Context: an optimization exercise on an open-source flow, tuned for small area. The choices shown serve that exercise and are no tape-out recipe.
The RTL was checked by simulation tests, not by an equivalence proof against the original design.
The series may have gaps, and a smaller design here may also do less where the tests do not look.
Power is estimated from default activity; no workload was simulated.

===== design/flow/run.sh =====
#!/bin/bash
# synth_recipe.tcl (not shown) runs the flow's synth.tcl, then flattens the netlist and writes it again
# the make line also repeats each setting of config.mk as NAME=value (left out here)
make -C /OpenROAD-flow-scripts/flow DESIGN_CONFIG=/design/flow/config.mk WORK_HOME=/design/flow/orfs CLKGATE_MAP_FILE= SYNTH_SCRIPT=/design/flow/synth_recipe.tcl finish

===== design/flow/config.mk =====
export PLATFORM = sky130hd
export DESIGN_NAME = system_bus
export DESIGN_NICKNAME = system_bus
export VERILOG_FILES = /design/flow/design.v
export SDC_FILE = /design/flow/constraint.sdc
export NUM_CORES = 4
export LEC_CHECK = 0
export CAP_MARGIN = 20
export CORE_MARGIN = 2
export CORE_UTILIZATION = 40
export PLACE_DENSITY = 0.6
export SLEW_MARGIN = 20

===== design/flow/constraint.sdc =====
create_clock -name core_clock -period 7.0 [get_ports {clk}]
set_input_delay 1.4000 -clock core_clock [delete_from_list [all_inputs] [get_ports {clk}]]
set_output_delay 1.4000 -clock core_clock [all_outputs]
set_load 0.01 [all_outputs]

===== design/flow/design.v =====
module system_bus
	#(parameter DATA_WIDTH = 8,
	parameter ADDR_WIDTH = 14,
	parameter NO_OF_MASTER = 4,
	parameter NO_OF_SLAVE = 8,
	parameter [NO_OF_SLAVE*ADDR_WIDTH-1:0] SLAVE_BASE_ADDR = {14'd10, 14'd20, 14'd30, 14'd40, 14'd50, 14'd60, 14'd70, 14'd80},
	parameter [NO_OF_SLAVE*ADDR_WIDTH-1:0] SLAVE_END_ADDR = {14'd19, 14'd29, 14'd39, 14'd49, 14'd59, 14'd69, 14'd79, 14'd89}
	)
	(
	input clk,
	input reset_n,
	input [ADDR_WIDTH*NO_OF_MASTER-1:0]  addr_avm,
	output [DATA_WIDTH*NO_OF_MASTER-1:0]  readdata_avm,
	input [DATA_WIDTH*NO_OF_MASTER-1:0]  writedata_avm,
	input [NO_OF_MASTER-1:0]  readen_avm,
	input [NO_OF_MASTER-1:0]  writeen_avm,
	output [NO_OF_MASTER-1:0]  readvalid_avm,
	output [NO_OF_MASTER-1:0]  writevalid_avm,
	input [NO_OF_MASTER-1:0]  waitrequest_avm,
	input [4*NO_OF_MASTER-1:0] priority_no,
	output [ADDR_WIDTH*NO_OF_SLAVE-1:0]  addr_avs,
	input [DATA_WIDTH*NO_OF_SLAVE-1:0]  readdata_avs,
	output [DATA_WIDTH*NO_OF_SLAVE-1:0]  writedata_avs,
	output [NO_OF_SLAVE-1:0]  readen_avs,
	output [NO_OF_SLAVE-1:0]  writeen_avs,
	input [NO_OF_SLAVE-1:0]  readvalid_avs,
	input [NO_OF_SLAVE-1:0]  writevalid_avs,
	output reg [NO_OF_SLAVE-1:0]  waitrequest_avs
	);
	genvar i;
	reg [3:0] readen_avm_last, writeen_avm_last;
	reg [7:0] readvalid_avs_last, writevalid_avs_last;
	always @(posedge clk or negedge reset_n)
		if (~reset_n) begin
			readen_avm_last <= 4'b0; writeen_avm_last <= 4'b0;
			readvalid_avs_last <= 8'b0; writevalid_avs_last <= 8'b0;
		end else begin
			readen_avm_last <= readen_avm; writeen_avm_last <= writeen_avm;
			readvalid_avs_last <= readvalid_avs; writevalid_avs_last <= writevalid_avs;
		end
	wire [7:0] rv_rise = readvalid_avs & ~readvalid_avs_last;
	wire [7:0] wv_rise = writevalid_avs & ~writevalid_avs_last;
	wire [7:0] v_rise = rv_rise | wv_rise;
	reg [3:0] master_rel;           
	reg       srel_v;               
	reg [2:0] srel_i;               
	wire [7:0] slave_rel = srel_v ? (8'b1 << srel_i) : 8'b0;
	reg [3:0] readen_avm_reg, writeen_avm_reg;
	always @(posedge clk or negedge reset_n)
		if (~reset_n) begin
			readen_avm_reg <= 4'b0; writeen_avm_reg <= 4'b0;
		end else begin
			readen_avm_reg <= (readen_avm & ~readen_avm_last) | (readen_avm_reg & ~master_rel);
			writeen_avm_reg <= (writeen_avm & ~writeen_avm_last) | (writeen_avm_reg & ~master_rel);
		end
	wire [7:0] mcs [0:3];           
	wire [2:0] mcs_idx [0:3];
	generate
		for (i = 0; i < 4; i = i + 1) begin : DEC
			wire [13:0] a = addr_avm[i*14 +: 14];
			assign mcs[i][0] = (a >= 14'd80) && (a <= 14'd89);
			assign mcs[i][1] = (a >= 14'd70) && (a <= 14'd79);
			assign mcs[i][2] = (a >= 14'd60) && (a <= 14'd69);
			assign mcs[i][3] = (a >= 14'd50) && (a <= 14'd59);
			assign mcs[i][4] = (a >= 14'd40) && (a <= 14'd49);
			assign mcs[i][5] = (a >= 14'd30) && (a <= 14'd39);
			assign mcs[i][6] = (a >= 14'd20) && (a <= 14'd29);
			assign mcs[i][7] = (a >= 14'd10) && (a <= 14'd19);
			assign mcs_idx[i] = {mcs[i][4] | mcs[i][5] | mcs[i][6] | mcs[i][7],
			                     mcs[i][2] | mcs[i][3] | mcs[i][6] | mcs[i][7],
			                     mcs[i][1] | mcs[i][3] | mcs[i][5] | mcs[i][7]};
		end
	endgenerate
	reg [3:0] ls12;                 
	reg [7:0] free_slaves;
	wire [3:0] act1;
	generate
		for (i = 0; i < 4; i = i + 1) begin : ACT1
			assign act1[i] = (readen_avm_reg[i] | writeen_avm_reg[i]) & ~ls12[i] & (|(mcs[i] & free_slaves));
		end
	endgenerate
	wire [15:0] pna = priority_no & {{4{act1[3]}}, {4{act1[2]}}, {4{act1[1]}}, {4{act1[0]}}};
	reg       g1;
	reg [1:0] gm1;
	always @(*) begin
		g1 = 1'b1;
		casex (pna)
			16'b1000xxxxxxxxxxxx: gm1 = 2'd3;
			16'b0xxx1000xxxxxxxx: gm1 = 2'd2;
			16'b0xxx0xxx1000xxxx: gm1 = 2'd1;
			16'b0xxx0xxx0xxx1000: gm1 = 2'd0;
			16'b01000xxx0xxx0xxx: gm1 = 2'd3;
			16'b00xx01000xxx0xxx: gm1 = 2'd2;
			16'b00xx00xx01000xxx: gm1 = 2'd1;
			16'b00xx00xx00xx0100: gm1 = 2'd0;
			16'b001000xx00xx00xx: gm1 = 2'd3;
			16'b000x001000xx00xx: gm1 = 2'd2;
			16'b000x000x001000xx: gm1 = 2'd1;
			16'b000x000x000x0010: gm1 = 2'd0;
			16'b0001000x000x000x: gm1 = 2'd3;
			16'b00000001000x000x: gm1 = 2'd2;
			16'b000000000001000x: gm1 = 2'd1;
			16'b0000000000000001: gm1 = 2'd0;
			default: begin g1 = 1'b0; gm1 = 2'd0; end
		endcase
	end
	reg [1:0] msm;                  
	reg       sdd_v;                
	reg [2:0] sdd_i;                
	reg [7:0] mdm_v;                
	reg [1:0] mdm_m [0:7];          
	wire [2:0] g_slave = mcs_idx[gm1];
	always @(posedge clk or negedge reset_n)
		if (~reset_n) begin
			msm <= 2'b0; sdd_v <= 1'b0;
		end else begin
			msm <= gm1; sdd_v <= g1;
		end
	always @(posedge clk) sdd_i <= g_slave;
	generate
		for (i = 0; i < 8; i = i + 1) begin : MDM
			always @(posedge clk or negedge reset_n)
				if (~reset_n) begin
					mdm_v[i] <= 1'b0; mdm_m[i] <= 2'b0;
				end else if (g1 && g_slave == i) begin
					mdm_v[i] <= 1'b1; mdm_m[i] <= gm1;
				end
		end
	endgenerate
	reg        s2_busy;
	reg [4:0]  s2_cnt;
	reg        s2_w;                
	reg [23:0] sr_m;
	reg [2:0]  cur_tgt;
	reg        cur_ren;
	reg        cur_ok;
	wire m2s = sr_m[23];
	wire [13:0] sel_addr = addr_avm[msm*14 +: 14];
	wire [7:0]  sel_wd = writedata_avm[msm*8 +: 8];
	wire        sel_ren = readen_avm[msm];
	wire        sel_wen = writeen_avm[msm];
	wire        s2_last = (s2_cnt == {s2_w, ~s2_w, 3'b111});    
	wire        s2_start = ~s2_busy & sdd_v;
	always @(posedge clk or negedge reset_n)
		if (~reset_n) begin
			s2_busy <= 1'b0;
			ls12 <= 4'b0;
			free_slaves <= 8'hff;
		end else begin
			if (s2_start) begin
				s2_busy <= 1'b1;
				ls12 <= (ls12 ^ master_rel) | (4'b1 << msm);
				free_slaves <= (free_slaves | slave_rel) & ~(8'b1 << sdd_i);
			end else begin
				if (s2_busy && s2_last) s2_busy <= 1'b0;
				ls12 <= ls12 ^ master_rel;
				free_slaves <= free_slaves | slave_rel;
			end
		end
	always @(posedge clk) begin
		if (~s2_busy) begin
			s2_cnt <= 5'd0;
			s2_w <= sel_wen;
			sr_m <= sel_wen ? {sel_ren, sel_wen, sel_wd, sel_addr} : {sel_ren, sel_wen, sel_addr, 8'b0};
			cur_ren <= sel_ren;
			cur_tgt <= sdd_i;
		end else begin
			s2_cnt <= s2_cnt + 5'd1;
			sr_m <= {sr_m[22:0], 1'b0};
		end
	end
	reg       ov_act;
	reg [2:0] ov_tgt;
	reg [2:0] ov_cnt;
	wire s2_cnt0 = s2_busy & (s2_cnt == 5'd0);
	wire ov_start = s2_busy & cur_ok & ~s2_w & ~cur_ren & (s2_cnt == 5'd15);
	always @(posedge clk or negedge reset_n)
		if (~reset_n) ov_act <= 1'b0;
		else ov_act <= ov_start | (ov_act & (ov_cnt != 3'd7));
	always @(posedge clk) begin
		if (s2_cnt0) cur_ok <= ~(ov_act & (ov_tgt == cur_tgt));
		if (ov_start) begin
			ov_tgt <= cur_tgt; ov_cnt <= 3'd0;
		end else
			ov_cnt <= ov_cnt + 3'd1;
	end
	wire cur_on = s2_busy & cur_ok;
	wire cur_shift = cur_on & (s2_cnt >= 5'd2) & (~cur_ren | (s2_cnt <= 5'd15));
	wire cur_end = cur_on & (cur_ren ? (s2_cnt == 5'd15) : (s2_w & (s2_cnt == 5'd23)));
	wire ov_end = ov_act & (ov_cnt == 3'd7);
	reg [13:0] addr_avs_reg [0:7];
	reg [7:0]  writedata_avs_reg [0:7];
	reg [7:0]  readen_avs_reg_out, writeen_avs_reg_out;
	reg [7:0]  readvalid_avs_reg, writevalid_avs_reg;
	reg [7:0]  readdata_avs_reg [0:7];
	reg [7:0]  slave_active;
	reg [7:0]  ls34;                
	assign readen_avs = readen_avs_reg_out;
	assign writeen_avs = writeen_avs_reg_out;
	generate
		for (i = 0; i < 8; i = i + 1) begin : SLV
			wire is_cur = (cur_tgt == i);
			wire is_ov = ov_act & (ov_tgt == i);
			wire shift = (cur_shift & is_cur) | is_ov;
			wire endc = cur_end & is_cur;
			wire endo = ov_end & (ov_tgt == i);
			always @(posedge clk or negedge reset_n)
				if (~reset_n) begin
					addr_avs_reg[i] <= 14'b0;
					writedata_avs_reg[i] <= 8'b0;
					readen_avs_reg_out[i] <= 1'b0;
					writeen_avs_reg_out[i] <= 1'b0;
				end else begin
					if (shift) begin
						writedata_avs_reg[i] <= {writedata_avs_reg[i][6:0], addr_avs_reg[i][13]};
						addr_avs_reg[i] <= {addr_avs_reg[i][12:0], m2s};
					end
					if (endc) begin
						readen_avs_reg_out[i] <= cur_ren;
						writeen_avs_reg_out[i] <= s2_w;
					end else if (endo) begin
						readen_avs_reg_out[i] <= 1'b0;
						writeen_avs_reg_out[i] <= 1'b0;
					end else if (~shift) begin
						readen_avs_reg_out[i] <= readen_avs_reg_out[i] & ~readvalid_avs[i];
						writeen_avs_reg_out[i] <= writeen_avs_reg_out[i] & ~writevalid_avs[i];
					end
				end
			assign writedata_avs[i*8 +: 8] = writedata_avs_reg[i];
			assign addr_avs[i*14 +: 14] = addr_avs_reg[i] - SLAVE_BASE_ADDR[i];
			always @(posedge clk or negedge reset_n)
				if (~reset_n) begin
					readvalid_avs_reg[i] <= 1'b0;
					writevalid_avs_reg[i] <= 1'b0;
					waitrequest_avs[i] <= 1'b0;
				end else begin
					waitrequest_avs[i] <= v_rise[i];
					if (v_rise[i]) begin
						readvalid_avs_reg[i] <= readvalid_avs[i];
						writevalid_avs_reg[i] <= writevalid_avs[i];
					end
				end
			always @(posedge clk)
				if (rv_rise[i]) readdata_avs_reg[i] <= readdata_avs[i*8 +: 8];
		end
	endgenerate
	always @(posedge clk or negedge reset_n)
		if (~reset_n) slave_active <= 8'b0;
		else slave_active <= (slave_active | v_rise) & ~ls34;
	wire [31:0] smpa;
	generate
		for (i = 0; i < 8; i = i + 1) begin : SMP
			assign smpa[i*4 +: 4] = priority_no[mdm_m[i]*4 +: 4] & {4{slave_active[i]}};
		end
	endgenerate
	reg       g3;
	reg [2:0] gs3;
	always @(*) begin
		g3 = 1'b1;
		if      ((smpa & 32'b11110000000000000000000000000000) == 32'b10000000000000000000000000000000) gs3 = 3'd7;
		else if ((smpa & 32'b10001111000000000000000000000000) == 32'b00001000000000000000000000000000) gs3 = 3'd6;
		else if ((smpa & 32'b10001000111100000000000000000000) == 32'b00000000100000000000000000000000) gs3 = 3'd5;
		else if ((smpa & 32'b10001000100011110000000000000000) == 32'b00000000000010000000000000000000) gs3 = 3'd4;
		else if ((smpa & 32'b10001000100010001111000000000000) == 32'b00000000000000001000000000000000) gs3 = 3'd3;
		else if ((smpa & 32'b10001000100010001000111100000000) == 32'b00000000000000000000100000000000) gs3 = 3'd2;
		else if ((smpa & 32'b10001000100010001000100011110000) == 32'b00000000000000000000000010000000) gs3 = 3'd1;
		else if ((smpa & 32'b10001000100010001000100010001111) == 32'b00000000000000000000000000001000) gs3 = 3'd0;
		else if ((smpa & 32'b11111000100010001000100010001000) == 32'b01000000000000000000000000000000) gs3 = 3'd7;
		else if ((smpa & 32'b11001111100010001000100010001000) == 32'b00000100000000000000000000000000) gs3 = 3'd6;
		else if ((smpa & 32'b11001100111110001000100010001000) == 32'b00000000010000000000000000000000) gs3 = 3'd5;
		else if ((smpa & 32'b11001100110011111000100010001000) == 32'b00000000000001000000000000000000) gs3 = 3'd4;
		else if ((smpa & 32'b11001100110011001111100010001000) == 32'b00000000000000000100000000000000) gs3 = 3'd3;
		else if ((smpa & 32'b11001100110011001100111110001000) == 32'b00000000000000000000010000000000) gs3 = 3'd2;
		else if ((smpa & 32'b11001100110011001100110011111000) == 32'b00000000000000000000000001000000) gs3 = 3'd1;
		else if ((smpa & 32'b11001100110011001100110011001111) == 32'b00000000000000000000000000000100) gs3 = 3'd0;
		else if ((smpa & 32'b11111100110011001100110011001100) == 32'b00100000000000000000000000000000) gs3 = 3'd7;
		else if ((smpa & 32'b11101111110011001100110011001100) == 32'b00000010000000000000000000000000) gs3 = 3'd6;
		else if ((smpa & 32'b11101110111111001100110011001100) == 32'b00000000001000000000000000000000) gs3 = 3'd5;
		else if ((smpa & 32'b11101110111011111100110011001100) == 32'b00000000000000100000000000000000) gs3 = 3'd4;
		else if ((smpa & 32'b11101110111011101111110011001100) == 32'b00000000000000000010000000000000) gs3 = 3'd3;
		else if ((smpa & 32'b11101110111011101110111111001100) == 32'b00000000000000000000001000000000) gs3 = 3'd2;
		else if ((smpa & 32'b11101110111011101110111011111100) == 32'b00000000000000000000000000100000) gs3 = 3'd1;
		else if ((smpa & 32'b11101110111011101110111011101111) == 32'b00000000000000000000000000000010) gs3 = 3'd0;
		else if ((smpa & 32'b11111110111011101110111011101110) == 32'b00010000000000000000000000000000) gs3 = 3'd7;
		else if ((smpa & 32'b11111111111011101110111011101110) == 32'b00000001000000000000000000000000) gs3 = 3'd6;
		else if ((smpa & 32'b11111111111111101110111011101110) == 32'b00000000000100000000000000000000) gs3 = 3'd5;
		else if ((smpa & 32'b11111111111111111110111011101110) == 32'b00000000000000010000000000000000) gs3 = 3'd4;
		else if ((smpa & 32'b11111111111111111111111011101110) == 32'b00000000000000000001000000000000) gs3 = 3'd3;
		else if ((smpa & 32'b11111111111111111111111111101110) == 32'b00000000000000000000000100000000) gs3 = 3'd2;
		else if ((smpa & 32'b11111111111111111111111111111110) == 32'b00000000000000000000000000010000) gs3 = 3'd1;
		else if ((smpa & 32'b11111111111111111111111111111111) == 32'b00000000000000000000000000000001) gs3 = 3'd0;
		else begin g3 = 1'b0; gs3 = 3'd0; end
	end
	reg       sms_v;                
	reg [2:0] sms_i;                
	always @(posedge clk or negedge reset_n)
		if (~reset_n) sms_v <= 1'b0;
		else sms_v <= g3;
	always @(posedge clk) sms_i <= gs3;
	reg       s4_busy;
	reg [3:0] s4_cnt;
	reg       s4_rd;                
	reg [9:0] sr_s;
	reg [3:0] me;                   
	reg [2:0] tem;                  
	reg       rel_p;                
	wire s2m = sr_s[9];
	wire       sel_rv = readvalid_avs_reg[sms_i];
	wire       sel_wv = writevalid_avs_reg[sms_i];
	wire [7:0] sel_rd = readdata_avs_reg[sms_i];
	wire [3:0] sel_me = mdm_v[sms_i] ? (4'b1 << mdm_m[sms_i]) : 4'b0;
	wire       s4_last = (s4_cnt == {s4_rd, 2'b00, 1'b1});    
	always @(posedge clk or negedge reset_n)
		if (~reset_n) begin
			s4_busy <= 1'b0;
			ls34 <= 8'b0;
			rel_p <= 1'b0;
		end else begin
			rel_p <= s4_busy & s4_last;
			if (~s4_busy) begin
				if (sms_v) begin
					s4_busy <= 1'b1;
					ls34 <= (ls34 ^ slave_rel) | (8'b1 << sms_i);
				end else
					ls34 <= ls34 ^ slave_rel;
			end else begin
				if (s4_last) s4_busy <= 1'b0;
				ls34 <= ls34 ^ slave_rel;
			end
		end
	always @(posedge clk) begin
		if (~s4_busy) begin
			s4_cnt <= 4'd0;
			s4_rd <= sel_rv;
			sr_s <= sel_rv ? {1'b1, sel_wv, sel_rd} : {1'b0, sel_wv, 8'b0};
			me <= sel_me;
			tem <= sms_i;
		end else begin
			s4_cnt <= s4_cnt + 4'd1;
			sr_s <= {sr_s[8:0], 1'b0};
		end
	end
	wire [3:0] rel_m = mdm_v[tem] ? (4'b1 << mdm_m[tem]) : 4'b0;
	always @(posedge clk or negedge reset_n)
		if (~reset_n) begin
			master_rel <= 4'b0;
			srel_v <= 1'b0;
		end else begin
			master_rel <= rel_p ? rel_m : 4'b0;
			srel_v <= rel_p;
		end
	always @(posedge clk) srel_i <= tem;
	reg [7:0] readdata_avm_reg [0:3];
	reg [3:0] readvalid_avm_reg_out, writevalid_avm_reg_out;
	assign readvalid_avm = readvalid_avm_reg_out;
	assign writevalid_avm = writevalid_avm_reg_out;
	wire s4_c1 = (s4_cnt == 4'd1);
	wire s4_c2p = (s4_cnt >= 4'd2);
	wire s4_c9 = (s4_cnt == 4'd9);
	generate
		for (i = 0; i < 4; i = i + 1) begin : MST
			wire a = s4_busy & me[i];
			wire hold = readen_avm[i] | writeen_avm[i] | waitrequest_avm[i];
			always @(posedge clk or negedge reset_n)
				if (~reset_n) begin
					readdata_avm_reg[i] <= 8'b0;
					readvalid_avm_reg_out[i] <= 1'b0;
					writevalid_avm_reg_out[i] <= 1'b0;
				end else begin
					if (a & s4_c2p) readdata_avm_reg[i] <= {readdata_avm_reg[i][6:0], s2m};
					readvalid_avm_reg_out[i] <= a ? s4_c9 : (hold & readvalid_avm_reg_out[i]);
					writevalid_avm_reg_out[i] <= a ? (s4_c1 & s2m) : (hold & writevalid_avm_reg_out[i]);
				end
			assign readdata_avm[i*8 +: 8] = readdata_avm_reg[i];
		end
	endgenerate
endmodule

**Run 1: the metal 4 layer**

Drawn at 1.5 px/micron. Supply wires on this layer in grey.
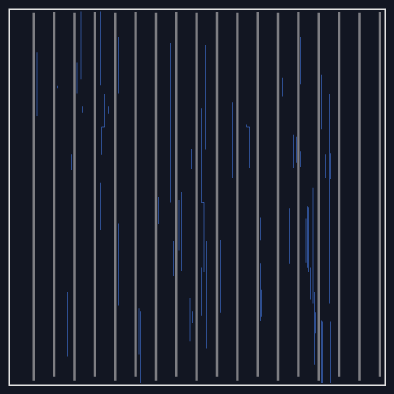
main direction = vertical
longest straight run = 139 microns
share of all routed wire = 2.6%
wire length on this layer = 1,960 microns
overall routed net length: 77,000 microns
total via count after detailed routing: 19,300

**Run 1: track usage over the die**

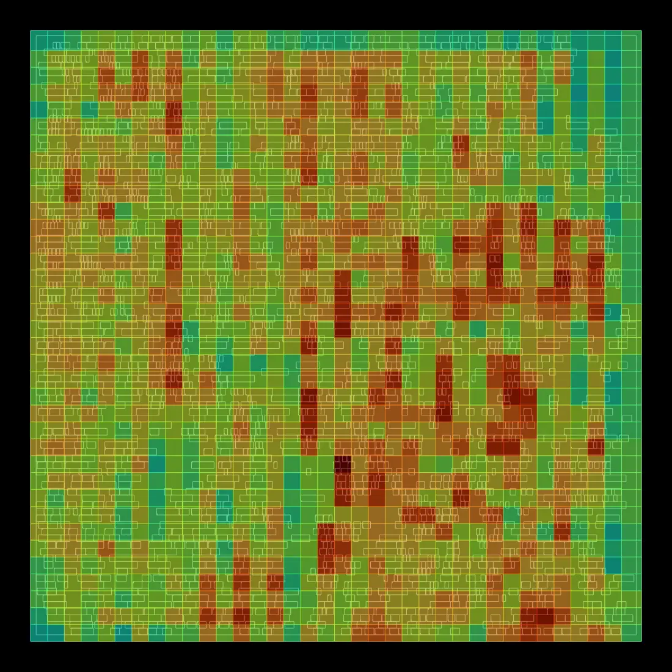
Avg WL per Cell: 22.5 microns
GR Layer Usage met2: 40.4%
Final Util: 51.3%
highest-utilization routing layer at the global route stage: met2
global-route usage over all layers: 24.3%

==> summary.txt, run 1 <==
Setup path
  • Cell at the slowest stage of the critical path: or4b_1
  • Highest net fanout along the worst path: 16
  • Crit path largest cell delay: 0.84 ns
  • Total buffers and inverters traversed by the critical path: 1
  • Family with the most delay on the worst path: simple AND/OR/NAND/NOR gates
  • Setup crit start kind: input port
  • Critical path class: in -> reg
  • Crit path capture type: flop
  • WP data required: 7.47 ns
  • Arrival time reported for the critical path endpoint: 6.38 ns
  • Cell-by-cell listing of the critical path: clkdlybuf4s50_1 -> and3_1 -> a22oi_1 -> o22ai_1 -> or4b_1 -> a32o_1 -> o21ai_0 -> nand3_1 -> and4_2 -> a2111oi_4 -> nand4_1 -> mux2_1

Run status
  • Run status: complete, no violations

Finish
  • Ant. Diodes: 0
  • Nets: 2,814
  • Layout Cells excl Fill: 3,426
  • Proportion of layout cells with a drive suffix above 1: 14.8%
  • Largest register FFs: 112
  • Area growth from synthesis to final layout: 27.7%

Clock network
  • Hold-fix buffer count after cts: 0
  • Post-CTS setup buffers: 0
  • Sinks on the clock net: 489
  • Clock tree root driver cell: clkbuf_16
  • CTS clk-pin slew, worst paths: 0.06 ns
  • Number of gates resized after cts: 0
  • TritonCTS buffer count: 52
  • Clock Tree Buf Depth: 3
  • Clock latency of the later-clocked register in the worst-skew pair: 0.60 ns
  • H-Tree Depth: 2
  • CTS tree: built

Routing
  • Detailed-router iteration count before antenna repair: 5
  • Total DRC errors in the routed layout: 0
  • Number of vias per cell: 5.64
  • Number of nets still failing antenna checks after routing: 0
  • Initial DRC count: 1,396

Floorplanning
  • Initial Utilization: 40.2%
  • Die Footprint: 62,300 sq um
  • Vert. Die Dim: 250 microns
  • Top-level I/O count: 438
  • DIE WIDTH: 250 microns
  • Row cnt: 90
  • Core area: 60,000 sq um

Logic synthesis
  • Fraction of registers with async set or reset after synthesis: 72.2%
  • Count of flip-flops with a built-in enable after synthesis: 81
  • Post-synthesis instance area: 24,100 sq um
  • Synth Area per Inst: 10.9 sq um
  • Most area-consuming cells after synthesis: dfrtp_1 (36%), edfxtp_1 (10%), mux2_2 (7.6%)
  • Top_reg_cell synth: dfrtp_1
  • Portion of synthesized cell area occupied by the leading cell type: 35.8%
  • Synth unique cells: 106
  • Yosys warns: 6
  • Total nets after synthesis: 2,422
  • Count of state elements after synthesis: 489
  • Proportion of synthesized chip area in sequential cells: 51.3%
  • Cell count after synthesis: 2,213
  • Cell taking the most area after synthesis: dfrtp_1

STA
  • Total Negative Setup Slacks: 0 ns
  • Transition at the pin with the smallest max-transition slack: 1.09 ns
  • Final min period: 5.91 ns
  • Relative slew slack: 27.2%
  • Maximum clock frequency: 169 MHz
  • Final Hold Fails: 0
  • Period Utilization, post-route: 84.4%
  • Unrepaired setup endpoints after global routing: false
  • Fin Clk Skew: 0.0194 ns
  • Max Transition Viols Final: 0
  • Number of endpoints failing setup at the final stage: 0

Global routing
  • Largest net degree at the start of global routing: 156
  • Via count of the first global-routing pass: 19,300
  • First-pass GRT wire length: 118,000 microns
  • Initial antenna violation count: 4
  • Overall overflow remaining after global route: 0

Run
  • Maximum capacitance violations: 0

Hold path
  • Class of the tightest hold or removal check: reg -> reg

Power and ir drop
  • Power density of the placed cells: 259 nW/um^2
  • Post-route total power: 0.00797 W
  • Peak supply drop: 175 uV
  • Cell leakage power: 12.9 nW

Place
  • HPWL after DPL: 57,400 microns
  • Cells after DPL: 3,333
  • Number of buffers added on ports: 437
  • Routability cong.: 0.918
**Run 1: the metal 1 layer**

Drawn at 1.5 px/micron. Supply wires on this layer in grey.
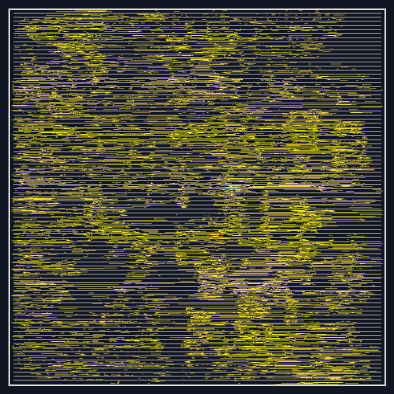
share of all routed wire = 42%
wire length on this layer = 32.6 mm
longest straight run = 87.4 microns
nets with wire on the layer = 2,606
met1 usage in global routing: 31.9%

**Run 1: M2 wires**

Drawn at 2 px/micron.
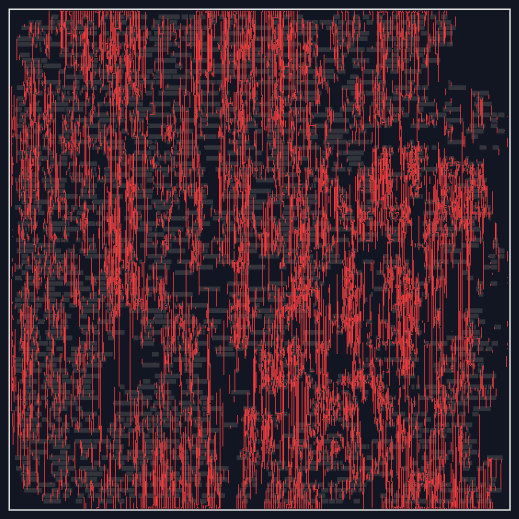
longest straight run = 135 microns
share of all routed wire = 48%
nets with wire on the layer = 2,462

[run 1: cell usage in the layout, fill, tap and decap left out, types with 9 or more instances in the layout]
| cell type | count |
|---|---|
| o21ai_0 | 78 |
| o221ai_1 | 11 |
| or2_2 | 11 |
| nand4_1 | 20 |
| nand2_1 | 395 |
| and3_1 | 16 |
| inv_1 | 80 |
| nand4b_1 | 12 |
| o22ai_1 | 29 |
| a32o_1 | 19 |
| nand2b_1 | 35 |
| nor2_1 | 131 |
| edfxtp_1 | 81 |
| dfrtp_1 | 344 |
| clkbuf_16 | 52 |
| a31oi_1 | 24 |
| clkbuf_8 | 10 |
| nor4_1 | 22 |
| nand3_1 | 37 |
| buf_4 | 18 |
| nor2b_1 | 19 |
| a21oi_1 | 46 |
| xnor2_1 | 23 |
| clkdlybuf4s50_1 | 436 |
| and2_1 | 9 |
| nor3b_1 | 9 |
| mux2_2 | 163 |
| mux2i_1 | 28 |
| mux4_2 | 68 |
| a221oi_1 | 11 |
| a22o_1 | 22 |
| dfxtp_1 | 54 |
| nor3_1 | 44 |
| nand3b_1 | 12 |
| a32oi_1 | 9 |
| clkbuf_1 | 22 |
| a22oi_1 | 12 |
| ha_1 | 11 |
| xor2_1 | 20 |
[run 1: cell families (layout without fill, tap and decap cells)]
logic type | Yosys count | in the layout | share of synthesized area (%)
multiplexers | 267 | 267 | 15.5
XOR/XNOR | 43 | 43 | 1.56
AO/OA/AOI/OAI | 372 | 372 | 11.3
adder cells (fa/ha/maj) | 11 | 11 | 0.570
buffers and inverters | 199 | 630 | 3.29
AND/OR/NAND/NOR | 832 | 832 | 16.5
flip-flops | 489 | 489 | 51.3
[run 1: final timing paths]
path	to	slack, ns	depth (start not counted)	from
max in group asynchronous	msm[0]	4.72	2	reset_n
setup / recovery	mdm_m[2][0]	1.09	12	addr_avm[31]
setup reg to reg	mdm_m[2][0]	2.37	11	free_slaves[7]
hold / removal	ov_cnt[0]	0.42	1	ov_cnt[0]
hold reg to reg	ov_cnt[0]	0.42	1	ov_cnt[0]
min in group asynchronous	addr_avs_reg[4][12]	0.91	1	reset_n
[run 1: cells in the mapped netlist, types with 23 or more instances]
library cell,instances
o21ai_0,78
mux2i_1,28
nand2_1,395
nand3_1,37
nor2_1,131
inv_1,80
a21oi_1,49
nand2b_1,35
edfxtp_1,81
mux4_2,68
clkbuf_1,95
xnor2_1,23
dfrtp_1,345
o22ai_1,31
dfxtp_1,55
mux2_2,163
nor3_1,44
a31oi_1,24
[run 1: stage by stage]
stage | setup WS (ns) | hold slack (ns) | area (sq um)
5_1_grt | 0.821 | 0.442 | 30800
3_5_place_dp | 0.604 | 0.408 | 29200
2_1_floorplan | 2.04 | 0.346 | 24100
4_1_cts | 1.22 | 0.426 | 30800
3_3_place_gp | 0.733 | 0.400 | 29200
6_report | 1.09 | 0.424 | 30800
[run 1: worst reg2reg max path: cells and delay by family (launching register included)]
family | cells | cell delay, ns
multiplexers | 1 | 0.36
AND/OR/NAND/NOR | 5 | 2.00
flip-flops | 1 | 0.42
AO/OA/AOI/OAI | 5 | 1.75
[run 1: power breakdown]
| group | switching (W) | internal, W |
|---|---|---|
| combinational | 0.000924 | 0.000789 |
| sequential | 0.000349 | 0.00325 |
| clock | 0.00114 | 0.00152 |
[run 1: cell type report]
type / instances / area (sq um)
tap: 782 / 978
clock buffer: 84 / 1520
timing repair buffer: 456 / 4530
fill: 5373 / 29200
sequential: 489 / 12400
clock inverter: 9 / 101
inverter: 81 / 304
multi-input combinational: 1525 / 11000
[run 1: per-layer routing]
layer | routed length (microns) | GRT usage, % | part of all wire [%]
met2 | 37000 | 40.4 | 48
met4 | 1960 | 6.54 | 2.5
met3 | 5430 | 5.85 | 7.1
met1 | 32600 | 31.9 | 42
met5 | 32 | 0 | 0.042
**Run 1: metal 3**

Drawn at 2 px/micron.
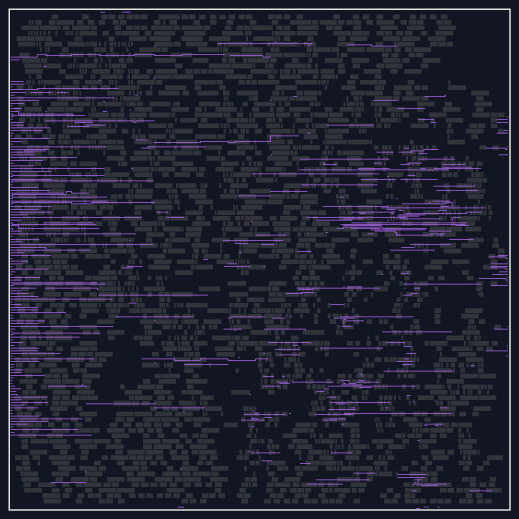

==> run 1 -> run 2 <==
--- a/design/flow/design.v
+++ b/design/flow/design.v
@@ -111,12 +111,11 @@
 	reg [1:0] mdm_m [0:7];          
 	wire [2:0] g_slave = mcs_idx[gm1];
 	always @(posedge clk or negedge reset_n)
-		if (~reset_n) begin
-			msm <= 2'b0; sdd_v <= 1'b0;
-		end else begin
-			msm <= gm1; sdd_v <= g1;
-		end
-	always @(posedge clk) sdd_i <= g_slave;
+		if (~reset_n) sdd_v <= 1'b0;
+		else sdd_v <= g1;
+	always @(posedge clk) begin
+		msm <= gm1; sdd_i <= g_slave;
+	end
 	generate
 		for (i = 0; i < 8; i = i + 1) begin : MDM
 			always @(posedge clk or negedge reset_n)
@@ -134,7 +133,7 @@
 	reg [2:0]  cur_tgt;
 	reg        cur_ren;
 	reg        cur_ok;
-	wire m2s = sr_m[23];
+	wire m2s = (~s2_w & (s2_cnt[4:1] != 4'd0)) ? sr_m[15] : sr_m[23];
 	wire [13:0] sel_addr = addr_avm[msm*14 +: 14];
 	wire [7:0]  sel_wd = writedata_avm[msm*8 +: 8];
 	wire        sel_ren = readen_avm[msm];
@@ -161,7 +160,7 @@
 		if (~s2_busy) begin
 			s2_cnt <= 5'd0;
 			s2_w <= sel_wen;
-			sr_m <= sel_wen ? {sel_ren, sel_wen, sel_wd, sel_addr} : {sel_ren, sel_wen, sel_addr, 8'b0};
+			sr_m <= {sel_ren, sel_wen, sel_wd, sel_addr};
 			cur_ren <= sel_ren;
 			cur_tgt <= sdd_i;
 		end else begin
@@ -229,19 +228,15 @@
 			assign writedata_avs[i*8 +: 8] = writedata_avs_reg[i];
 			assign addr_avs[i*14 +: 14] = addr_avs_reg[i] - SLAVE_BASE_ADDR[i];
 			always @(posedge clk or negedge reset_n)
-				if (~reset_n) begin
-					readvalid_avs_reg[i] <= 1'b0;
-					writevalid_avs_reg[i] <= 1'b0;
-					waitrequest_avs[i] <= 1'b0;
-				end else begin
-					waitrequest_avs[i] <= v_rise[i];
-					if (v_rise[i]) begin
-						readvalid_avs_reg[i] <= readvalid_avs[i];
-						writevalid_avs_reg[i] <= writevalid_avs[i];
-					end
+				if (~reset_n) waitrequest_avs[i] <= 1'b0;
+				else waitrequest_avs[i] <= v_rise[i];
+			always @(posedge clk) begin
+				if (v_rise[i]) begin
+					readvalid_avs_reg[i] <= readvalid_avs[i];
+					writevalid_avs_reg[i] <= writevalid_avs[i];
 				end
-			always @(posedge clk)
 				if (rv_rise[i]) readdata_avs_reg[i] <= readdata_avs[i*8 +: 8];
+			end
 		end
 	endgenerate
 	always @(posedge clk or negedge reset_n)
@@ -332,7 +327,7 @@
 		if (~s4_busy) begin
 			s4_cnt <= 4'd0;
 			s4_rd <= sel_rv;
-			sr_s <= sel_rv ? {1'b1, sel_wv, sel_rd} : {1'b0, sel_wv, 8'b0};
+			sr_s <= {sel_rv, sel_wv, sel_rd};
 			me <= sel_me;
 			tem <= sms_i;
 		end else begin
==> design/flow/flow/run.sh (new file) <==
#!/bin/bash
# Standard ORFS layout, with every port buffered by the smallest buffer
# (buf_1) instead of the default choice.
set -euo pipefail
export BUFFER_PORTS_ARGS="-buffer_cell sky130_fd_sc_hd__buf_1"
bash standard.sh > standard.log 2>&1
==> design/flow/standard.sh (new file) <==
#!/bin/bash
# synth_recipe.tcl (not shown) runs the flow's synth.tcl, then flattens the netlist and writes it again
# the make line also repeats each setting of config.mk as NAME=value (left out here)
make -C /OpenROAD-flow-scripts/flow DESIGN_CONFIG=/design/flow/config.mk WORK_HOME=/design/flow/orfs CLKGATE_MAP_FILE= SYNTH_SCRIPT=/design/flow/synth_recipe.tcl "${@:-finish}"
removed: design/flow/run.sh
**Run 2: metal 3**

Drawn at 2 px/micron.
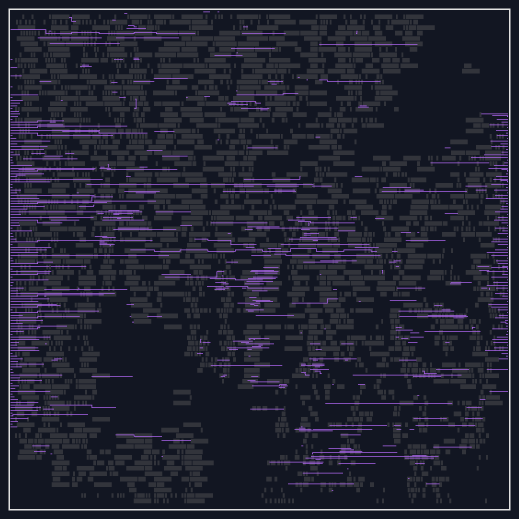
nets with wire on the layer = 402
main direction = horizontal
longest straight run = 113 microns
total via count after detailed routing: 19,600
overall routed net length: 76,500 microns
GR Util met3: 5.61%

**Run 2: the metal 1 layer**

Drawn at 1.5 px/micron. Supply wires on this layer in grey.
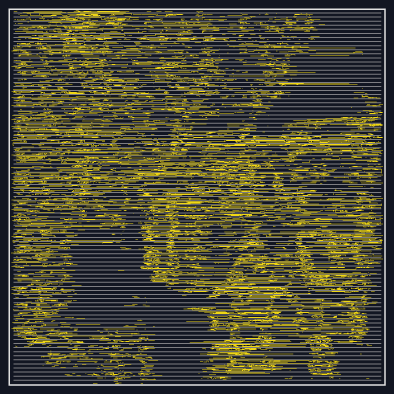
longest straight run = 58.9 microns
main direction = horizontal
share of all routed wire = 42%
wire length on this layer = 31.9 mm
nets with wire on the layer = 2,642
met1 usage in global routing: 31.6%

**Run 2: track usage over the die**

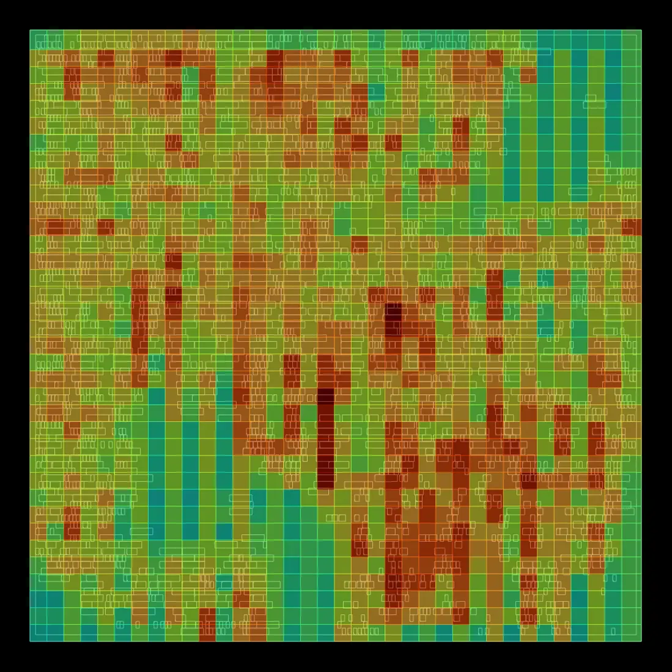
Final Util: 47.1%
global-route usage over all layers: 24.4%

**Run 2: path with the least slack**

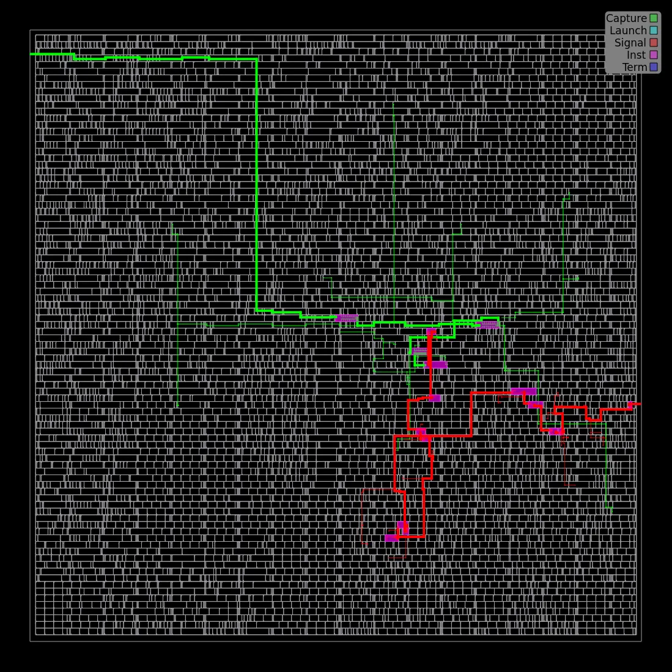
Final min period: 4.99 ns
final worst setup slack: 2.01 ns
Layout Cells excl Fill: 3,524

==> run 2 against run 1 <==
  * First-iteration DRC count increased by 9.9%
  * Largest cell class unchanged
  * Clock power up 7%
  * Die area about the same
  * Sequential power increased by 1%
  * Combinational power down 13%
  * Still clean
  * Final cell count rose by 2.9%
==> summary.txt, run 2 <==
Global routing
  • First-pass GRT wire length: 118,000 microns (+0.29%)
  • Largest net degree at the start of global routing: 155 (-0.64%)
  • Initial antenna violation count: 2 (-2)
  • Via count of the first global-routing pass: 19,700 (+2.4%)
  • Overall overflow remaining after global route: 0 (unchanged)

Logic synthesis
  • Proportion of synthesized chip area in sequential cells: 51.6% (+0.33 points)
  • Portion of synthesized cell area occupied by the leading cell type: 33.9% (-1.8 points)
  • Top_reg_cell synth: dfrtp_1
  • Fraction of registers with async set or reset after synthesis: 68.5% (-3.7 points)
  • Yosys warns: 6 (unchanged)
  • Most frequent cell after synthesis: nand2_1
  • Cell count after synthesis: 2,306 (+4.2%)
  • Post-synthesis instance area: 24,100 sq um (about the same)
  • Most area-consuming cells after synthesis: dfrtp_1 (34%), edfxtp_1 (12%), nand2_1 (8.3%)
  • Top cells by count, synth: nand2_1 (534), dfrtp_1 (327), nor2_1 (145)
  • Count of state elements after synthesis: 489 (unchanged)
  • Total nets after synthesis: 2,515 (+3.8%)
  • Count of flip-flops with a built-in enable after synthesis: 97 (+20%)

Floorplanning
  • Core area: 60,000 sq um (unchanged)
  • Initial Utilization: 40.2% (about the same)
  • Top-level I/O count: 438 (unchanged)
  • Die Footprint: 62,300 sq um (about the same)
  • Row cnt: 90 (unchanged)
  • Vert. Die Dim: 250 microns (about the same)

Clock network
  • Clock Tree Buf Depth: 3 (unchanged)
  • Hold-fix buffer count after cts: 0 (unchanged)
  • Number of gates resized after cts: 0 (unchanged)
  • H-Tree Depth: 2 (unchanged)
  • Clock tree root driver cell: clkbuf_16
  • Sinks on the clock net: 489 (unchanged)
  • TritonCTS buffer count: 53 (+1.9%)
  • Post-CTS setup buffers: 0 (unchanged)
  • CTS tree: built
  • Clock latency of the later-clocked register in the worst-skew pair: 0.63 ns (+0.03 ns)
  • CTS clk-pin slew, worst paths: 0.06 ns (about the same)

Setup path
  • Critical path class: in -> reg
  • Cell count along the critical path: 12 (unchanged)
  • Setup crit start kind: input port
  • Arrival time reported for the critical path endpoint: 5.54 ns (-0.84 ns)
  • Crit path largest cell delay: 0.72 ns (-0.12 ns)
  • Highest net fanout along the worst path: 18 (+2)
  • Total buffers and inverters traversed by the critical path: 1 (unchanged)
  • Most frequent cell on the critical path: mux2i_1
  • Family with the most delay on the worst path: compound AO/OA/AOI/OAI gates
  • Crit path capture type: flop
  • WP data required: 7.55 ns (+0.08 ns)
  • Worst r2r path cells: 11 (unchanged)
  • Cell-by-cell listing of the critical path: buf_1 -> o21ai_0 -> a32oi_1 -> o32ai_2 -> a2111oi_4 -> nor2_2 -> a2111o_1 -> o221ai_2 -> mux2i_1 -> a221o_1 -> a211oi_2 -> mux2i_1
  • Cell at the slowest stage of the critical path: a2111oi_4

STA
  • Period Utilization, post-route: 71.4% (-13 points)
  • Total Negative Setup Slacks: 0 ns (unchanged)
  • Final Hold Fails: 0 (unchanged)
  • Fin Clk Skew: 0.0461 ns (+0.0267 ns)
  • Transition at the pin with the smallest max-transition slack: 1.10 ns (+0.00911 ns)
  • Max Transition Viols Final: 0 (unchanged)
  • Maximum clock frequency: 200 MHz (+18%)
  • Number of endpoints failing setup at the final stage: 0 (unchanged)
  • Relative slew slack: 26.4% (-0.76 points)
  • Unrepaired setup endpoints after global routing: false

Finish
  • Area growth from synthesis to final layout: 17.3%
  • Area used by sequential logic in the layout: 12,500 sq um (+0.58%)
  • Ant. Diodes: 0 (unchanged)
  • Count of filler cells inserted in the layout: 5,659 (+5.3%)
  • Proportion of layout cells with a drive suffix above 1: 12.4% (-2.4 points)
  • Leading cell type in the layout, fill and taps excluded: nand2_1
  • Largest register FFs: 112 (unchanged)
  • Nets: 2,907 (+3.3%)

Hold path
  • Class of the tightest hold or removal check: reg -> reg
  • Depth of the worst hold-timing path: 0 (-1)

Place
  • Number of buffers added on ports: 437 (unchanged)
  • HPWL after DPL: 56,900 microns (-0.92%)
  • Routability cong.: 0.895 (-2.5%)

Run status
  • Run status: complete, no violations

Power and ir drop
  • Switching Power: 0.00246 W (+2.2%)
  • Cell leakage power: 12.0 nW (-7.0%)
  • Net Sw Frac: 30.8% (+0.62 points)
  • Internal power consumption: 0.00552 W (-0.78%)
  • Clock network fraction of design power: 35.7% (+2.4 points)
  • Sequential group share of total power: 45.6% (+0.4 points)
  • Power density of the placed cells: 282 nW/um^2 (+9.1%)

Routing
  • Total DRC errors in the routed layout: 0 (unchanged)
  • Number of nets still failing antenna checks after routing: 0 (unchanged)
  • Initial DRC count: 1,534 (+9.9%)
  • Avg WL per Cell: 21.7 microns (-3.4%)
  • Number of vias per cell: 5.56 (-1.4%)

Run
  • Maximum capacitance violations: 0 (unchanged)
==> run 2: kinds of logic after synthesis <==
kind of cell             share of synthesized area, %
XOR/XNOR                                         1.60
multiplexers                                     12.8
flip-flops                                       51.6
buffers and inverters                            3.53
AO/OA/AOI/OAI                                    11.9
adder cells (fa/ha/maj)                         0.571
AND/OR/NAND/NOR                                  17.9
==> run 2: final cells by class <==
class,count,area share [%]
flip-flops and latches,489,44.0
clock buffers,72,5.23
inverters,99,1.31
clock inverters,27,1.15
repair buffers,457,6.40
well taps,782,3.46
multi-input cells,1598,38.4
==> run 2: power by group through the flow <==
stage               Clock (W)  Combinational (W)  Sequential, W
floorplan                   0            0.00103        0.00353
global placement            0            0.00146        0.00367
detailed placement          0            0.00149        0.00369
CTS                   0.00292            0.00150        0.00363
global route          0.00305            0.00165        0.00368
finish                0.00285            0.00149        0.00364
==> run 2: path summary, 6_finish.rpt <==
check	slack [ns]	startpoint	to
max	2.01	addr_avm[45]	mdm_m[2][0]
max reg2reg	2.94	free_slaves[3]	mdm_m[7][0]
min reg2reg	0.37	rel_p	srel_v
max in group asynchronous	4.60	reset_n	free_slaves[6]
min	0.37	rel_p	srel_v
min in group asynchronous	0.77	reset_n	writedata_avs_reg[6][4]
==> run 2: metal layers <==
layer | wire [microns] | share of wire [%] | up-vias | GRT usage, %
li1 | - | - | 9004 | -
met2 | 36800 | 48 | 781 | 40.7
met3 | 5830 | 7.6 | 120 | 5.61
met4 | 1940 | 2.5 | 4 | 7.23
met5 | 28 | 0.037 | - | 0
met1 | 31900 | 42 | 9698 | 31.6
==> run 2: through the flow <==
stage	utilization (%)	total power [W]	cell area (sq um)	setup slack, ns	std cells
global route	47.1	0.00838	28300	1.51	3524
floorplan	-	0.00456	24100	2.35	2306
detailed placement	44.1	0.00518	26500	1.40	3424
global placement	44.1	0.00513	26400	1.50	3423
finish	47.1	0.00798	28300	2.01	3524
CTS	47.1	0.00806	28300	2.08	3523
==> run 2 -> run 3 <==
==> design/flow/flow/run.sh (replaced) <==
#!/bin/bash
# Standard ORFS layout, with every port buffered by buf_1 and no dummy
# clock loads inserted by CTS.
set -euo pipefail
export BUFFER_PORTS_ARGS="-buffer_cell sky130_fd_sc_hd__buf_1"
export CTS_ARGS="-sink_clustering_enable -repair_clock_nets -dont_use_dummy_load"
bash standard.sh > standard.log 2>&1
==> run 3 against run 2 <==
  * Count of clock-buffer cells in the layout shrank 19
  * Hold slack got worse by 0.00074 ns
  * Die area stayed put
  * Register-to-register slack about the same
  * Clock power decreased by 17%
  * Still clean on timing, DRC and antenna
  * Sequential power is essentially flat
  * Non-clock buffer count decreased by 1
  * Largest power group unchanged
  * Clock skew is 0.029 ns higher
==> summary.txt, run 3 <==
Routing
  • Total DRC errors in the routed layout: 0 (unchanged)
  • Number of vias per cell: 5.65 (+1.5%)
  • Initial DRC count: 1,567 (+2.2%)

Clock network
  • Number of gates resized after cts: 0 (unchanged)
  • TritonCTS buffer count: 53 (unchanged)
  • Clock tree root driver cell: clkbuf_16
  • Post-CTS setup buffers: 0 (unchanged)
  • Hold-fix buffer count after cts: 0 (unchanged)
  • Clock latency of the later-clocked register in the worst-skew pair: 0.61 ns (-0.02 ns)
  • H-Tree Depth: 2 (unchanged)

Finish
  • Leading cell type in the layout, fill and taps excluded: nand2_1
  • Proportion of layout cells with a drive suffix above 1: 11.5% (-0.93 points)

Logic synthesis
  • Total nets after synthesis: 2,515 (unchanged)
  • Combinational family with the most area after synthesis: simple AND/OR/NAND/NOR gates
  • Portion of synthesized cell area occupied by the leading cell type: 33.9% (unchanged)
  • Xor/xnor cell area share of the yosys netlist: 1.60% (unchanged)
  • Compound-gate portion of the synthesized area: 11.9% (unchanged)
  • Cell count after synthesis: 2,306 (unchanged)
  • Mux contribution to synthesized area: 12.8% (unchanged)
  • Most area-consuming cells after synthesis: dfrtp_1 (34%), edfxtp_1 (12%), nand2_1 (8.3%)
  • Synth Area in Adders: 0.571% (unchanged)
  • Yosys warns: 6 (unchanged)
  • Count of state elements after synthesis: 489 (unchanged)
  • Proportion of synthesized chip area in sequential cells: 51.6% (unchanged)
  • Most frequent cell after synthesis: nand2_1

Setup path
  • Crit path capture type: flop
  • WP data required: 7.49 ns (-0.06 ns)
  • Arrival time reported for the critical path endpoint: 5.54 ns (about the same)

Place
  • Routability cong.: 0.895 (unchanged)
  • HPWL after DPL: 56,900 microns (unchanged)

Global routing
  • Initial antenna violation count: 2 (unchanged)
  • Largest net degree at the start of global routing: 155 (unchanged)

STA
  • Relative slew slack: 25.4% (-1.0 points)
  • Max Transition Viols Final: 0 (unchanged)
  • Unrepaired setup endpoints after global routing: false
  • Total Negative Setup Slacks: 0 ns (unchanged)
  • Transition at the pin with the smallest max-transition slack: 1.12 ns (+0.0157 ns)
  • Final min period: 5.05 ns (+0.0510 ns)

Hold path
  • Class of the tightest hold or removal check: reg -> reg

Run status
  • Run status: complete, no violations

Floorplanning
  • Row cnt: 90 (unchanged)
  • Core area: 60,000 sq um (unchanged)

Power and ir drop
  • Power density of the placed cells: 269 nW/um^2 (-4.5%)
==> run 3: kinds of logic (layout without fill, tap and decap cells) <==
| family | count (synthesis) | count (layout) |
|---|---|---|
| simple gates | 952 | 952 |
| fa+ha+maj | 11 | 11 |
| xor+xnor | 44 | 44 |
| mux | 206 | 206 |
| compound gates | 385 | 385 |
| buf+inv | 219 | 608 |
| flops | 489 | 489 |
==> run 3: final timing paths <==
check	endpoint	cells after the start	start	slack (ns)
max reg2reg	mdm_v[2]	11	free_slaves[3]	2.93
min in group asynchronous	writedata_avs_reg[6][4]	1	reset_n	0.79
max	mdm_m[2][1]	12	addr_avm[45]	1.95
min	srel_v	0	rel_p	0.37
min reg2reg	srel_v	0	rel_p	0.37
max in group asynchronous	free_slaves[6]	3	reset_n	4.54
==> run 3: metrics by stage <==
step	cell area [sq um]	util (%)	instances	setup slack (ns)	power (W)
after detailed placement	26500	44.1	3424	1.40	0.00518
after global placement	26400	44.1	3423	1.50	0.00513
after floorplan	24100	-	2306	2.35	0.00456
after CTS	27800	46.3	3477	2.02	0.00756
after global routing	27800	46.3	3477	1.46	0.00787
final	27800	46.3	3477	1.95	0.00749
==> run 3: area by class of cell <==
type	instances	area [sq um]
fill	5698	32200
multi-input combinational	1598	10900
clock buffer	53	1330
tap	782	978
sequential	489	12500
inverter	99	372
timing repair buffer	456	1800
==> run 3: worst max-delay path, cell delays in order <==
cell and delay (ns):
buf_1 0.53, o21ai_0 0.26, a32oi_1 0.31, o32ai_2 0.16
a2111oi_4 0.73, nor2_2 0.04, a2111o_1 0.46, o221ai_2 0.38
mux2i_1 0.17, a221o_1 0.45, a211oi_2 0.40, mux2i_1 0.24
==> run 3: report_power, final <==
| group | total [W] | switching [W] | leakage [nW] | internal [W] |
|---|---|---|---|---|
| sequential | 0.00364 | 0.000370 | 5.77 | 0.00327 |
| combinational | 0.00149 | 0.000887 | 5.38 | 0.000608 |
| clock | 0.00236 | 0.00104 | 0.653 | 0.00132 |
| total | 0.00749 | 0.00229 | 11.8 | 0.00520 |
==> run 3: per-layer routing <==
| layer | up-vias | track usage (%) | routed length (microns) |
|---|---|---|---|
| li1 | 8964 | - | - |
| met1 | 9781 | 31.4 | 32100 |
| met3 | 133 | 5.62 | 5520 |
| met5 | - | 0 | 25 |
| met2 | 752 | 40.8 | 36800 |
| met4 | 4 | 6.80 | 1960 |
**Run 3: the metal 4 layer**

Drawn at 1.5 px/micron. Supply wires on this layer in grey.
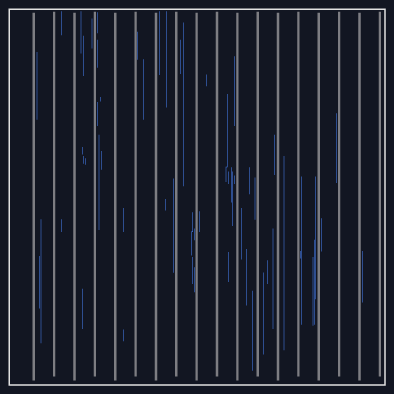
longest straight run = 129 microns
nets with wire on the layer = 40
overall routed net length: 76,500 microns
total via count after detailed routing: 19,600

**Run 3: metal 3**

Drawn at 2 px/micron.
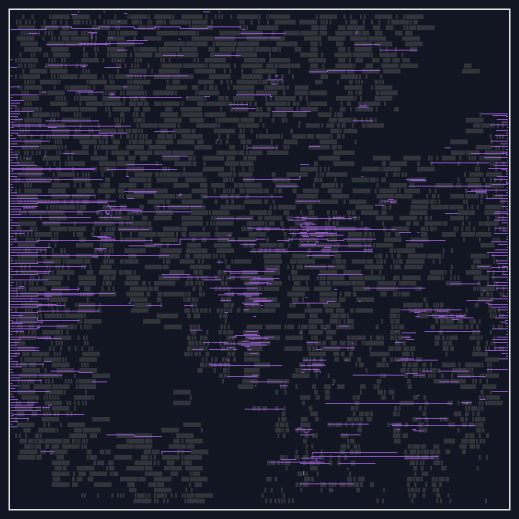
share of all routed wire = 7.2%
longest straight run = 78.9 microns
main direction = horizontal
GR Util met3: 5.62%

**Run 3: track usage over the die**

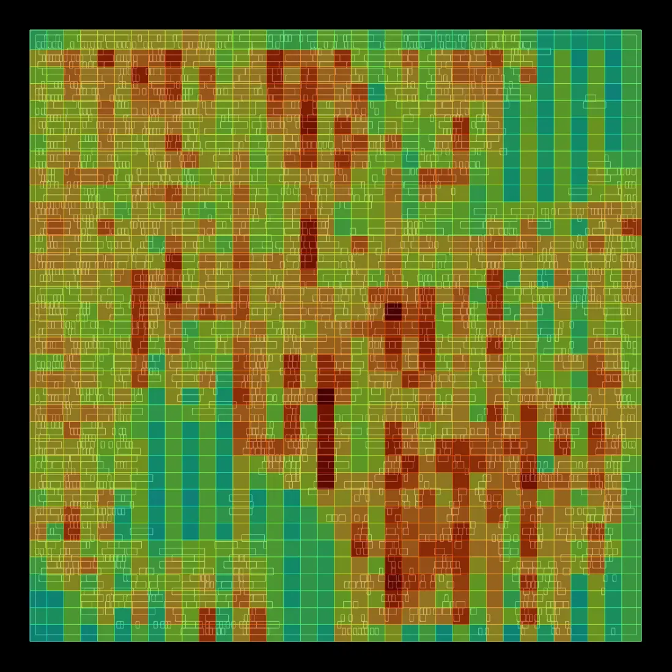
Final Util: 46.3%
Avg WL per Cell: 22.0 microns
GR Layer Usage met2: 40.8%
met1 usage in global routing: 31.4%

**Run 3: M2 wires**

Drawn at 2 px/micron.
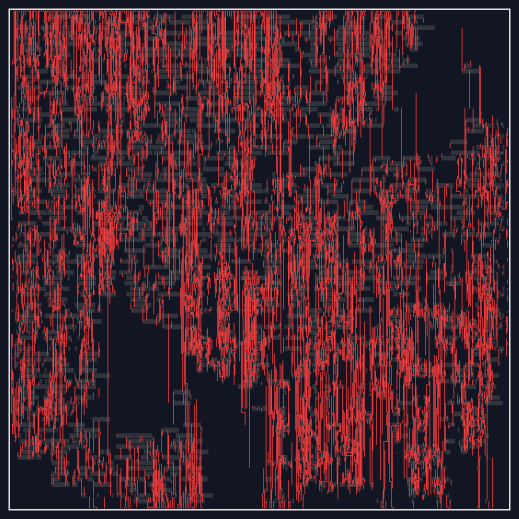
share of all routed wire = 48%
nets with wire on the layer = 2,501
wire length on this layer = 36.8 mm

==> run 3 -> run 4 <==
==> design/flow/flow/run.sh (replaced) <==
#!/bin/bash
# Standard ORFS layout, with every port buffered by buf_1, a clock tree of
# clkbuf_4 without dummy loads, and power recovery after global routing.
set -euo pipefail
export BUFFER_PORTS_ARGS="-buffer_cell sky130_fd_sc_hd__buf_1"
export CTS_ARGS="-sink_clustering_enable -repair_clock_nets -dont_use_dummy_load -buf_list sky130_fd_sc_hd__clkbuf_4"
export RECOVER_POWER=100
bash standard.sh > standard.log 2>&1
==> run 4 against run 3 <==
  * Routed wire length rose by 0.66%
  * Critical endpoint is now mdm_m[3][1]
  * The layout now fails its checks (capacitance limit, slew limit)
  * Maximum frequency fell by 3.2%
  * Largest cell class unchanged
  * Synthesized area unchanged
  * Total power down 5.6%
==> summary.txt, run 4 <==
Finish
  • Finished Cell Area: 27,300 sq um (-1.6%)
  • Count of filler cells inserted in the layout: 5,831 (+2.3%)
  • Leading cell type in the layout, fill and taps excluded: nand2_1
  • Proportion of layout cells with a drive suffix above 1: 12.8% (+1.3 points)

Power and ir drop
  • Internal power consumption: 0.00477 W (-8.3%)
  • Sequential group share of total power: 51.4% (+2.8 points)
  • Net Sw Frac: 32.6% (+2.0 points)
  • Post-route total power: 0.00707 W (-5.6%)
  • Clock network fraction of design power: 27.4% (-4.0 points)
  • Switching Power: 0.00230 W (+0.43%)
  • Comb pwr share: 21.1% (+1.1 points)
  • Power density of the placed cells: 259 nW/um^2 (-4.0%)

Hold path
  • Worst hold path endpoint: srel_v
  • Depth of the worst hold-timing path: 0 (unchanged)
  • Class of the tightest hold or removal check: reg -> reg
  • Hold path startpoint: rel_p

Global routing
  • Initial antenna violation count: 6 (+4)
  • Largest net degree at the start of global routing: 155 (unchanged)

Run status
  • Run status: finished with violations
  • Failed Checks: capacitance limit, slew limit

Routing
  • Met2 wirelength from detailed routing: 36,800 microns (about the same)
  • Met3 routed WL: 6390 microns (+16%)
  • Number of vias per cell: 5.63 (-0.37%)
  • Top routing layer in use: met5
  • Initial DRC count: 1,741 (+11%)
  • Number of nets still failing antenna checks after routing: 0
  • Detailed-router iteration count before antenna repair: 6
  • Detailed-route wire length on metal 1: 31,700 microns (-1.4%)
  • Total DRC errors in the routed layout: 0 (unchanged)

Logic synthesis
  • Yosys warns: 6 (unchanged)
  • Total nets after synthesis: 2,515 (unchanged)
  • Most frequent cell after synthesis: nand2_1
  • Cell count after synthesis: 2,306 (unchanged)
  • Count of flip-flops with a built-in enable after synthesis: 97
  • Proportion of synthesized chip area in sequential cells: 51.6% (unchanged)
  • Portion of synthesized cell area occupied by the leading cell type: 33.9% (unchanged)
  • Count of state elements after synthesis: 489 (unchanged)
  • Most area-consuming cells after synthesis: dfrtp_1 (34%), edfxtp_1 (12%), nand2_1 (8.3%)

Clock network
  • Clock tree root driver cell: clkbuf_4
  • Hold-fix buffer count after cts: 0 (unchanged)
  • TritonCTS buffer count: 137 (+160%)
  • Post-CTS setup buffers: 0 (unchanged)
  • Clock latency of the later-clocked register in the worst-skew pair: 0.93 ns (+0.32 ns)
  • H-Tree Depth: 4 (+2)
  • Number of gates resized after cts: 0 (unchanged)

STA
  • Unrepaired setup endpoints after global routing: false
  • Maximum clock frequency: 192 MHz
  • Transition at the pin with the smallest max-transition slack: 3.04 ns (+1.92 ns)
  • Relative slew slack: -103% (-130 points)
  • Max Transition Viols Final: 345 (+345)

Setup path
  • Crit path largest cell delay: 0.76 ns (+0.03 ns)
  • Cell at the slowest stage of the critical path: nor4_1
  • Capturing point of the worst reg2reg path: writeen_avs_reg_out[7]
  • Family with the most delay on the worst path: compound AO/OA/AOI/OAI gates
  • Most frequent cell on the critical path: a2111oi_0
  • Worst flop-to-flop path startpoint: s2_cnt[1]
  • Crit path capture type: flop
  • Reg2reg setup slack: 2.20 ns (-0.73 ns)
  • Cell-by-cell listing of the critical path: clkbuf_1 -> nor3_1 -> a2111oi_0 -> a211oi_1 -> a21bo_1 -> a2111oi_0 -> o21a_1 -> o311ai_0 -> or3_1 -> o221a_1 -> nor4_1 -> mux2i_1
  • Worst r2r path cells: 12 (+1)
  • Arrival time reported for the critical path endpoint: 5.95 ns (+0.41 ns)
  • WP data required: 7.73 ns (+0.24 ns)
  • Total buffers and inverters traversed by the critical path: 1 (unchanged)

Place
  • HPWL after DPL: 56,900 microns (unchanged)
  • Number of buffers added on ports: 437
  • Routability cong.: 0.895 (unchanged)
  • Cell area after placement: 26,500 sq um (unchanged)

Floorplanning
  • Core area: 60,000 sq um (unchanged)
  • Top-level I/O count: 438
  • Die Footprint: 62,300 sq um
  • Row cnt: 90 (unchanged)

Run
  • Maximum capacitance violations: 9
==> run 4: cell counts after synthesis <==
Identical to the previous run, type by type.
==> run 4: power groups by stage <==
stage / Clock (W) / Sequential (W) / Combinational (W)
3_3_place_gp: 0 / 0.00367 / 0.00146
4_1_cts: 0.00202 / 0.00364 / 0.00150
2_1_floorplan: 0 / 0.00353 / 0.00103
3_5_place_dp: 0 / 0.00369 / 0.00149
6_report: 0.00194 / 0.00364 / 0.00149
5_1_grt: 0.00218 / 0.00368 / 0.00166
==> run 4: cell families (layout without fill, tap and decap cells) <==
logic type | after synthesis | count (layout) | share of synthesized area (%)
buffers and inverters | 219 | 692 | 3.53
AO/OA/AOI/OAI | 385 | 385 | 11.9
multiplexers | 206 | 206 | 12.8
XOR/XNOR | 44 | 44 | 1.60
other | 0 | 5 | 0
flip-flops | 489 | 489 | 51.6
adder cells (fa/ha/maj) | 11 | 11 | 0.571
AND/OR/NAND/NOR | 952 | 952 | 17.9
==> run 4: cell type report <==
cell class / count / area, sq um / share of cell area, %
Sequential cell: 489 / 12400 / 45.5
Timing Repair Buffer: 456 / 1740 / 6.37
Clock buffer: 137 / 1030 / 3.76
Antenna cell: 5 / 12.5 / 0.0458
Tap cell: 782 / 978 / 3.58
Multi-Input combinational cell: 1598 / 10800 / 39.4
Inverter: 99 / 372 / 1.36
==> run 4: worst max path at each step <==
stage,to,cells past startpoint,slack (ns),from
after global placement,mdm_m[2][0],12,1.50,addr_avm[45]
after floorplan,mdm_m[2][1],10,2.35,addr_avm[24]
after detailed placement,mdm_m[1][1],12,1.40,addr_avm[45]
after global routing,mdm_m[3][1],12,1.22,addr_avm[3]
final,mdm_m[3][1],12,1.79,addr_avm[3]
after CTS,mdm_m[1][0],12,2.35,addr_avm[45]
==> run 4: stage by stage <==
step | worst slack, ns | cells
2_1_floorplan | 2.35 | 2306
3_3_place_gp | 1.50 | 3423
3_5_place_dp | 1.40 | 3424
4_1_cts | 2.35 | 3561
5_1_grt | 1.22 | 3566
6_report | 1.79 | 3566
==> run 4: metal layers <==
metal  track usage (%)  up-vias
met3              7.91      144
met1              31.0     9929
met2              40.0      816
li1                  -     9170
met5                 0        -
met4              8.67        4
**Run 4: track usage over the die**

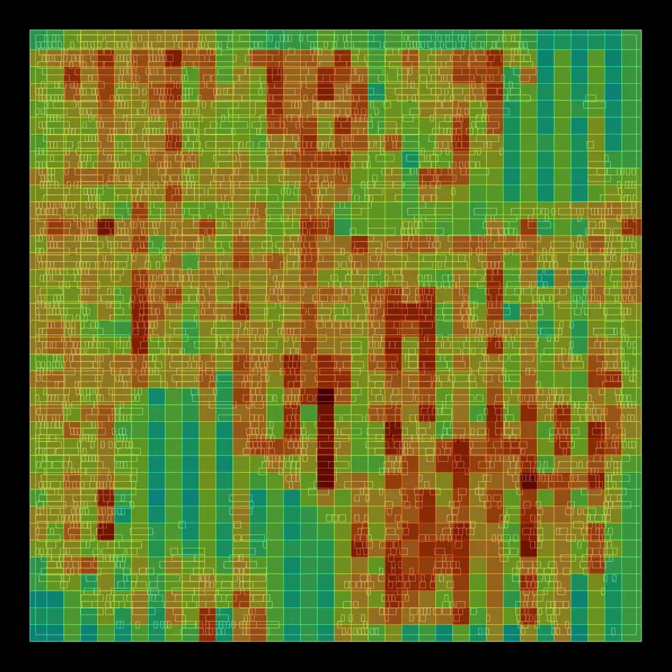
global-route usage over all layers: 24.6%
Final Util: 45.6%
met1 usage in global routing: 31.0%
Avg WL per Cell: 21.6 microns

**Run 4: metal 3**

Drawn at 2 px/micron.
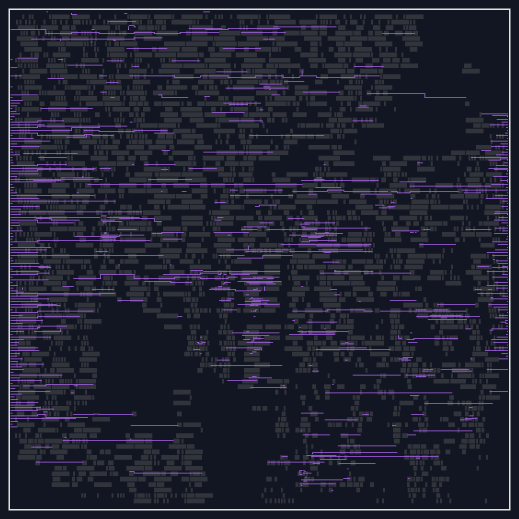
total via count after detailed routing: 20,100
GR Util met3: 7.91%
overall routed net length: 77,000 microns

**Run 4: the metal 1 layer**

Drawn at 1.5 px/micron. Supply wires on this layer in grey.
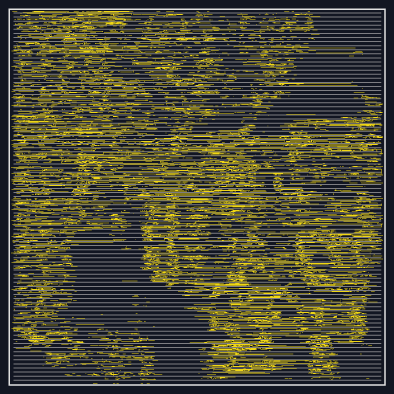
main direction = horizontal
share of all routed wire = 41%
wire length on this layer = 31.7 mm
nets with wire on the layer = 2,722
longest straight run = 58.9 microns

**Run 4: path with the least slack**

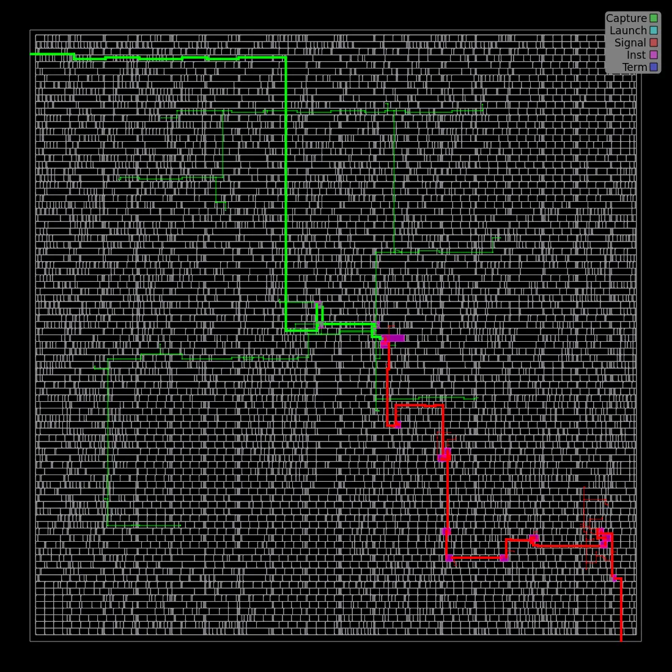
Total Negative Setup Slacks: 0 ns
Layout Cells excl Fill: 3,566
final worst setup slack: 1.79 ns
Final min period: 5.21 ns

**Run 4: M2 wires**

Drawn at 2 px/micron.
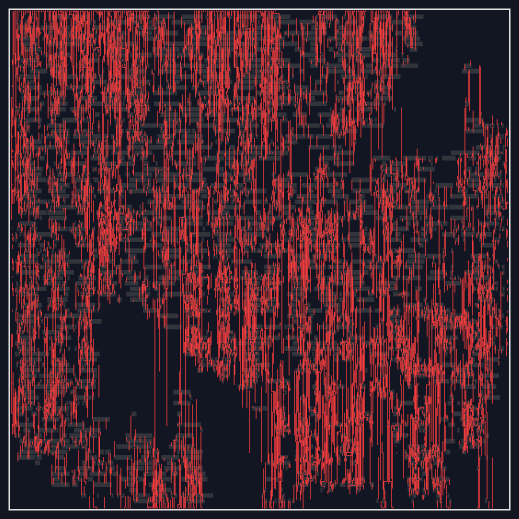

==> run 4 -> run 5 <==
==> design/flow/flow/run.sh (replaced) <==
#!/bin/bash
# Standard ORFS layout (standard.sh, unchanged synthesis), except:
#  - every port is buffered with buf_1 rather than the default buffer;
#  - the clock tree is built from clkbuf_4 without dummy loads.
set -euo pipefail
export BUFFER_PORTS_ARGS="-buffer_cell sky130_fd_sc_hd__buf_1"
export CTS_ARGS="-sink_clustering_enable -repair_clock_nets -dont_use_dummy_load -buf_list sky130_fd_sc_hd__clkbuf_4"
bash standard.sh > standard.log 2>&1
**Run 5: M2 wires**

Drawn at 2 px/micron.
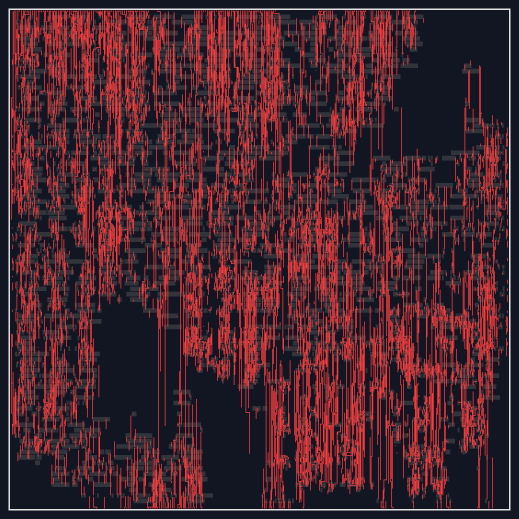
longest straight run = 80.9 microns
share of all routed wire = 48%
wire length on this layer = 36.9 mm
main direction = vertical
GR Layer Usage met2: 40.0%
total via count after detailed routing: 20,000
overall routed net length: 77,000 microns

**Run 5: the metal 4 layer**

Drawn at 1.5 px/micron. Supply wires on this layer in grey.
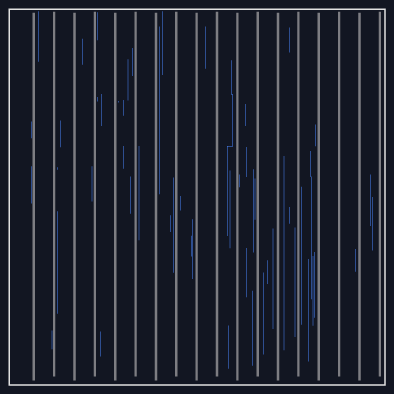
main direction = vertical
share of all routed wire = 2.6%

**Run 5: track usage over the die**

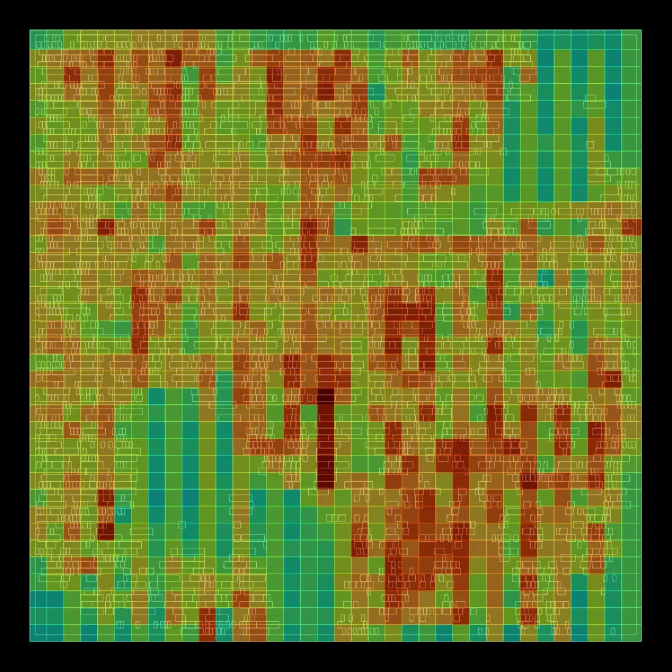
Avg WL per Cell: 21.6 microns
Final Util: 45.9%

**Run 5: the metal 1 layer**

Drawn at 1.5 px/micron. Supply wires on this layer in grey.
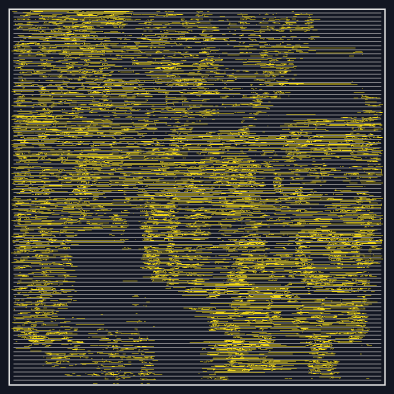
nets with wire on the layer = 2,707
longest straight run = 58.9 microns
wire length on this layer = 31.7 mm

==> run 5 against run 4 <==
  * The run now finishes clean
  * Utilization is 0.30 points higher
  * Flip-flop and latch count stayed put
  * Combinational power hardly changed
  * Worst setup slack better by 0.44 ns
  * Via count is 0.20% lower
  * Synthesized area stayed put
  * First-iteration DRC count is 7.6% lower
  * Register-to-register slack better by 0.70 ns
  * Die area stayed put
  * Global-route usage stayed put
  * Critical path type unchanged
  * Largest power group unchanged
==> summary.txt, run 5 <==
STA
  • Max Transition Viols Final: 0 (-100%)
  • Maximum clock frequency: 209 MHz (+9.1%)
  • Unrepaired setup endpoints after global routing: false
  • Final min period: 4.78 ns (-0.436 ns)
  • Total Negative Setup Slacks: 0 ns (unchanged)

Setup path
  • Reg2reg setup slack: 2.90 ns (+0.70 ns)
  • Cell-by-cell listing of the critical path: buf_1 -> o21ai_0 -> a32oi_1 -> o32ai_2 -> a2111oi_4 -> nor2_2 -> a2111o_1 -> o221ai_2 -> mux2i_1 -> a221o_1 -> nor4_4 -> mux2i_1
  • Worst r2r path cells: 11 (-1)
  • WP data required: 7.73 ns (about the same)
  • Arrival time reported for the critical path endpoint: 5.51 ns (-0.44 ns)
  • Worst flop-to-flop path startpoint: free_slaves[3]
  • Crit path largest cell delay: 0.73 ns (-0.03 ns)
  • Crit path capture type: flop
  • Most frequent cell on the critical path: mux2i_1
  • Capturing point of the worst reg2reg path: mdm_m[7][0]

Hold path
  • Depth of the worst hold-timing path: 0 (unchanged)
  • Hold path startpoint: rel_p
  • Class of the tightest hold or removal check: reg -> reg

Finish
  • Proportion of layout cells with a drive suffix above 1: 14.1% (+1.3 points)
  • Layout Cells excl Fill: 3,566 (unchanged)

Logic synthesis
  • Yosys warns: 6 (unchanged)
  • Most area-consuming cells after synthesis: dfrtp_1 (34%), edfxtp_1 (12%), nand2_1 (8.3%)
  • Portion of synthesized cell area occupied by the leading cell type: 33.9% (unchanged)
  • Proportion of synthesized chip area in sequential cells: 51.6% (unchanged)
  • Total nets after synthesis: 2,515 (unchanged)
  • Most frequent cell after synthesis: nand2_1
  • Count of flip-flops with a built-in enable after synthesis: 97 (unchanged)

Floorplanning
  • Die Footprint: 62,300 sq um (unchanged)
  • Top-level I/O count: 438 (unchanged)
  • Core area: 60,000 sq um (unchanged)

Routing
  • Total DRC errors in the routed layout: 0 (unchanged)
  • Initial DRC count: 1,609 (-7.6%)
  • Number of vias per cell: 5.61 (-0.20%)
  • Detailed-router iteration count before antenna repair: 5 (-1)
  • Number of nets still failing antenna checks after routing: 0 (unchanged)

Place
  • Routability cong.: 0.895 (unchanged)
  • Cells after DPL: 3,424 (unchanged)
  • Cell area after placement: 26,500 sq um (unchanged)
  • HPWL after DPL: 56,900 microns (unchanged)

Run status
  • Run status: complete, no violations

Clock network
  • Number of gates resized after cts: 0 (unchanged)
  • Clock latency of the later-clocked register in the worst-skew pair: 0.93 ns (about the same)

Global routing
  • Largest net degree at the start of global routing: 155 (unchanged)

Power and ir drop
  • Power density of the placed cells: 257 nW/um^2 (-0.65%)
  • Post-route total power: 0.00707 W (about the same)
-- run 5: cell counts after synthesis --
No cell type changed its count.
-- run 5: critical path, delay by kind of cell --
kind	cells	cell delay [ns]
AND/OR/NAND/NOR	2	0.40
multiplexers	2	0.41
AO/OA/AOI/OAI	7	2.75
buffers and inverters	1	0.54
-- run 5: where the power goes --
group	leakage (nW)	internal, W	switching (W)
clock	0.630	0.000885	0.00105
combinational	5.38	0.000608	0.000886
sequential	5.77	0.00327	0.000368
-- run 5: worst max path at each step --
stage	start	end	slack, ns
after CTS	addr_avm[45]	mdm_m[1][0]	2.35
after global routing	addr_avm[3]	mdm_m[7][0]	1.77
after floorplan	addr_avm[24]	mdm_m[2][1]	2.35
after detailed placement	addr_avm[45]	mdm_m[1][1]	1.40
after global placement	addr_avm[45]	mdm_m[2][0]	1.50
final	addr_avm[45]	mdm_m[1][0]	2.22
-- run 5: cell type report --
class / count / area, sq um / share of cell area (%)
timing repair buffer: 456 / 1800 / 6.54
antenna: 5 / 12.5 / 0.0455
clock buffer: 137 / 1030 / 3.74
sequential: 489 / 12500 / 45.2
inverter: 99 / 372 / 1.35
tap: 782 / 978 / 3.55
multi-input combinational: 1598 / 10900 / 39.5
-- run 5: through the flow --
step	setup slack, ns	utilization (%)
6_report	2.22	45.9
5_1_grt	1.77	45.9
4_1_cts	2.35	45.8
3_5_place_dp	1.40	44.1
3_3_place_gp	1.50	44.1
2_1_floorplan	2.35	-
-- run 5: cells by family after synthesis --
family | after synthesis | share of synthesized area, %
fa+ha+maj | 11 | 0.571
simple gates | 952 | 17.9
xor+xnor | 44 | 1.60
mux | 206 | 12.8
compound gates | 385 | 11.9
buf+inv | 219 | 3.53
flops | 489 | 51.6
-- run 5: per-layer routing --
layer	part of all wire, %	GRT usage (%)	wire length [microns]	up-vias
met5	0.035	0	27	-
met4	2.6	8.67	1960	4
met3	8.2	7.91	6340	120
met2	48	40.0	36900	804
met1	41	31.0	31700	9936
li1	-	-	-	9158
==> run 5 -> run 6 <==
--- a/design/flow/design.v
+++ b/design/flow/design.v
@@ -80,30 +80,25 @@
 		end
 	endgenerate
 	wire [15:0] pna = priority_no & {{4{act1[3]}}, {4{act1[2]}}, {4{act1[1]}}, {4{act1[0]}}};
-	reg       g1;
-	reg [1:0] gm1;
-	always @(*) begin
-		g1 = 1'b1;
-		casex (pna)
-			16'b1000xxxxxxxxxxxx: gm1 = 2'd3;
-			16'b0xxx1000xxxxxxxx: gm1 = 2'd2;
-			16'b0xxx0xxx1000xxxx: gm1 = 2'd1;
-			16'b0xxx0xxx0xxx1000: gm1 = 2'd0;
-			16'b01000xxx0xxx0xxx: gm1 = 2'd3;
-			16'b00xx01000xxx0xxx: gm1 = 2'd2;
-			16'b00xx00xx01000xxx: gm1 = 2'd1;
-			16'b00xx00xx00xx0100: gm1 = 2'd0;
-			16'b001000xx00xx00xx: gm1 = 2'd3;
-			16'b000x001000xx00xx: gm1 = 2'd2;
-			16'b000x000x001000xx: gm1 = 2'd1;
-			16'b000x000x000x0010: gm1 = 2'd0;
-			16'b0001000x000x000x: gm1 = 2'd3;
-			16'b00000001000x000x: gm1 = 2'd2;
-			16'b000000000001000x: gm1 = 2'd1;
-			16'b0000000000000001: gm1 = 2'd0;
-			default: begin g1 = 1'b0; gm1 = 2'd0; end
-		endcase
-	end
+	wire [3:0] any1 = pna[3:0] | pna[7:4] | pna[11:8] | pna[15:12];
+	wire [3:0] lvl1 = {any1[3], ~any1[3] & any1[2], ~|any1[3:2] & any1[1], ~|any1[3:1] & any1[0]};
+	wire [3:0] top1, oh1;
+	assign top1[0] = |(pna[3:0] & lvl1);
+	assign oh1[0] = (pna[3:0] == 4'b1000) | (pna[3:0] == 4'b0100) | (pna[3:0] == 4'b0010) | (pna[3:0] == 4'b0001);
+	assign top1[1] = |(pna[7:4] & lvl1);
+	assign oh1[1] = (pna[7:4] == 4'b1000) | (pna[7:4] == 4'b0100) | (pna[7:4] == 4'b0010) | (pna[7:4] == 4'b0001);
+	assign top1[2] = |(pna[11:8] & lvl1);
+	assign oh1[2] = (pna[11:8] == 4'b1000) | (pna[11:8] == 4'b0100) | (pna[11:8] == 4'b0010) | (pna[11:8] == 4'b0001);
+	assign top1[3] = |(pna[15:12] & lvl1);
+	assign oh1[3] = (pna[15:12] == 4'b1000) | (pna[15:12] == 4'b0100) | (pna[15:12] == 4'b0010) | (pna[15:12] == 4'b0001);
+	wire [3:0] first1;
+	assign first1[0] = top1[0] & ~(top1[1] | top1[2] | top1[3]);
+	assign first1[1] = top1[1] & ~(top1[2] | top1[3]);
+	assign first1[2] = top1[2] & ~(top1[3]);
+	assign first1[3] = top1[3] & ~(1'b0);
+	wire g1 = |(first1 & oh1);
+	wire [1:0] idx1 = {first1[2] | first1[3], first1[1] | first1[3]};
+	wire [1:0] gm1 = g1 ? idx1 : 2'd0;
 	reg [1:0] msm;                  
 	reg       sdd_v;                
 	reg [2:0] sdd_i;                
@@ -242,50 +237,37 @@
 	always @(posedge clk or negedge reset_n)
 		if (~reset_n) slave_active <= 8'b0;
 		else slave_active <= (slave_active | v_rise) & ~ls34;
-	wire [31:0] smpa;
+	wire [3:0] act_m;
 	generate
-		for (i = 0; i < 8; i = i + 1) begin : SMP
-			assign smpa[i*4 +: 4] = priority_no[mdm_m[i]*4 +: 4] & {4{slave_active[i]}};
+		for (i = 0; i < 4; i = i + 1) begin : ACTM
+			wire [7:0] d;
+			genvar j;
+			for (j = 0; j < 8; j = j + 1) begin : D
+				assign d[j] = slave_active[j] & (mdm_m[j] == i);
+			end
+			assign act_m[i] = |d;
 		end
 	endgenerate
-	reg       g3;
-	reg [2:0] gs3;
-	always @(*) begin
-		g3 = 1'b1;
-		if      ((smpa & 32'b11110000000000000000000000000000) == 32'b10000000000000000000000000000000) gs3 = 3'd7;
-		else if ((smpa & 32'b10001111000000000000000000000000) == 32'b00001000000000000000000000000000) gs3 = 3'd6;
-		else if ((smpa & 32'b10001000111100000000000000000000) == 32'b00000000100000000000000000000000) gs3 = 3'd5;
-		else if ((smpa & 32'b10001000100011110000000000000000) == 32'b00000000000010000000000000000000) gs3 = 3'd4;
-		else if ((smpa & 32'b10001000100010001111000000000000) == 32'b00000000000000001000000000000000) gs3 = 3'd3;
-		else if ((smpa & 32'b10001000100010001000111100000000) == 32'b00000000000000000000100000000000) gs3 = 3'd2;
-		else if ((smpa & 32'b10001000100010001000100011110000) == 32'b00000000000000000000000010000000) gs3 = 3'd1;
-		else if ((smpa & 32'b10001000100010001000100010001111) == 32'b00000000000000000000000000001000) gs3 = 3'd0;
-		else if ((smpa & 32'b11111000100010001000100010001000) == 32'b01000000000000000000000000000000) gs3 = 3'd7;
-		else if ((smpa & 32'b11001111100010001000100010001000) == 32'b00000100000000000000000000000000) gs3 = 3'd6;
-		else if ((smpa & 32'b11001100111110001000100010001000) == 32'b00000000010000000000000000000000) gs3 = 3'd5;
-		else if ((smpa & 32'b11001100110011111000100010001000) == 32'b00000000000001000000000000000000) gs3 = 3'd4;
-		else if ((smpa & 32'b11001100110011001111100010001000) == 32'b00000000000000000100000000000000) gs3 = 3'd3;
-		else if ((smpa & 32'b11001100110011001100111110001000) == 32'b00000000000000000000010000000000) gs3 = 3'd2;
-		else if ((smpa & 32'b11001100110011001100110011111000) == 32'b00000000000000000000000001000000) gs3 = 3'd1;
-		else if ((smpa & 32'b11001100110011001100110011001111) == 32'b00000000000000000000000000000100) gs3 = 3'd0;
-		else if ((smpa & 32'b11111100110011001100110011001100) == 32'b00100000000000000000000000000000) gs3 = 3'd7;
-		else if ((smpa & 32'b11101111110011001100110011001100) == 32'b00000010000000000000000000000000) gs3 = 3'd6;
-		else if ((smpa & 32'b11101110111111001100110011001100) == 32'b00000000001000000000000000000000) gs3 = 3'd5;
-		else if ((smpa & 32'b11101110111011111100110011001100) == 32'b00000000000000100000000000000000) gs3 = 3'd4;
-		else if ((smpa & 32'b11101110111011101111110011001100) == 32'b00000000000000000010000000000000) gs3 = 3'd3;
-		else if ((smpa & 32'b11101110111011101110111111001100) == 32'b00000000000000000000001000000000) gs3 = 3'd2;
-		else if ((smpa & 32'b11101110111011101110111011111100) == 32'b00000000000000000000000000100000) gs3 = 3'd1;
-		else if ((smpa & 32'b11101110111011101110111011101111) == 32'b00000000000000000000000000000010) gs3 = 3'd0;
-		else if ((smpa & 32'b11111110111011101110111011101110) == 32'b00010000000000000000000000000000) gs3 = 3'd7;
-		else if ((smpa & 32'b11111111111011101110111011101110) == 32'b00000001000000000000000000000000) gs3 = 3'd6;
-		else if ((smpa & 32'b11111111111111101110111011101110) == 32'b00000000000100000000000000000000) gs3 = 3'd5;
-		else if ((smpa & 32'b11111111111111111110111011101110) == 32'b00000000000000010000000000000000) gs3 = 3'd4;
-		else if ((smpa & 32'b11111111111111111111111011101110) == 32'b00000000000000000001000000000000) gs3 = 3'd3;
-		else if ((smpa & 32'b11111111111111111111111111101110) == 32'b00000000000000000000000100000000) gs3 = 3'd2;
-		else if ((smpa & 32'b11111111111111111111111111111110) == 32'b00000000000000000000000000010000) gs3 = 3'd1;
-		else if ((smpa & 32'b11111111111111111111111111111111) == 32'b00000000000000000000000000000001) gs3 = 3'd0;
-		else begin g3 = 1'b0; gs3 = 3'd0; end
-	end
+	wire [3:0] any3 = (priority_no[15:12] & {4{act_m[3]}}) | (priority_no[11:8] & {4{act_m[2]}}) |
+	                  (priority_no[7:4] & {4{act_m[1]}}) | (priority_no[3:0] & {4{act_m[0]}});
+	wire [3:0] lvl3 = {any3[3], ~any3[3] & any3[2], ~|any3[3:2] & any3[1], ~|any3[3:1] & any3[0]};
+	wire [3:0] tm, ohm;
+	generate
+		for (i = 0; i < 4; i = i + 1) begin : TM
+			wire [3:0] p = priority_no[i*4 +: 4];
+			assign tm[i] = |(p & lvl3);
+			assign ohm[i] = (p == 4'b1000) | (p == 4'b0100) | (p == 4'b0010) | (p == 4'b0001);
+		end
+	endgenerate
+	wire [7:0] top3;
+	generate
+		for (i = 0; i < 8; i = i + 1) begin : TOP3
+			assign top3[i] = slave_active[i] & tm[mdm_m[i]];
+		end
+	endgenerate
+	wire [2:0] gs3 = top3[7] ? 3'd7 : top3[6] ? 3'd6 : top3[5] ? 3'd5 : top3[4] ? 3'd4 :
+	                 top3[3] ? 3'd3 : top3[2] ? 3'd2 : top3[1] ? 3'd1 : 3'd0;
+	wire       g3 = |top3 & ohm[mdm_m[gs3]];
 	reg       sms_v;                
 	reg [2:0] sms_i;                
 	always @(posedge clk or negedge reset_n)
==> design/flow/flow/run.sh (replaced) <==
#!/bin/bash
# Standard ORFS layout (standard.sh, unchanged synthesis), except that every
# port is buffered with buf_1 and the clock tree is built without dummy loads.
set -euo pipefail
export BUFFER_PORTS_ARGS="-buffer_cell sky130_fd_sc_hd__buf_1"
export CTS_ARGS="-sink_clustering_enable -repair_clock_nets -dont_use_dummy_load -buf_list sky130_fd_sc_hd__clkbuf_2"

bash standard.sh > standard.log 2>&1
**Run 6: path with the least slack**

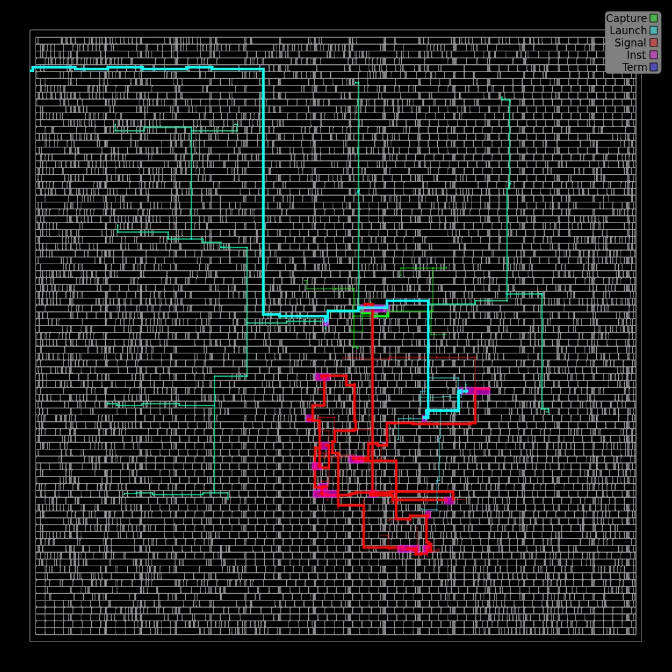
Layout Cells excl Fill: 3,391
final worst setup slack: 2.12 ns
Final Util: 45.7%
Final min period: 4.88 ns

**Run 6: the metal 1 layer**

Drawn at 1.5 px/micron. Supply wires on this layer in grey.
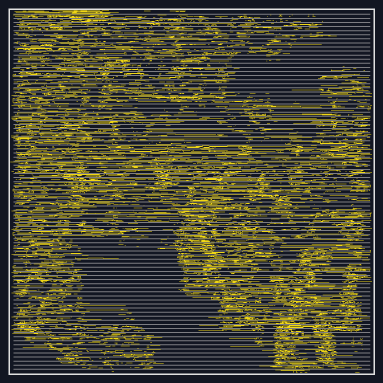
met1 usage in global routing: 30.1%
overall routed net length: 70,000 microns
total via count after detailed routing: 18,600

**Run 6: track usage over the die**

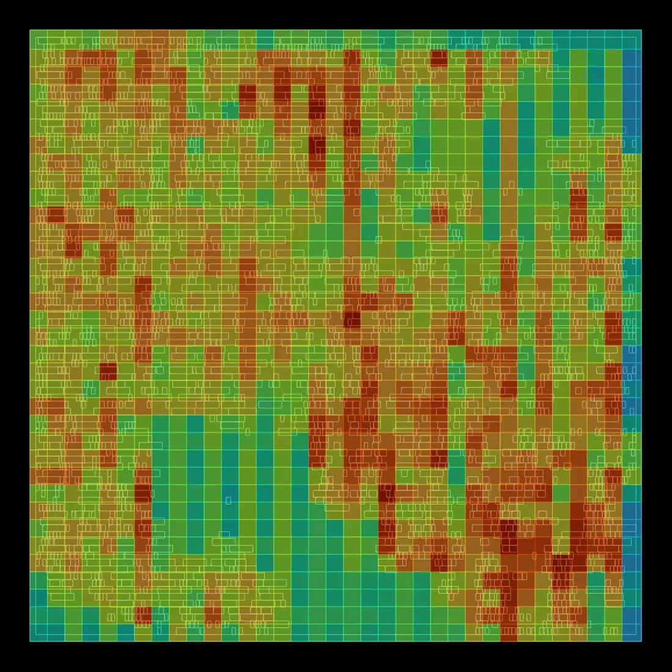
GR Layer Usage met2: 38.2%
global-route usage over all layers: 23.9%

**Run 6: the metal 4 layer**

Drawn at 1.5 px/micron. Supply wires on this layer in grey.
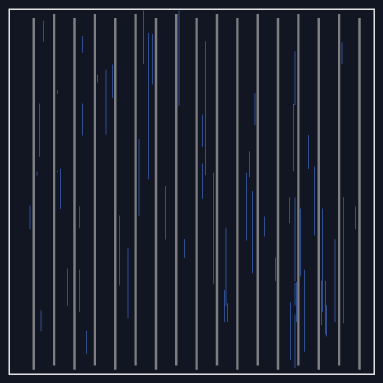
longest straight run = 97.2 microns
share of all routed wire = 2.8%
nets with wire on the layer = 42
wire length on this layer = 1,930 microns

==> run 6 against run 5 <==
  * Routed wire length down 9.1%
  * Maximum frequency fell by 2.1%
  * Synthesized cell count is 6.9% lower
  * Clock skew up 0.034 ns
  * Hold slack worse by 0.059 ns
  * Total power decreased by 7.0%
  * Via count fell by 7.2%
  * Sequential share of layout area grew 3.2 points
  * First-iteration DRC count fell by 25%
  * Largest cell class unchanged
  * Highest routed layer unchanged
==> summary.txt, run 6 <==
Logic synthesis
  • Compound-gate portion of the synthesized area: 11.2% (-0.77 points)
  • Cell taking the most area after synthesis: dfrtp_1
  • Total nets after synthesis: 2,355 (-6.4%)
  • Yosys warns: 6 (unchanged)
  • Proportion of synthesized chip area in sequential cells: 54.8% (+3.2 points)
  • Mux contribution to synthesized area: 10.6% (-2.2 points)
  • Count of flip-flops with a built-in enable after synthesis: 97 (unchanged)
  • Most area-consuming cells after synthesis: dfrtp_1 (36%), edfxtp_1 (13%), nand2_1 (8.4%)
  • Basic-gate share of the synthesized area counting and, or, nand and nor cells: 17.7% (-0.27 points)
  • Synth Area in Adders: 0.606% (+0.035 points)
  • Portion of synthesized cell area occupied by the leading cell type: 36.0% (+2.1 points)
  • Combinational family with the most area after synthesis: simple AND/OR/NAND/NOR gates

Routing
  • Detailed-router iteration count before antenna repair: 8 (+3)
  • Number of nets still failing antenna checks after routing: 0 (unchanged)
  • Initial DRC count: 1,209 (-25%)
  • Avg WL per Cell: 20.6 microns (-4.4%)
  • Number of vias per cell: 5.48 (-2.4%)
  • Total DRC errors in the routed layout: 0 (unchanged)

Place
  • HPWL after DPL: 51,200 microns (-10%)
  • Setup slack after placement: 1.36 ns (-0.0342 ns)
  • Cell area after placement: 25,000 sq um (-5.4%)
  • Routability cong.: 0.928 (+3.7%)

Global routing
  • Highest-utilization routing layer at the global route stage: met2
  • GR Util met3: 7.67% (-0.24 points)
  • Largest net degree at the start of global routing: 147 (-5.2%)

Clock network
  • Clock latency of the later-clocked register in the worst-skew pair: 1.29 ns (+0.36 ns)
  • Number of gates resized after cts: 0 (unchanged)

Power and ir drop
  • Power density of the placed cells: 256 nW/um^2 (-0.40%)

Setup path
  • Crit path largest cell delay: 0.65 ns (-0.08 ns)
  • Arrival time reported for the critical path endpoint: 5.93 ns (+0.42 ns)
  • Cell-by-cell listing of the critical path: nor3b_1 -> or4_1 -> o21ai_1 -> and4_1 -> a311oi_1 -> o22ai_2 -> o221ai_2 -> o211ai_1 -> nor3_2 -> a221oi_1 -> o21ai_2 -> o32ai_4 -> mux2i_1 -> o2bb2ai_1
  • Crit path capture type: flop
  • Reg2reg setup slack: 2.12 ns (-0.78 ns)
  • Total buffers and inverters traversed by the critical path: 0 (-1)

STA
  • Unrepaired setup endpoints after global routing: false
  • Fin Clk Skew: 0.153 ns
  • Total Negative Setup Slacks: 0 ns (unchanged)
  • Max Transition Viols Final: 0 (unchanged)
  • Maximum clock frequency: 205 MHz (-2.1%)

Finish
  • Nets: 2,840
  • Proportion of layout cells with a drive suffix above 1: 13.7% (-0.45 points)
  • Commonest non-fill, non-tap cells in the layout: nand2_1 (511), buf_1 (436), dfrtp_1 (327)

Floorplanning
  • Core area: 56,300 sq um (-6.2%)
  • Die Footprint: 58,700 sq um (-5.7%)

Hold path
  • Class of the tightest hold or removal check: in -> async

Run status
  • Run status: complete, no violations
[run 6: cell types whose count changed after synthesis, sizes merged, moves of 11 or more]
cell	change
a21oi	-12
and2	-13
clkbuf	-21
inv	-15
mux2	+21
mux2i	-20
mux4	-32
nand2	-22
nand3b	+11
nor2	-13
nor3	-13
or2	-14
[run 6: final cells by class]
type | instances | area, sq um | share of cell area, %
antenna | 6 | 15.0 | 0.0584
timing repair buffer | 452 | 1770 | 6.90
inverter | 84 | 315 | 1.23
tap | 756 | 946 | 3.68
clock buffer | 132 | 661 | 2.57
multi-input combinational | 1472 | 9550 | 37.1
sequential | 489 | 12400 | 48.4
[run 6: through the flow]
| stage | instances | total power [W] |
|---|---|---|
| floorplan | 2146 | 0.00449 |
| global placement | 3253 | 0.00507 |
| detailed placement | 3253 | 0.00511 |
| CTS | 3385 | 0.00669 |
| global route | 3387 | 0.00701 |
| finish | 3391 | 0.00658 |
[run 6: logic make-up after synthesis]
| group | Yosys count |
|---|---|
| flip-flops | 489 |
| multiplexers | 175 |
| AO/OA/AOI/OAI | 354 |
| XOR/XNOR | 48 |
| AND/OR/NAND/NOR | 884 |
| adder cells (fa/ha/maj) | 11 |
| buffers and inverters | 185 |
[run 6: where the power goes]
group	total [W]	internal, W	switching [W]
clock network	0.00154	0.000491	0.00105
registers	0.00355	0.00324	0.000316
logic	0.00148	0.000591	0.000893
[run 6: final timing paths]
path / startpoint / end / depth (start not counted)
worst max-delay path: mdm_m[7][1] / sms_v / 14
min in group core_clock: readdata_avs[56] / readdata_avs_reg[7][0] / 1
worst min-delay path: reset_n / writedata_avs_reg[2][3] / 1
max in group asynchronous: reset_n / mdm_v[2] / 2
worst min register to register: rel_p / srel_v / 0
worst max register to register: mdm_m[7][1] / sms_v / 14
[run 6: per-layer routing]
| layer | part of all wire (%) | vias to the layer above |
|---|---|---|
| li1 | - | 8523 |
| met1 | 41 | 9153 |
| met2 | 48 | 756 |
| met3 | 8.6 | 145 |
| met4 | 2.8 | 8 |
| met5 | 0.077 | - |
==> run 6 -> run 7 <==
==> design/flow/flow/run.sh (replaced) <==
#!/bin/bash
# Standard ORFS layout (standard.sh, unchanged synthesis), except that every
# port is buffered with buf_1 and the clock tree is built without dummy loads.
set -euo pipefail
export BUFFER_PORTS_ARGS="-buffer_cell sky130_fd_sc_hd__buf_1"
export CTS_ARGS="-sink_clustering_enable -repair_clock_nets -dont_use_dummy_load -buf_list sky130_fd_sc_hd__clkbuf_8 -sink_clustering_size 30"

bash standard.sh > standard.log 2>&1
**Run 7: track usage over the die**

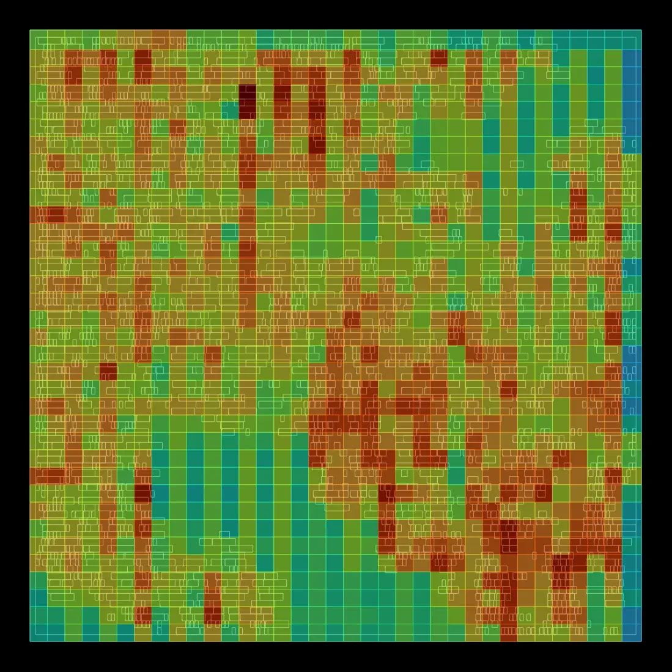
global-route usage over all layers: 23.6%
Avg WL per Cell: 20.9 microns
GR Util met3: 6.68%
GR Layer Usage met2: 38.3%
met1 usage in global routing: 30.6%

**Run 7: path with the least slack**

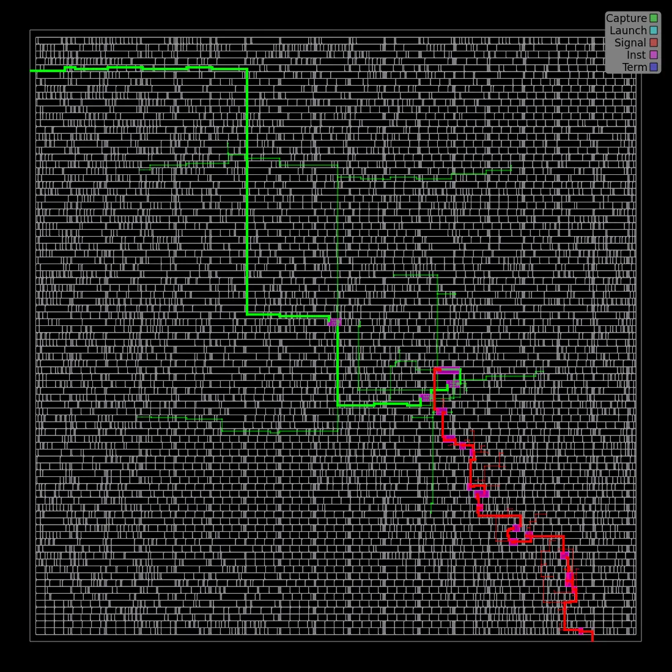
Final Util: 46.6%
Layout Cells excl Fill: 3,343
final worst setup slack: 1.89 ns

==> run 7 against run 6 <==
  * Synthesized cell count stayed put
  * Sequential share of layout area decreased by 0.96 points
  * Flip-flop and latch count did not move
  * Combinational power about the same
  * Final cell count down 1.4%
  * Clock skew decreased by 0.077 ns
  * Maximum frequency down 4.6%
  * Sequential power about the same
==> summary.txt, run 7 <==
Routing
  • Met2 wirelength from detailed routing: 33,100 microns (-0.53%)
  • Total DRC errors in the routed layout: 0 (unchanged)
  • Number of nets still failing antenna checks after routing: 0 (unchanged)
  • Top routing layer in use: met5
  • Detailed-router iteration count before antenna repair: 5 (-3)
  • Met3 routed WL: 5500 microns (-8.5%)
  • Number of vias per cell: 5.46 (-0.37%)
  • Initial DRC count: 1,236 (+2.2%)
  • Detailed-route wire length on metal 1: 29,100 microns (+1.4%)

Logic synthesis
  • Post-synthesis instance area: 22,700 sq um
  • Cell count after synthesis: 2,146
  • Portion of synthesized cell area occupied by the leading cell type: 36.0% (unchanged)
  • Cell taking the most area after synthesis: dfrtp_1
  • Yosys warns: 6 (unchanged)
  • Most area-consuming cells after synthesis: dfrtp_1 (36%), edfxtp_1 (13%), nand2_1 (8.4%)
  • Count of flip-flops with a built-in enable after synthesis: 97 (unchanged)
  • Top_reg_cell synth: dfrtp_1
  • Count of state elements after synthesis: 489
  • Top cells by count, synth: nand2_1 (511), dfrtp_1 (327), nor2_1 (133)
  • Most frequent cell after synthesis: nand2_1
  • Proportion of synthesized chip area in sequential cells: 54.8% (unchanged)
  • Total nets after synthesis: 2,355 (unchanged)
  • Synth Area per Inst: 10.6 sq um

Clock network
  • CTS tree: built
  • Sinks on the clock net: 489
  • Clock latency of the later-clocked register in the worst-skew pair: 0.68 ns (-0.61 ns)
  • Hold-fix buffer count after cts: 0
  • Clock tree root driver cell: clkbuf_8
  • Clock Tree Buf Depth: 3
  • CTS clk-pin slew, worst paths: 0.06 ns
  • Number of gates resized after cts: 0 (unchanged)
  • H-Tree Depth: 3
  • TritonCTS buffer count: 86

STA
  • Max Transition Viols Final: 0 (unchanged)
  • Relative slew slack: 23.4%
  • Total Negative Setup Slacks: 0 ns (unchanged)
  • Unrepaired setup endpoints after global routing: false
  • Fin Clk Skew: 0.0757 ns (-0.0771 ns)
  • Period Utilization, post-route: 73.0%
  • Number of endpoints failing setup at the final stage: 0
  • Transition at the pin with the smallest max-transition slack: 1.15 ns
  • Maximum clock frequency: 196 MHz (-4.6%)
  • Final min period: 5.11 ns (+0.234 ns)
  • Final Hold Fails: 0

Setup path
  • Cell-by-cell listing of the critical path: buf_1 -> nor3_1 -> a21o_1 -> a32oi_1 -> o2111ai_1 -> o211ai_1 -> a41oi_1 -> o31ai_1 -> and2_1 -> nor4b_2 -> nor2_1 -> o21ai_0 -> nand2b_1 -> nor3b_2 -> mux2_2
  • Total buffers and inverters traversed by the critical path: 1 (+1)
  • Highest net fanout along the worst path: 15
  • Crit path largest cell delay: 0.64 ns (about the same)
  • Worst r2r path cells: 14 (unchanged)
  • WP data required: 7.50 ns
  • Cell count along the critical path: 15 (+1)
  • Critical path class: in -> reg
  • Arrival time reported for the critical path endpoint: 5.61 ns (-0.32 ns)
  • Cell at the slowest stage of the critical path: nor4b_2
  • Crit path capture type: flop
  • Family with the most delay on the worst path: simple AND/OR/NAND/NOR gates
  • Setup crit start kind: input port

Place
  • Number of buffers added on ports: 437
  • Cells after DPL: 3,253 (unchanged)
  • HPWL after DPL: 51,200 microns (unchanged)
  • Routability cong.: 0.928 (unchanged)
  • Setup slack after placement: 1.36 ns (unchanged)

Hold path
  • Class of the tightest hold or removal check: reg -> reg
  • Depth of the worst hold-timing path: 0

Global routing
  • First-pass GRT wire length: 109,000 microns
  • Largest net degree at the start of global routing: 147 (unchanged)
  • Overall overflow remaining after global route: 0
  • Via count of the first global-routing pass: 18,400

Finish
  • Largest register FFs: 112
  • Count of filler cells inserted in the layout: 5,377
  • Nets: 2,794 (-1.6%)
  • Area growth from synthesis to final layout: 15.5%
  • Proportion of layout cells with a drive suffix above 1: 12.2% (-1.5 points)
  • Commonest non-fill, non-tap cells in the layout: nand2_1 (511), buf_1 (436), dfrtp_1 (327)

Floorplanning
  • Die Footprint: 58,700 sq um (unchanged)
  • Top-level I/O count: 438
  • Row cnt: 87
  • DIE WIDTH: 242 microns
  • Core area: 56,300 sq um (unchanged)

Power and ir drop
  • Power density of the placed cells: 274 nW/um^2 (+7.1%)
  • Cell leakage power: 11.4 nW
  • Peak supply drop: 151 uV

Run status
  • Run status: complete, no violations

Run
  • Maximum capacitance violations: 0
**Run 7: metal 3**

Drawn at 2 px/micron.
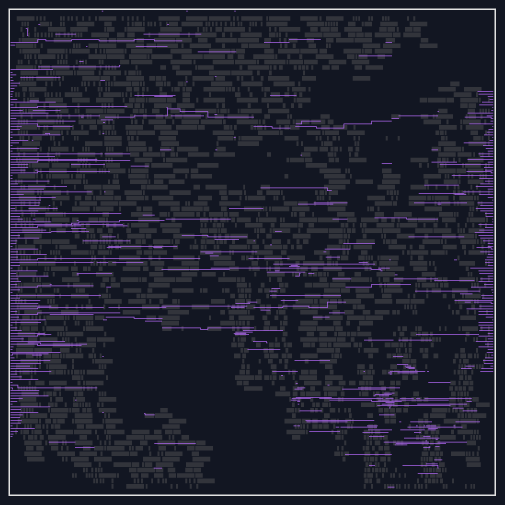
longest straight run = 81.2 microns
main direction = horizontal
total via count after detailed routing: 18,300
overall routed net length: 69,800 microns

**Run 7: M2 wires**

Drawn at 2 px/micron.
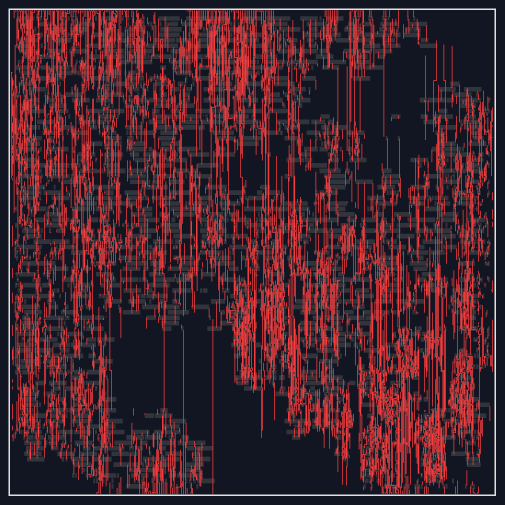
share of all routed wire = 47%
wire length on this layer = 33.1 mm
main direction = vertical
longest straight run = 94.5 microns

==> run 7: cell counts after synthesis <==
No cell type changed its count.
==> run 7: area by class of cell <==
| cell class | instances | area, sq um | area share [%] |
|---|---|---|---|
| Inverter | 84 | 315 | 1.20 |
| Sequential cell | 489 | 12400 | 47.5 |
| Antenna cell | 4 | 10.0 | 0.0382 |
| Multi-Input combinational cell | 1472 | 9550 | 36.4 |
| Clock buffer | 86 | 1180 | 4.51 |
| Tap cell | 756 | 946 | 3.61 |
| Timing Repair Buffer | 452 | 1770 | 6.76 |
==> run 7: per-layer routing <==
| metal | vias up | track usage (%) |
|---|---|---|
| li1 | 8413 | - |
| met1 | 9036 | 30.6 |
| met2 | 648 | 38.3 |
| met3 | 149 | 6.68 |
| met4 | 8 | 7.66 |
| met5 | - | 0 |
==> run 7: worst paths after layout <==
path	slack, ns	endpoint	startpoint
setup / recovery	1.89	mdm_m[5][0]	addr_avm[44]
hold / removal	0.37	srel_v	rel_p
setup reg to reg	2.12	sms_v	mdm_m[7][1]
hold reg to reg	0.37	srel_v	rel_p
max in group asynchronous	4.72	readen_avm_last[3]	reset_n
min in group asynchronous	0.89	writedata_avs_reg[2][4]	reset_n
==> run 7: power breakdown <==
part | leakage, nW | internal [W] | switching, W
registers | 5.87 | 0.00325 | 0.000318
clock network | 0.618 | 0.00108 | 0.00106
logic | 4.93 | 0.000591 | 0.000895
==> run 7: per-stage QoR <==
stage	hold WS, ns	power (W)	area [sq um]	util (%)
after CTS	0.373	0.00727	26200	46.6
final	0.372	0.00719	26200	46.6
after floorplan	0.346	0.00449	22700	-
after detailed placement	0.363	0.00511	25000	44.5
after global routing	0.392	0.00759	26200	46.6
after global placement	0.362	0.00507	25000	44.5
==> run 7: cell families after synthesis <==
group,count (synthesis),synth area share [%]
simple gates,884,17.7
flops,489,54.8
compound gates,354,11.2
buf+inv,185,3.27
mux,175,10.6
xor+xnor,48,1.85
fa+ha+maj,11,0.606
==> run 7 -> run 8 <==
==> design/flow/flow/run.sh (replaced) <==
#!/bin/bash
# ORFS layout through standard.sh, with three changes to how the
# layout is made:
#  - synthesis maps the logic with an area-oriented ABC script
#    (flow/abc_map.script) in place of ORFS's speed script; everything else
#    in synthesis, including flip-flop mapping, is ORFS's own;
#  - every port is buffered with buf_1 rather than the default buffer;
#  - the clock tree is built from clkbuf_4 without dummy loads.
set -euo pipefail
rm -rf scripts_local
cp -r "$FLOW_HOME/scripts" scripts_local
cp flow/abc_map.script scripts_local/abc_speed.script
export SCRIPTS_DIR="$PWD/scripts_local"
export BUFFER_PORTS_ARGS="-buffer_cell sky130_fd_sc_hd__buf_1"
export CTS_ARGS="-sink_clustering_enable -repair_clock_nets -dont_use_dummy_load -buf_list sky130_fd_sc_hd__clkbuf_4"
bash standard.sh > standard.log 2>&1
==> design/flow/flow/abc_map.script (new file) <==
strash
dc2
dch -f
map -a
strash
dch -f
map -a
topo
**Run 8: M2 wires**

Drawn at 2 px/micron.
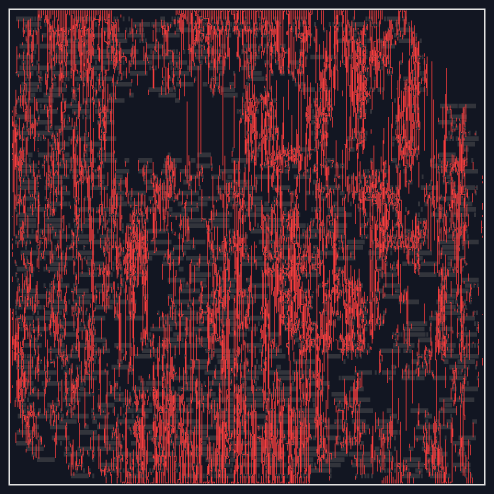
share of all routed wire = 48%
wire length on this layer = 34.0 mm
longest straight run = 77.7 microns
overall routed net length: 71,200 microns
total via count after detailed routing: 20,100
GR Layer Usage met2: 41.3%

**Run 8: metal 3**

Drawn at 2 px/micron.
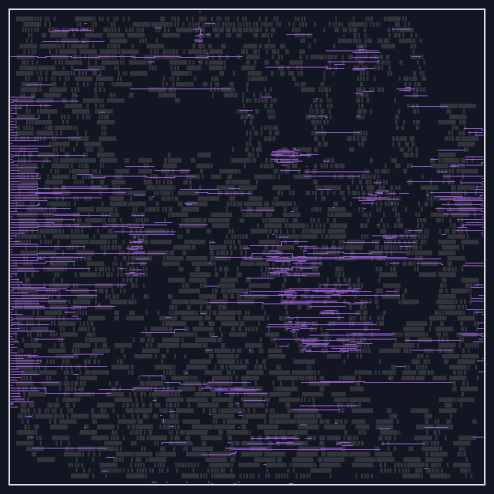
main direction = horizontal
share of all routed wire = 8.3%
nets with wire on the layer = 379
longest straight run = 79.6 microns
GR Util met3: 7.66%

**Run 8: the metal 1 layer**

Drawn at 1.5 px/micron. Supply wires on this layer in grey.
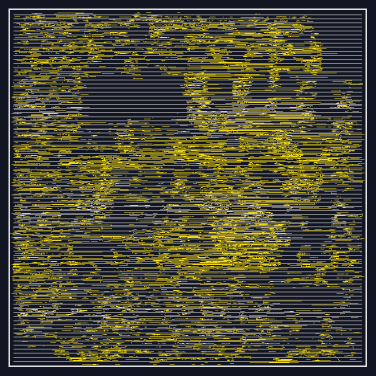
longest straight run = 55.2 microns
nets with wire on the layer = 2,980
share of all routed wire = 42%
wire length on this layer = 29.7 mm
main direction = horizontal
met1 usage in global routing: 31.7%

**Run 8: the metal 4 layer**

Drawn at 1.5 px/micron. Supply wires on this layer in grey.
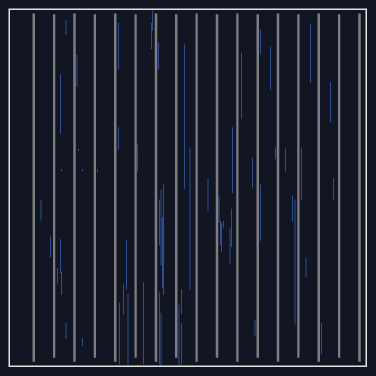
nets with wire on the layer = 40
main direction = vertical
share of all routed wire = 2.3%

==> run 8 against run 7 <==
  * Worst setup slack lost 1.0 ns
  * Routed wire length increased by 2.1%
  * Combinational power decreased by 3%
==> summary.txt, run 8 <==
Run status
  • Run status: complete, no violations

STA
  • Period Utilization, post-route: 87.4% (+14 points)
  • Unrepaired setup endpoints after global routing: false
  • Total Negative Setup Slacks: 0 ns (unchanged)
  • Number of endpoints failing setup at the final stage: 0 (unchanged)
  • Final min period: 6.12 ns (+1.01 ns)
  • Final worst setup slack: 0.880 ns (-1.01 ns)
  • Fin Clk Skew: 0.0938 ns (+0.0181 ns)

Clock network
  • Hold-fix buffer count after cts: 0 (unchanged)
  • CTS clk-pin slew, worst paths: 0.06 ns (about the same)
  • Clock Tree Buf Depth: 3 (unchanged)
  • CTS tree: built
  • H-Tree Depth: 4 (+1)
  • Clock latency of the later-clocked register in the worst-skew pair: 0.94 ns (+0.26 ns)

Hold path
  • Class of the tightest hold or removal check: reg -> reg
  • Hold path startpoint: rel_p

Finish
  • Proportion of layout cells with a drive suffix above 1: 6.91% (-5.2 points)
  • Commonest non-fill, non-tap cells in the layout: nand2_1 (598), buf_1 (436), dfrtp_1 (327)
  • Final Util: 47.6% (+0.97 points)
  • Area growth from synthesis to final layout: 17.6%
  • Nets: 3,237 (+16%)

Setup path
  • Critical path class: in -> reg
  • Total buffers and inverters traversed by the critical path: 5 (+4)
  • Cell at the slowest stage of the critical path: o21ai_0
  • Family with the most delay on the worst path: simple AND/OR/NAND/NOR gates
  • Crit path capture type: flop
  • Setup crit start kind: input port
  • Crit path largest cell delay: 0.47 ns (-0.17 ns)
  • CP startpoint: addr_avm[41]
  • WP data required: 7.74 ns (+0.24 ns)

Run
  • Maximum capacitance violations: 0 (unchanged)

Global routing
  • First-pass GRT wire length: 110,000 microns (+1.1%)
  • Overall overflow remaining after global route: 0 (unchanged)
  • Global-route usage over all layers: 25.2% (+1.6 points)
  • Via count of the first global-routing pass: 19,800 (+7.6%)

Logic synthesis
  • Total nets after synthesis: 2,635 (+12%)
  • Top cells by count, synth: nand2_1 (598), dfrtp_1 (327), clkinv_1 (316)
  • Synth Area per Inst: 8.95 sq um (-15%)
  • Yosys warns: 6 (unchanged)
  • Count of state elements after synthesis: 489 (unchanged)
  • Count of flip-flops with a built-in enable after synthesis: 97 (unchanged)
  • Cell taking the most area after synthesis: dfrtp_1
  • Post-synthesis instance area: 21,700 sq um (-4.3%)
  • Top_reg_cell synth: dfrtp_1
  • Most area-consuming cells after synthesis: dfrtp_1 (38%), edfxtp_1 (13%), nand2_1 (10%)
  • Proportion of synthesized chip area in sequential cells: 57.3% (+2.5 points)

Place
  • Routability cong.: 0.971 (+4.6%)
  • Setup slack after placement: 0.105 ns (-1.26 ns)
  • HPWL after DPL: 53,000 microns (+3.6%)

Routing
  • Number of vias per cell: 5.40 (-1.2%)
  • Avg WL per Cell: 19.1 microns (-8.5%)
  • Detailed-router iteration count before antenna repair: 6 (+1)
  • Total DRC errors in the routed layout: 0 (unchanged)
  • Number of nets still failing antenna checks after routing: 0 (unchanged)

Floorplanning
  • Top-level I/O count: 438 (unchanged)
  • Core area: 53,700 sq um (-4.6%)
  • Die Footprint: 56,200 sq um (-4.3%)

Power and ir drop
  • Peak supply drop: 129 uV (-15%)
  • Power density of the placed cells: 271 nW/um^2 (-1.0%)
## run 8: cell count changes after synthesis, moves of 56 or more
cell	previous run	this run
nor2_1	133	247
clkbuf_1	68	0
o21ai_0	80	136
mux2_2	119	8
a22oi_1	10	73
inv_1	82	0
nand2_1	511	598
clkinv_1	1	316
## run 8: path summary, 6_finish.rpt
kind / cells after the start / slack (ns) / endpoint
hold reg to reg: 0 / 0.37 / srel_v
hold / removal: 0 / 0.37 / srel_v
setup reg to reg: 25 / 1.24 / sms_v
min in group asynchronous: 1 / 0.66 / readdata_avm_reg[2][0]
setup / recovery: 31 / 0.88 / mdm_m[4][0]
max in group asynchronous: 3 / 4.77 / writedata_avs_reg[7][2]
## run 8: final cells by class
type / count / area (sq um)
fill: 5324 / 28200
inverter: 316 / 1190
timing repair buffer: 464 / 1900
sequential: 489 / 12400
clock buffer: 136 / 1020
antenna: 7 / 17.5
tap: 696 / 871
multi-input combinational: 1621 / 8110
## run 8: worst register-to-register path: cells and delay by family, from the launching register on
| family | cells | cell delay, ns |
|---|---|---|
| compound gates | 13 | 2.78 |
| buf+inv | 4 | 0.85 |
| flops | 1 | 0.52 |
| mux | 1 | 0.26 |
| simple gates | 7 | 1.29 |
## run 8: layer usage
layer,up-vias,GRT usage (%),wire length [microns]
met5,-,0,44
met4,6,8.98,1630
met3,129,7.66,5870
met2,768,41.3,34000
met1,9633,31.7,29700
li1,9583,-,-
## run 8: through the flow
step / std cells / cell area (sq um) / total power [W]
global placement: 3584 / 24500 / 0.00500
floorplan: 2426 / 21700 / 0.00436
CTS: 3720 / 25500 / 0.00700
finish: 3729 / 25500 / 0.00693
global route: 3728 / 25500 / 0.00735
detailed placement: 3584 / 24500 / 0.00503
## run 8: power by group
part / switching (W) / internal, W / total [W]
combinational: 0.000990 / 0.000445 / 0.00144
clock: 0.00105 / 0.000878 / 0.00193
sequential: 0.000292 / 0.00327 / 0.00357
total: 0.00233 / 0.00460 / 0.00693
## run 8: kinds of logic after synthesis
family | after synthesis | share of synthesized area [%]
simple gates | 1061 | 20.0
compound gates | 516 | 15.1
flops | 489 | 57.3
buf+inv | 316 | 5.46
xor+xnor | 23 | 0.927
fa+ha+maj | 11 | 0.634
mux | 10 | 0.507

## Gallery

The metal 4 layer.
Drawn at 1.5 px/micron. Supply wires on this layer in grey.
picture 1
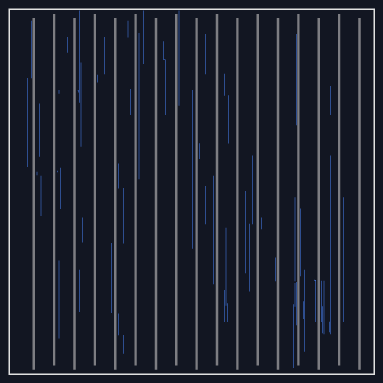
picture 2
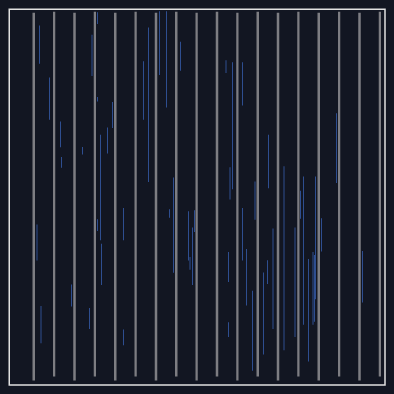
Picture 1 is run 7.
Picture 2 is run 2.

Key to picture 2:
nets with wire on the layer = 35
share of all routed wire = 2.5%
wire length on this layer = 1,940 microns
main direction = vertical
longest straight run = 122 microns

## separate check: timing with driven ports
Ports are ideal in the flow. The routed layouts listed here were re-timed in OpenROAD. Step 1 sets driving cells, clkbuf_16 on the clock port and buf_2 on the other inputs (assumed; they add their load-dependent delay and slew). Step 2 moves the port delays by t, midway between the first and last clock arrival at a register: inputs arrive t later, outputs are due t later. That takes back most of the time a late clock gives input paths. Slacks: ideal / step 1 / step 2; pairs: ideal / step 1.
| run | shift t [ns] | slack for setup (ns) | pins driven straight from the clock port |
|---|---|---|---|
| run 1 | 0.652 | 1.093 / 1.126 / 0.474 | 1 |
| run 2 | 0.672 | 2.005 / 2.041 / 1.369 | 1 |
| run 3 | 0.639 | 1.954 / 1.978 / 1.339 | 1 |
| run 4 | 0.932 | 1.789 / 1.814 / 0.882 | 1 |
| run 5 | 0.929 | 2.224 / 2.248 / 1.319 | 1 |
| run 6 | 1.249 | 2.123 / 2.122 / 1.204 | 1 |
| run 7 | 0.695 | 1.888 / 1.925 / 1.230 | 1 |
| run 8 | 0.954 | 0.880 / 0.911 / -0.043 | 1 |
With both steps, setup timing fails in run 8, where it was met with ideal ports. For run 8, which loses most, drivers alone change the setup slack by +0.031 ns; drivers and shift together by -0.923 ns.
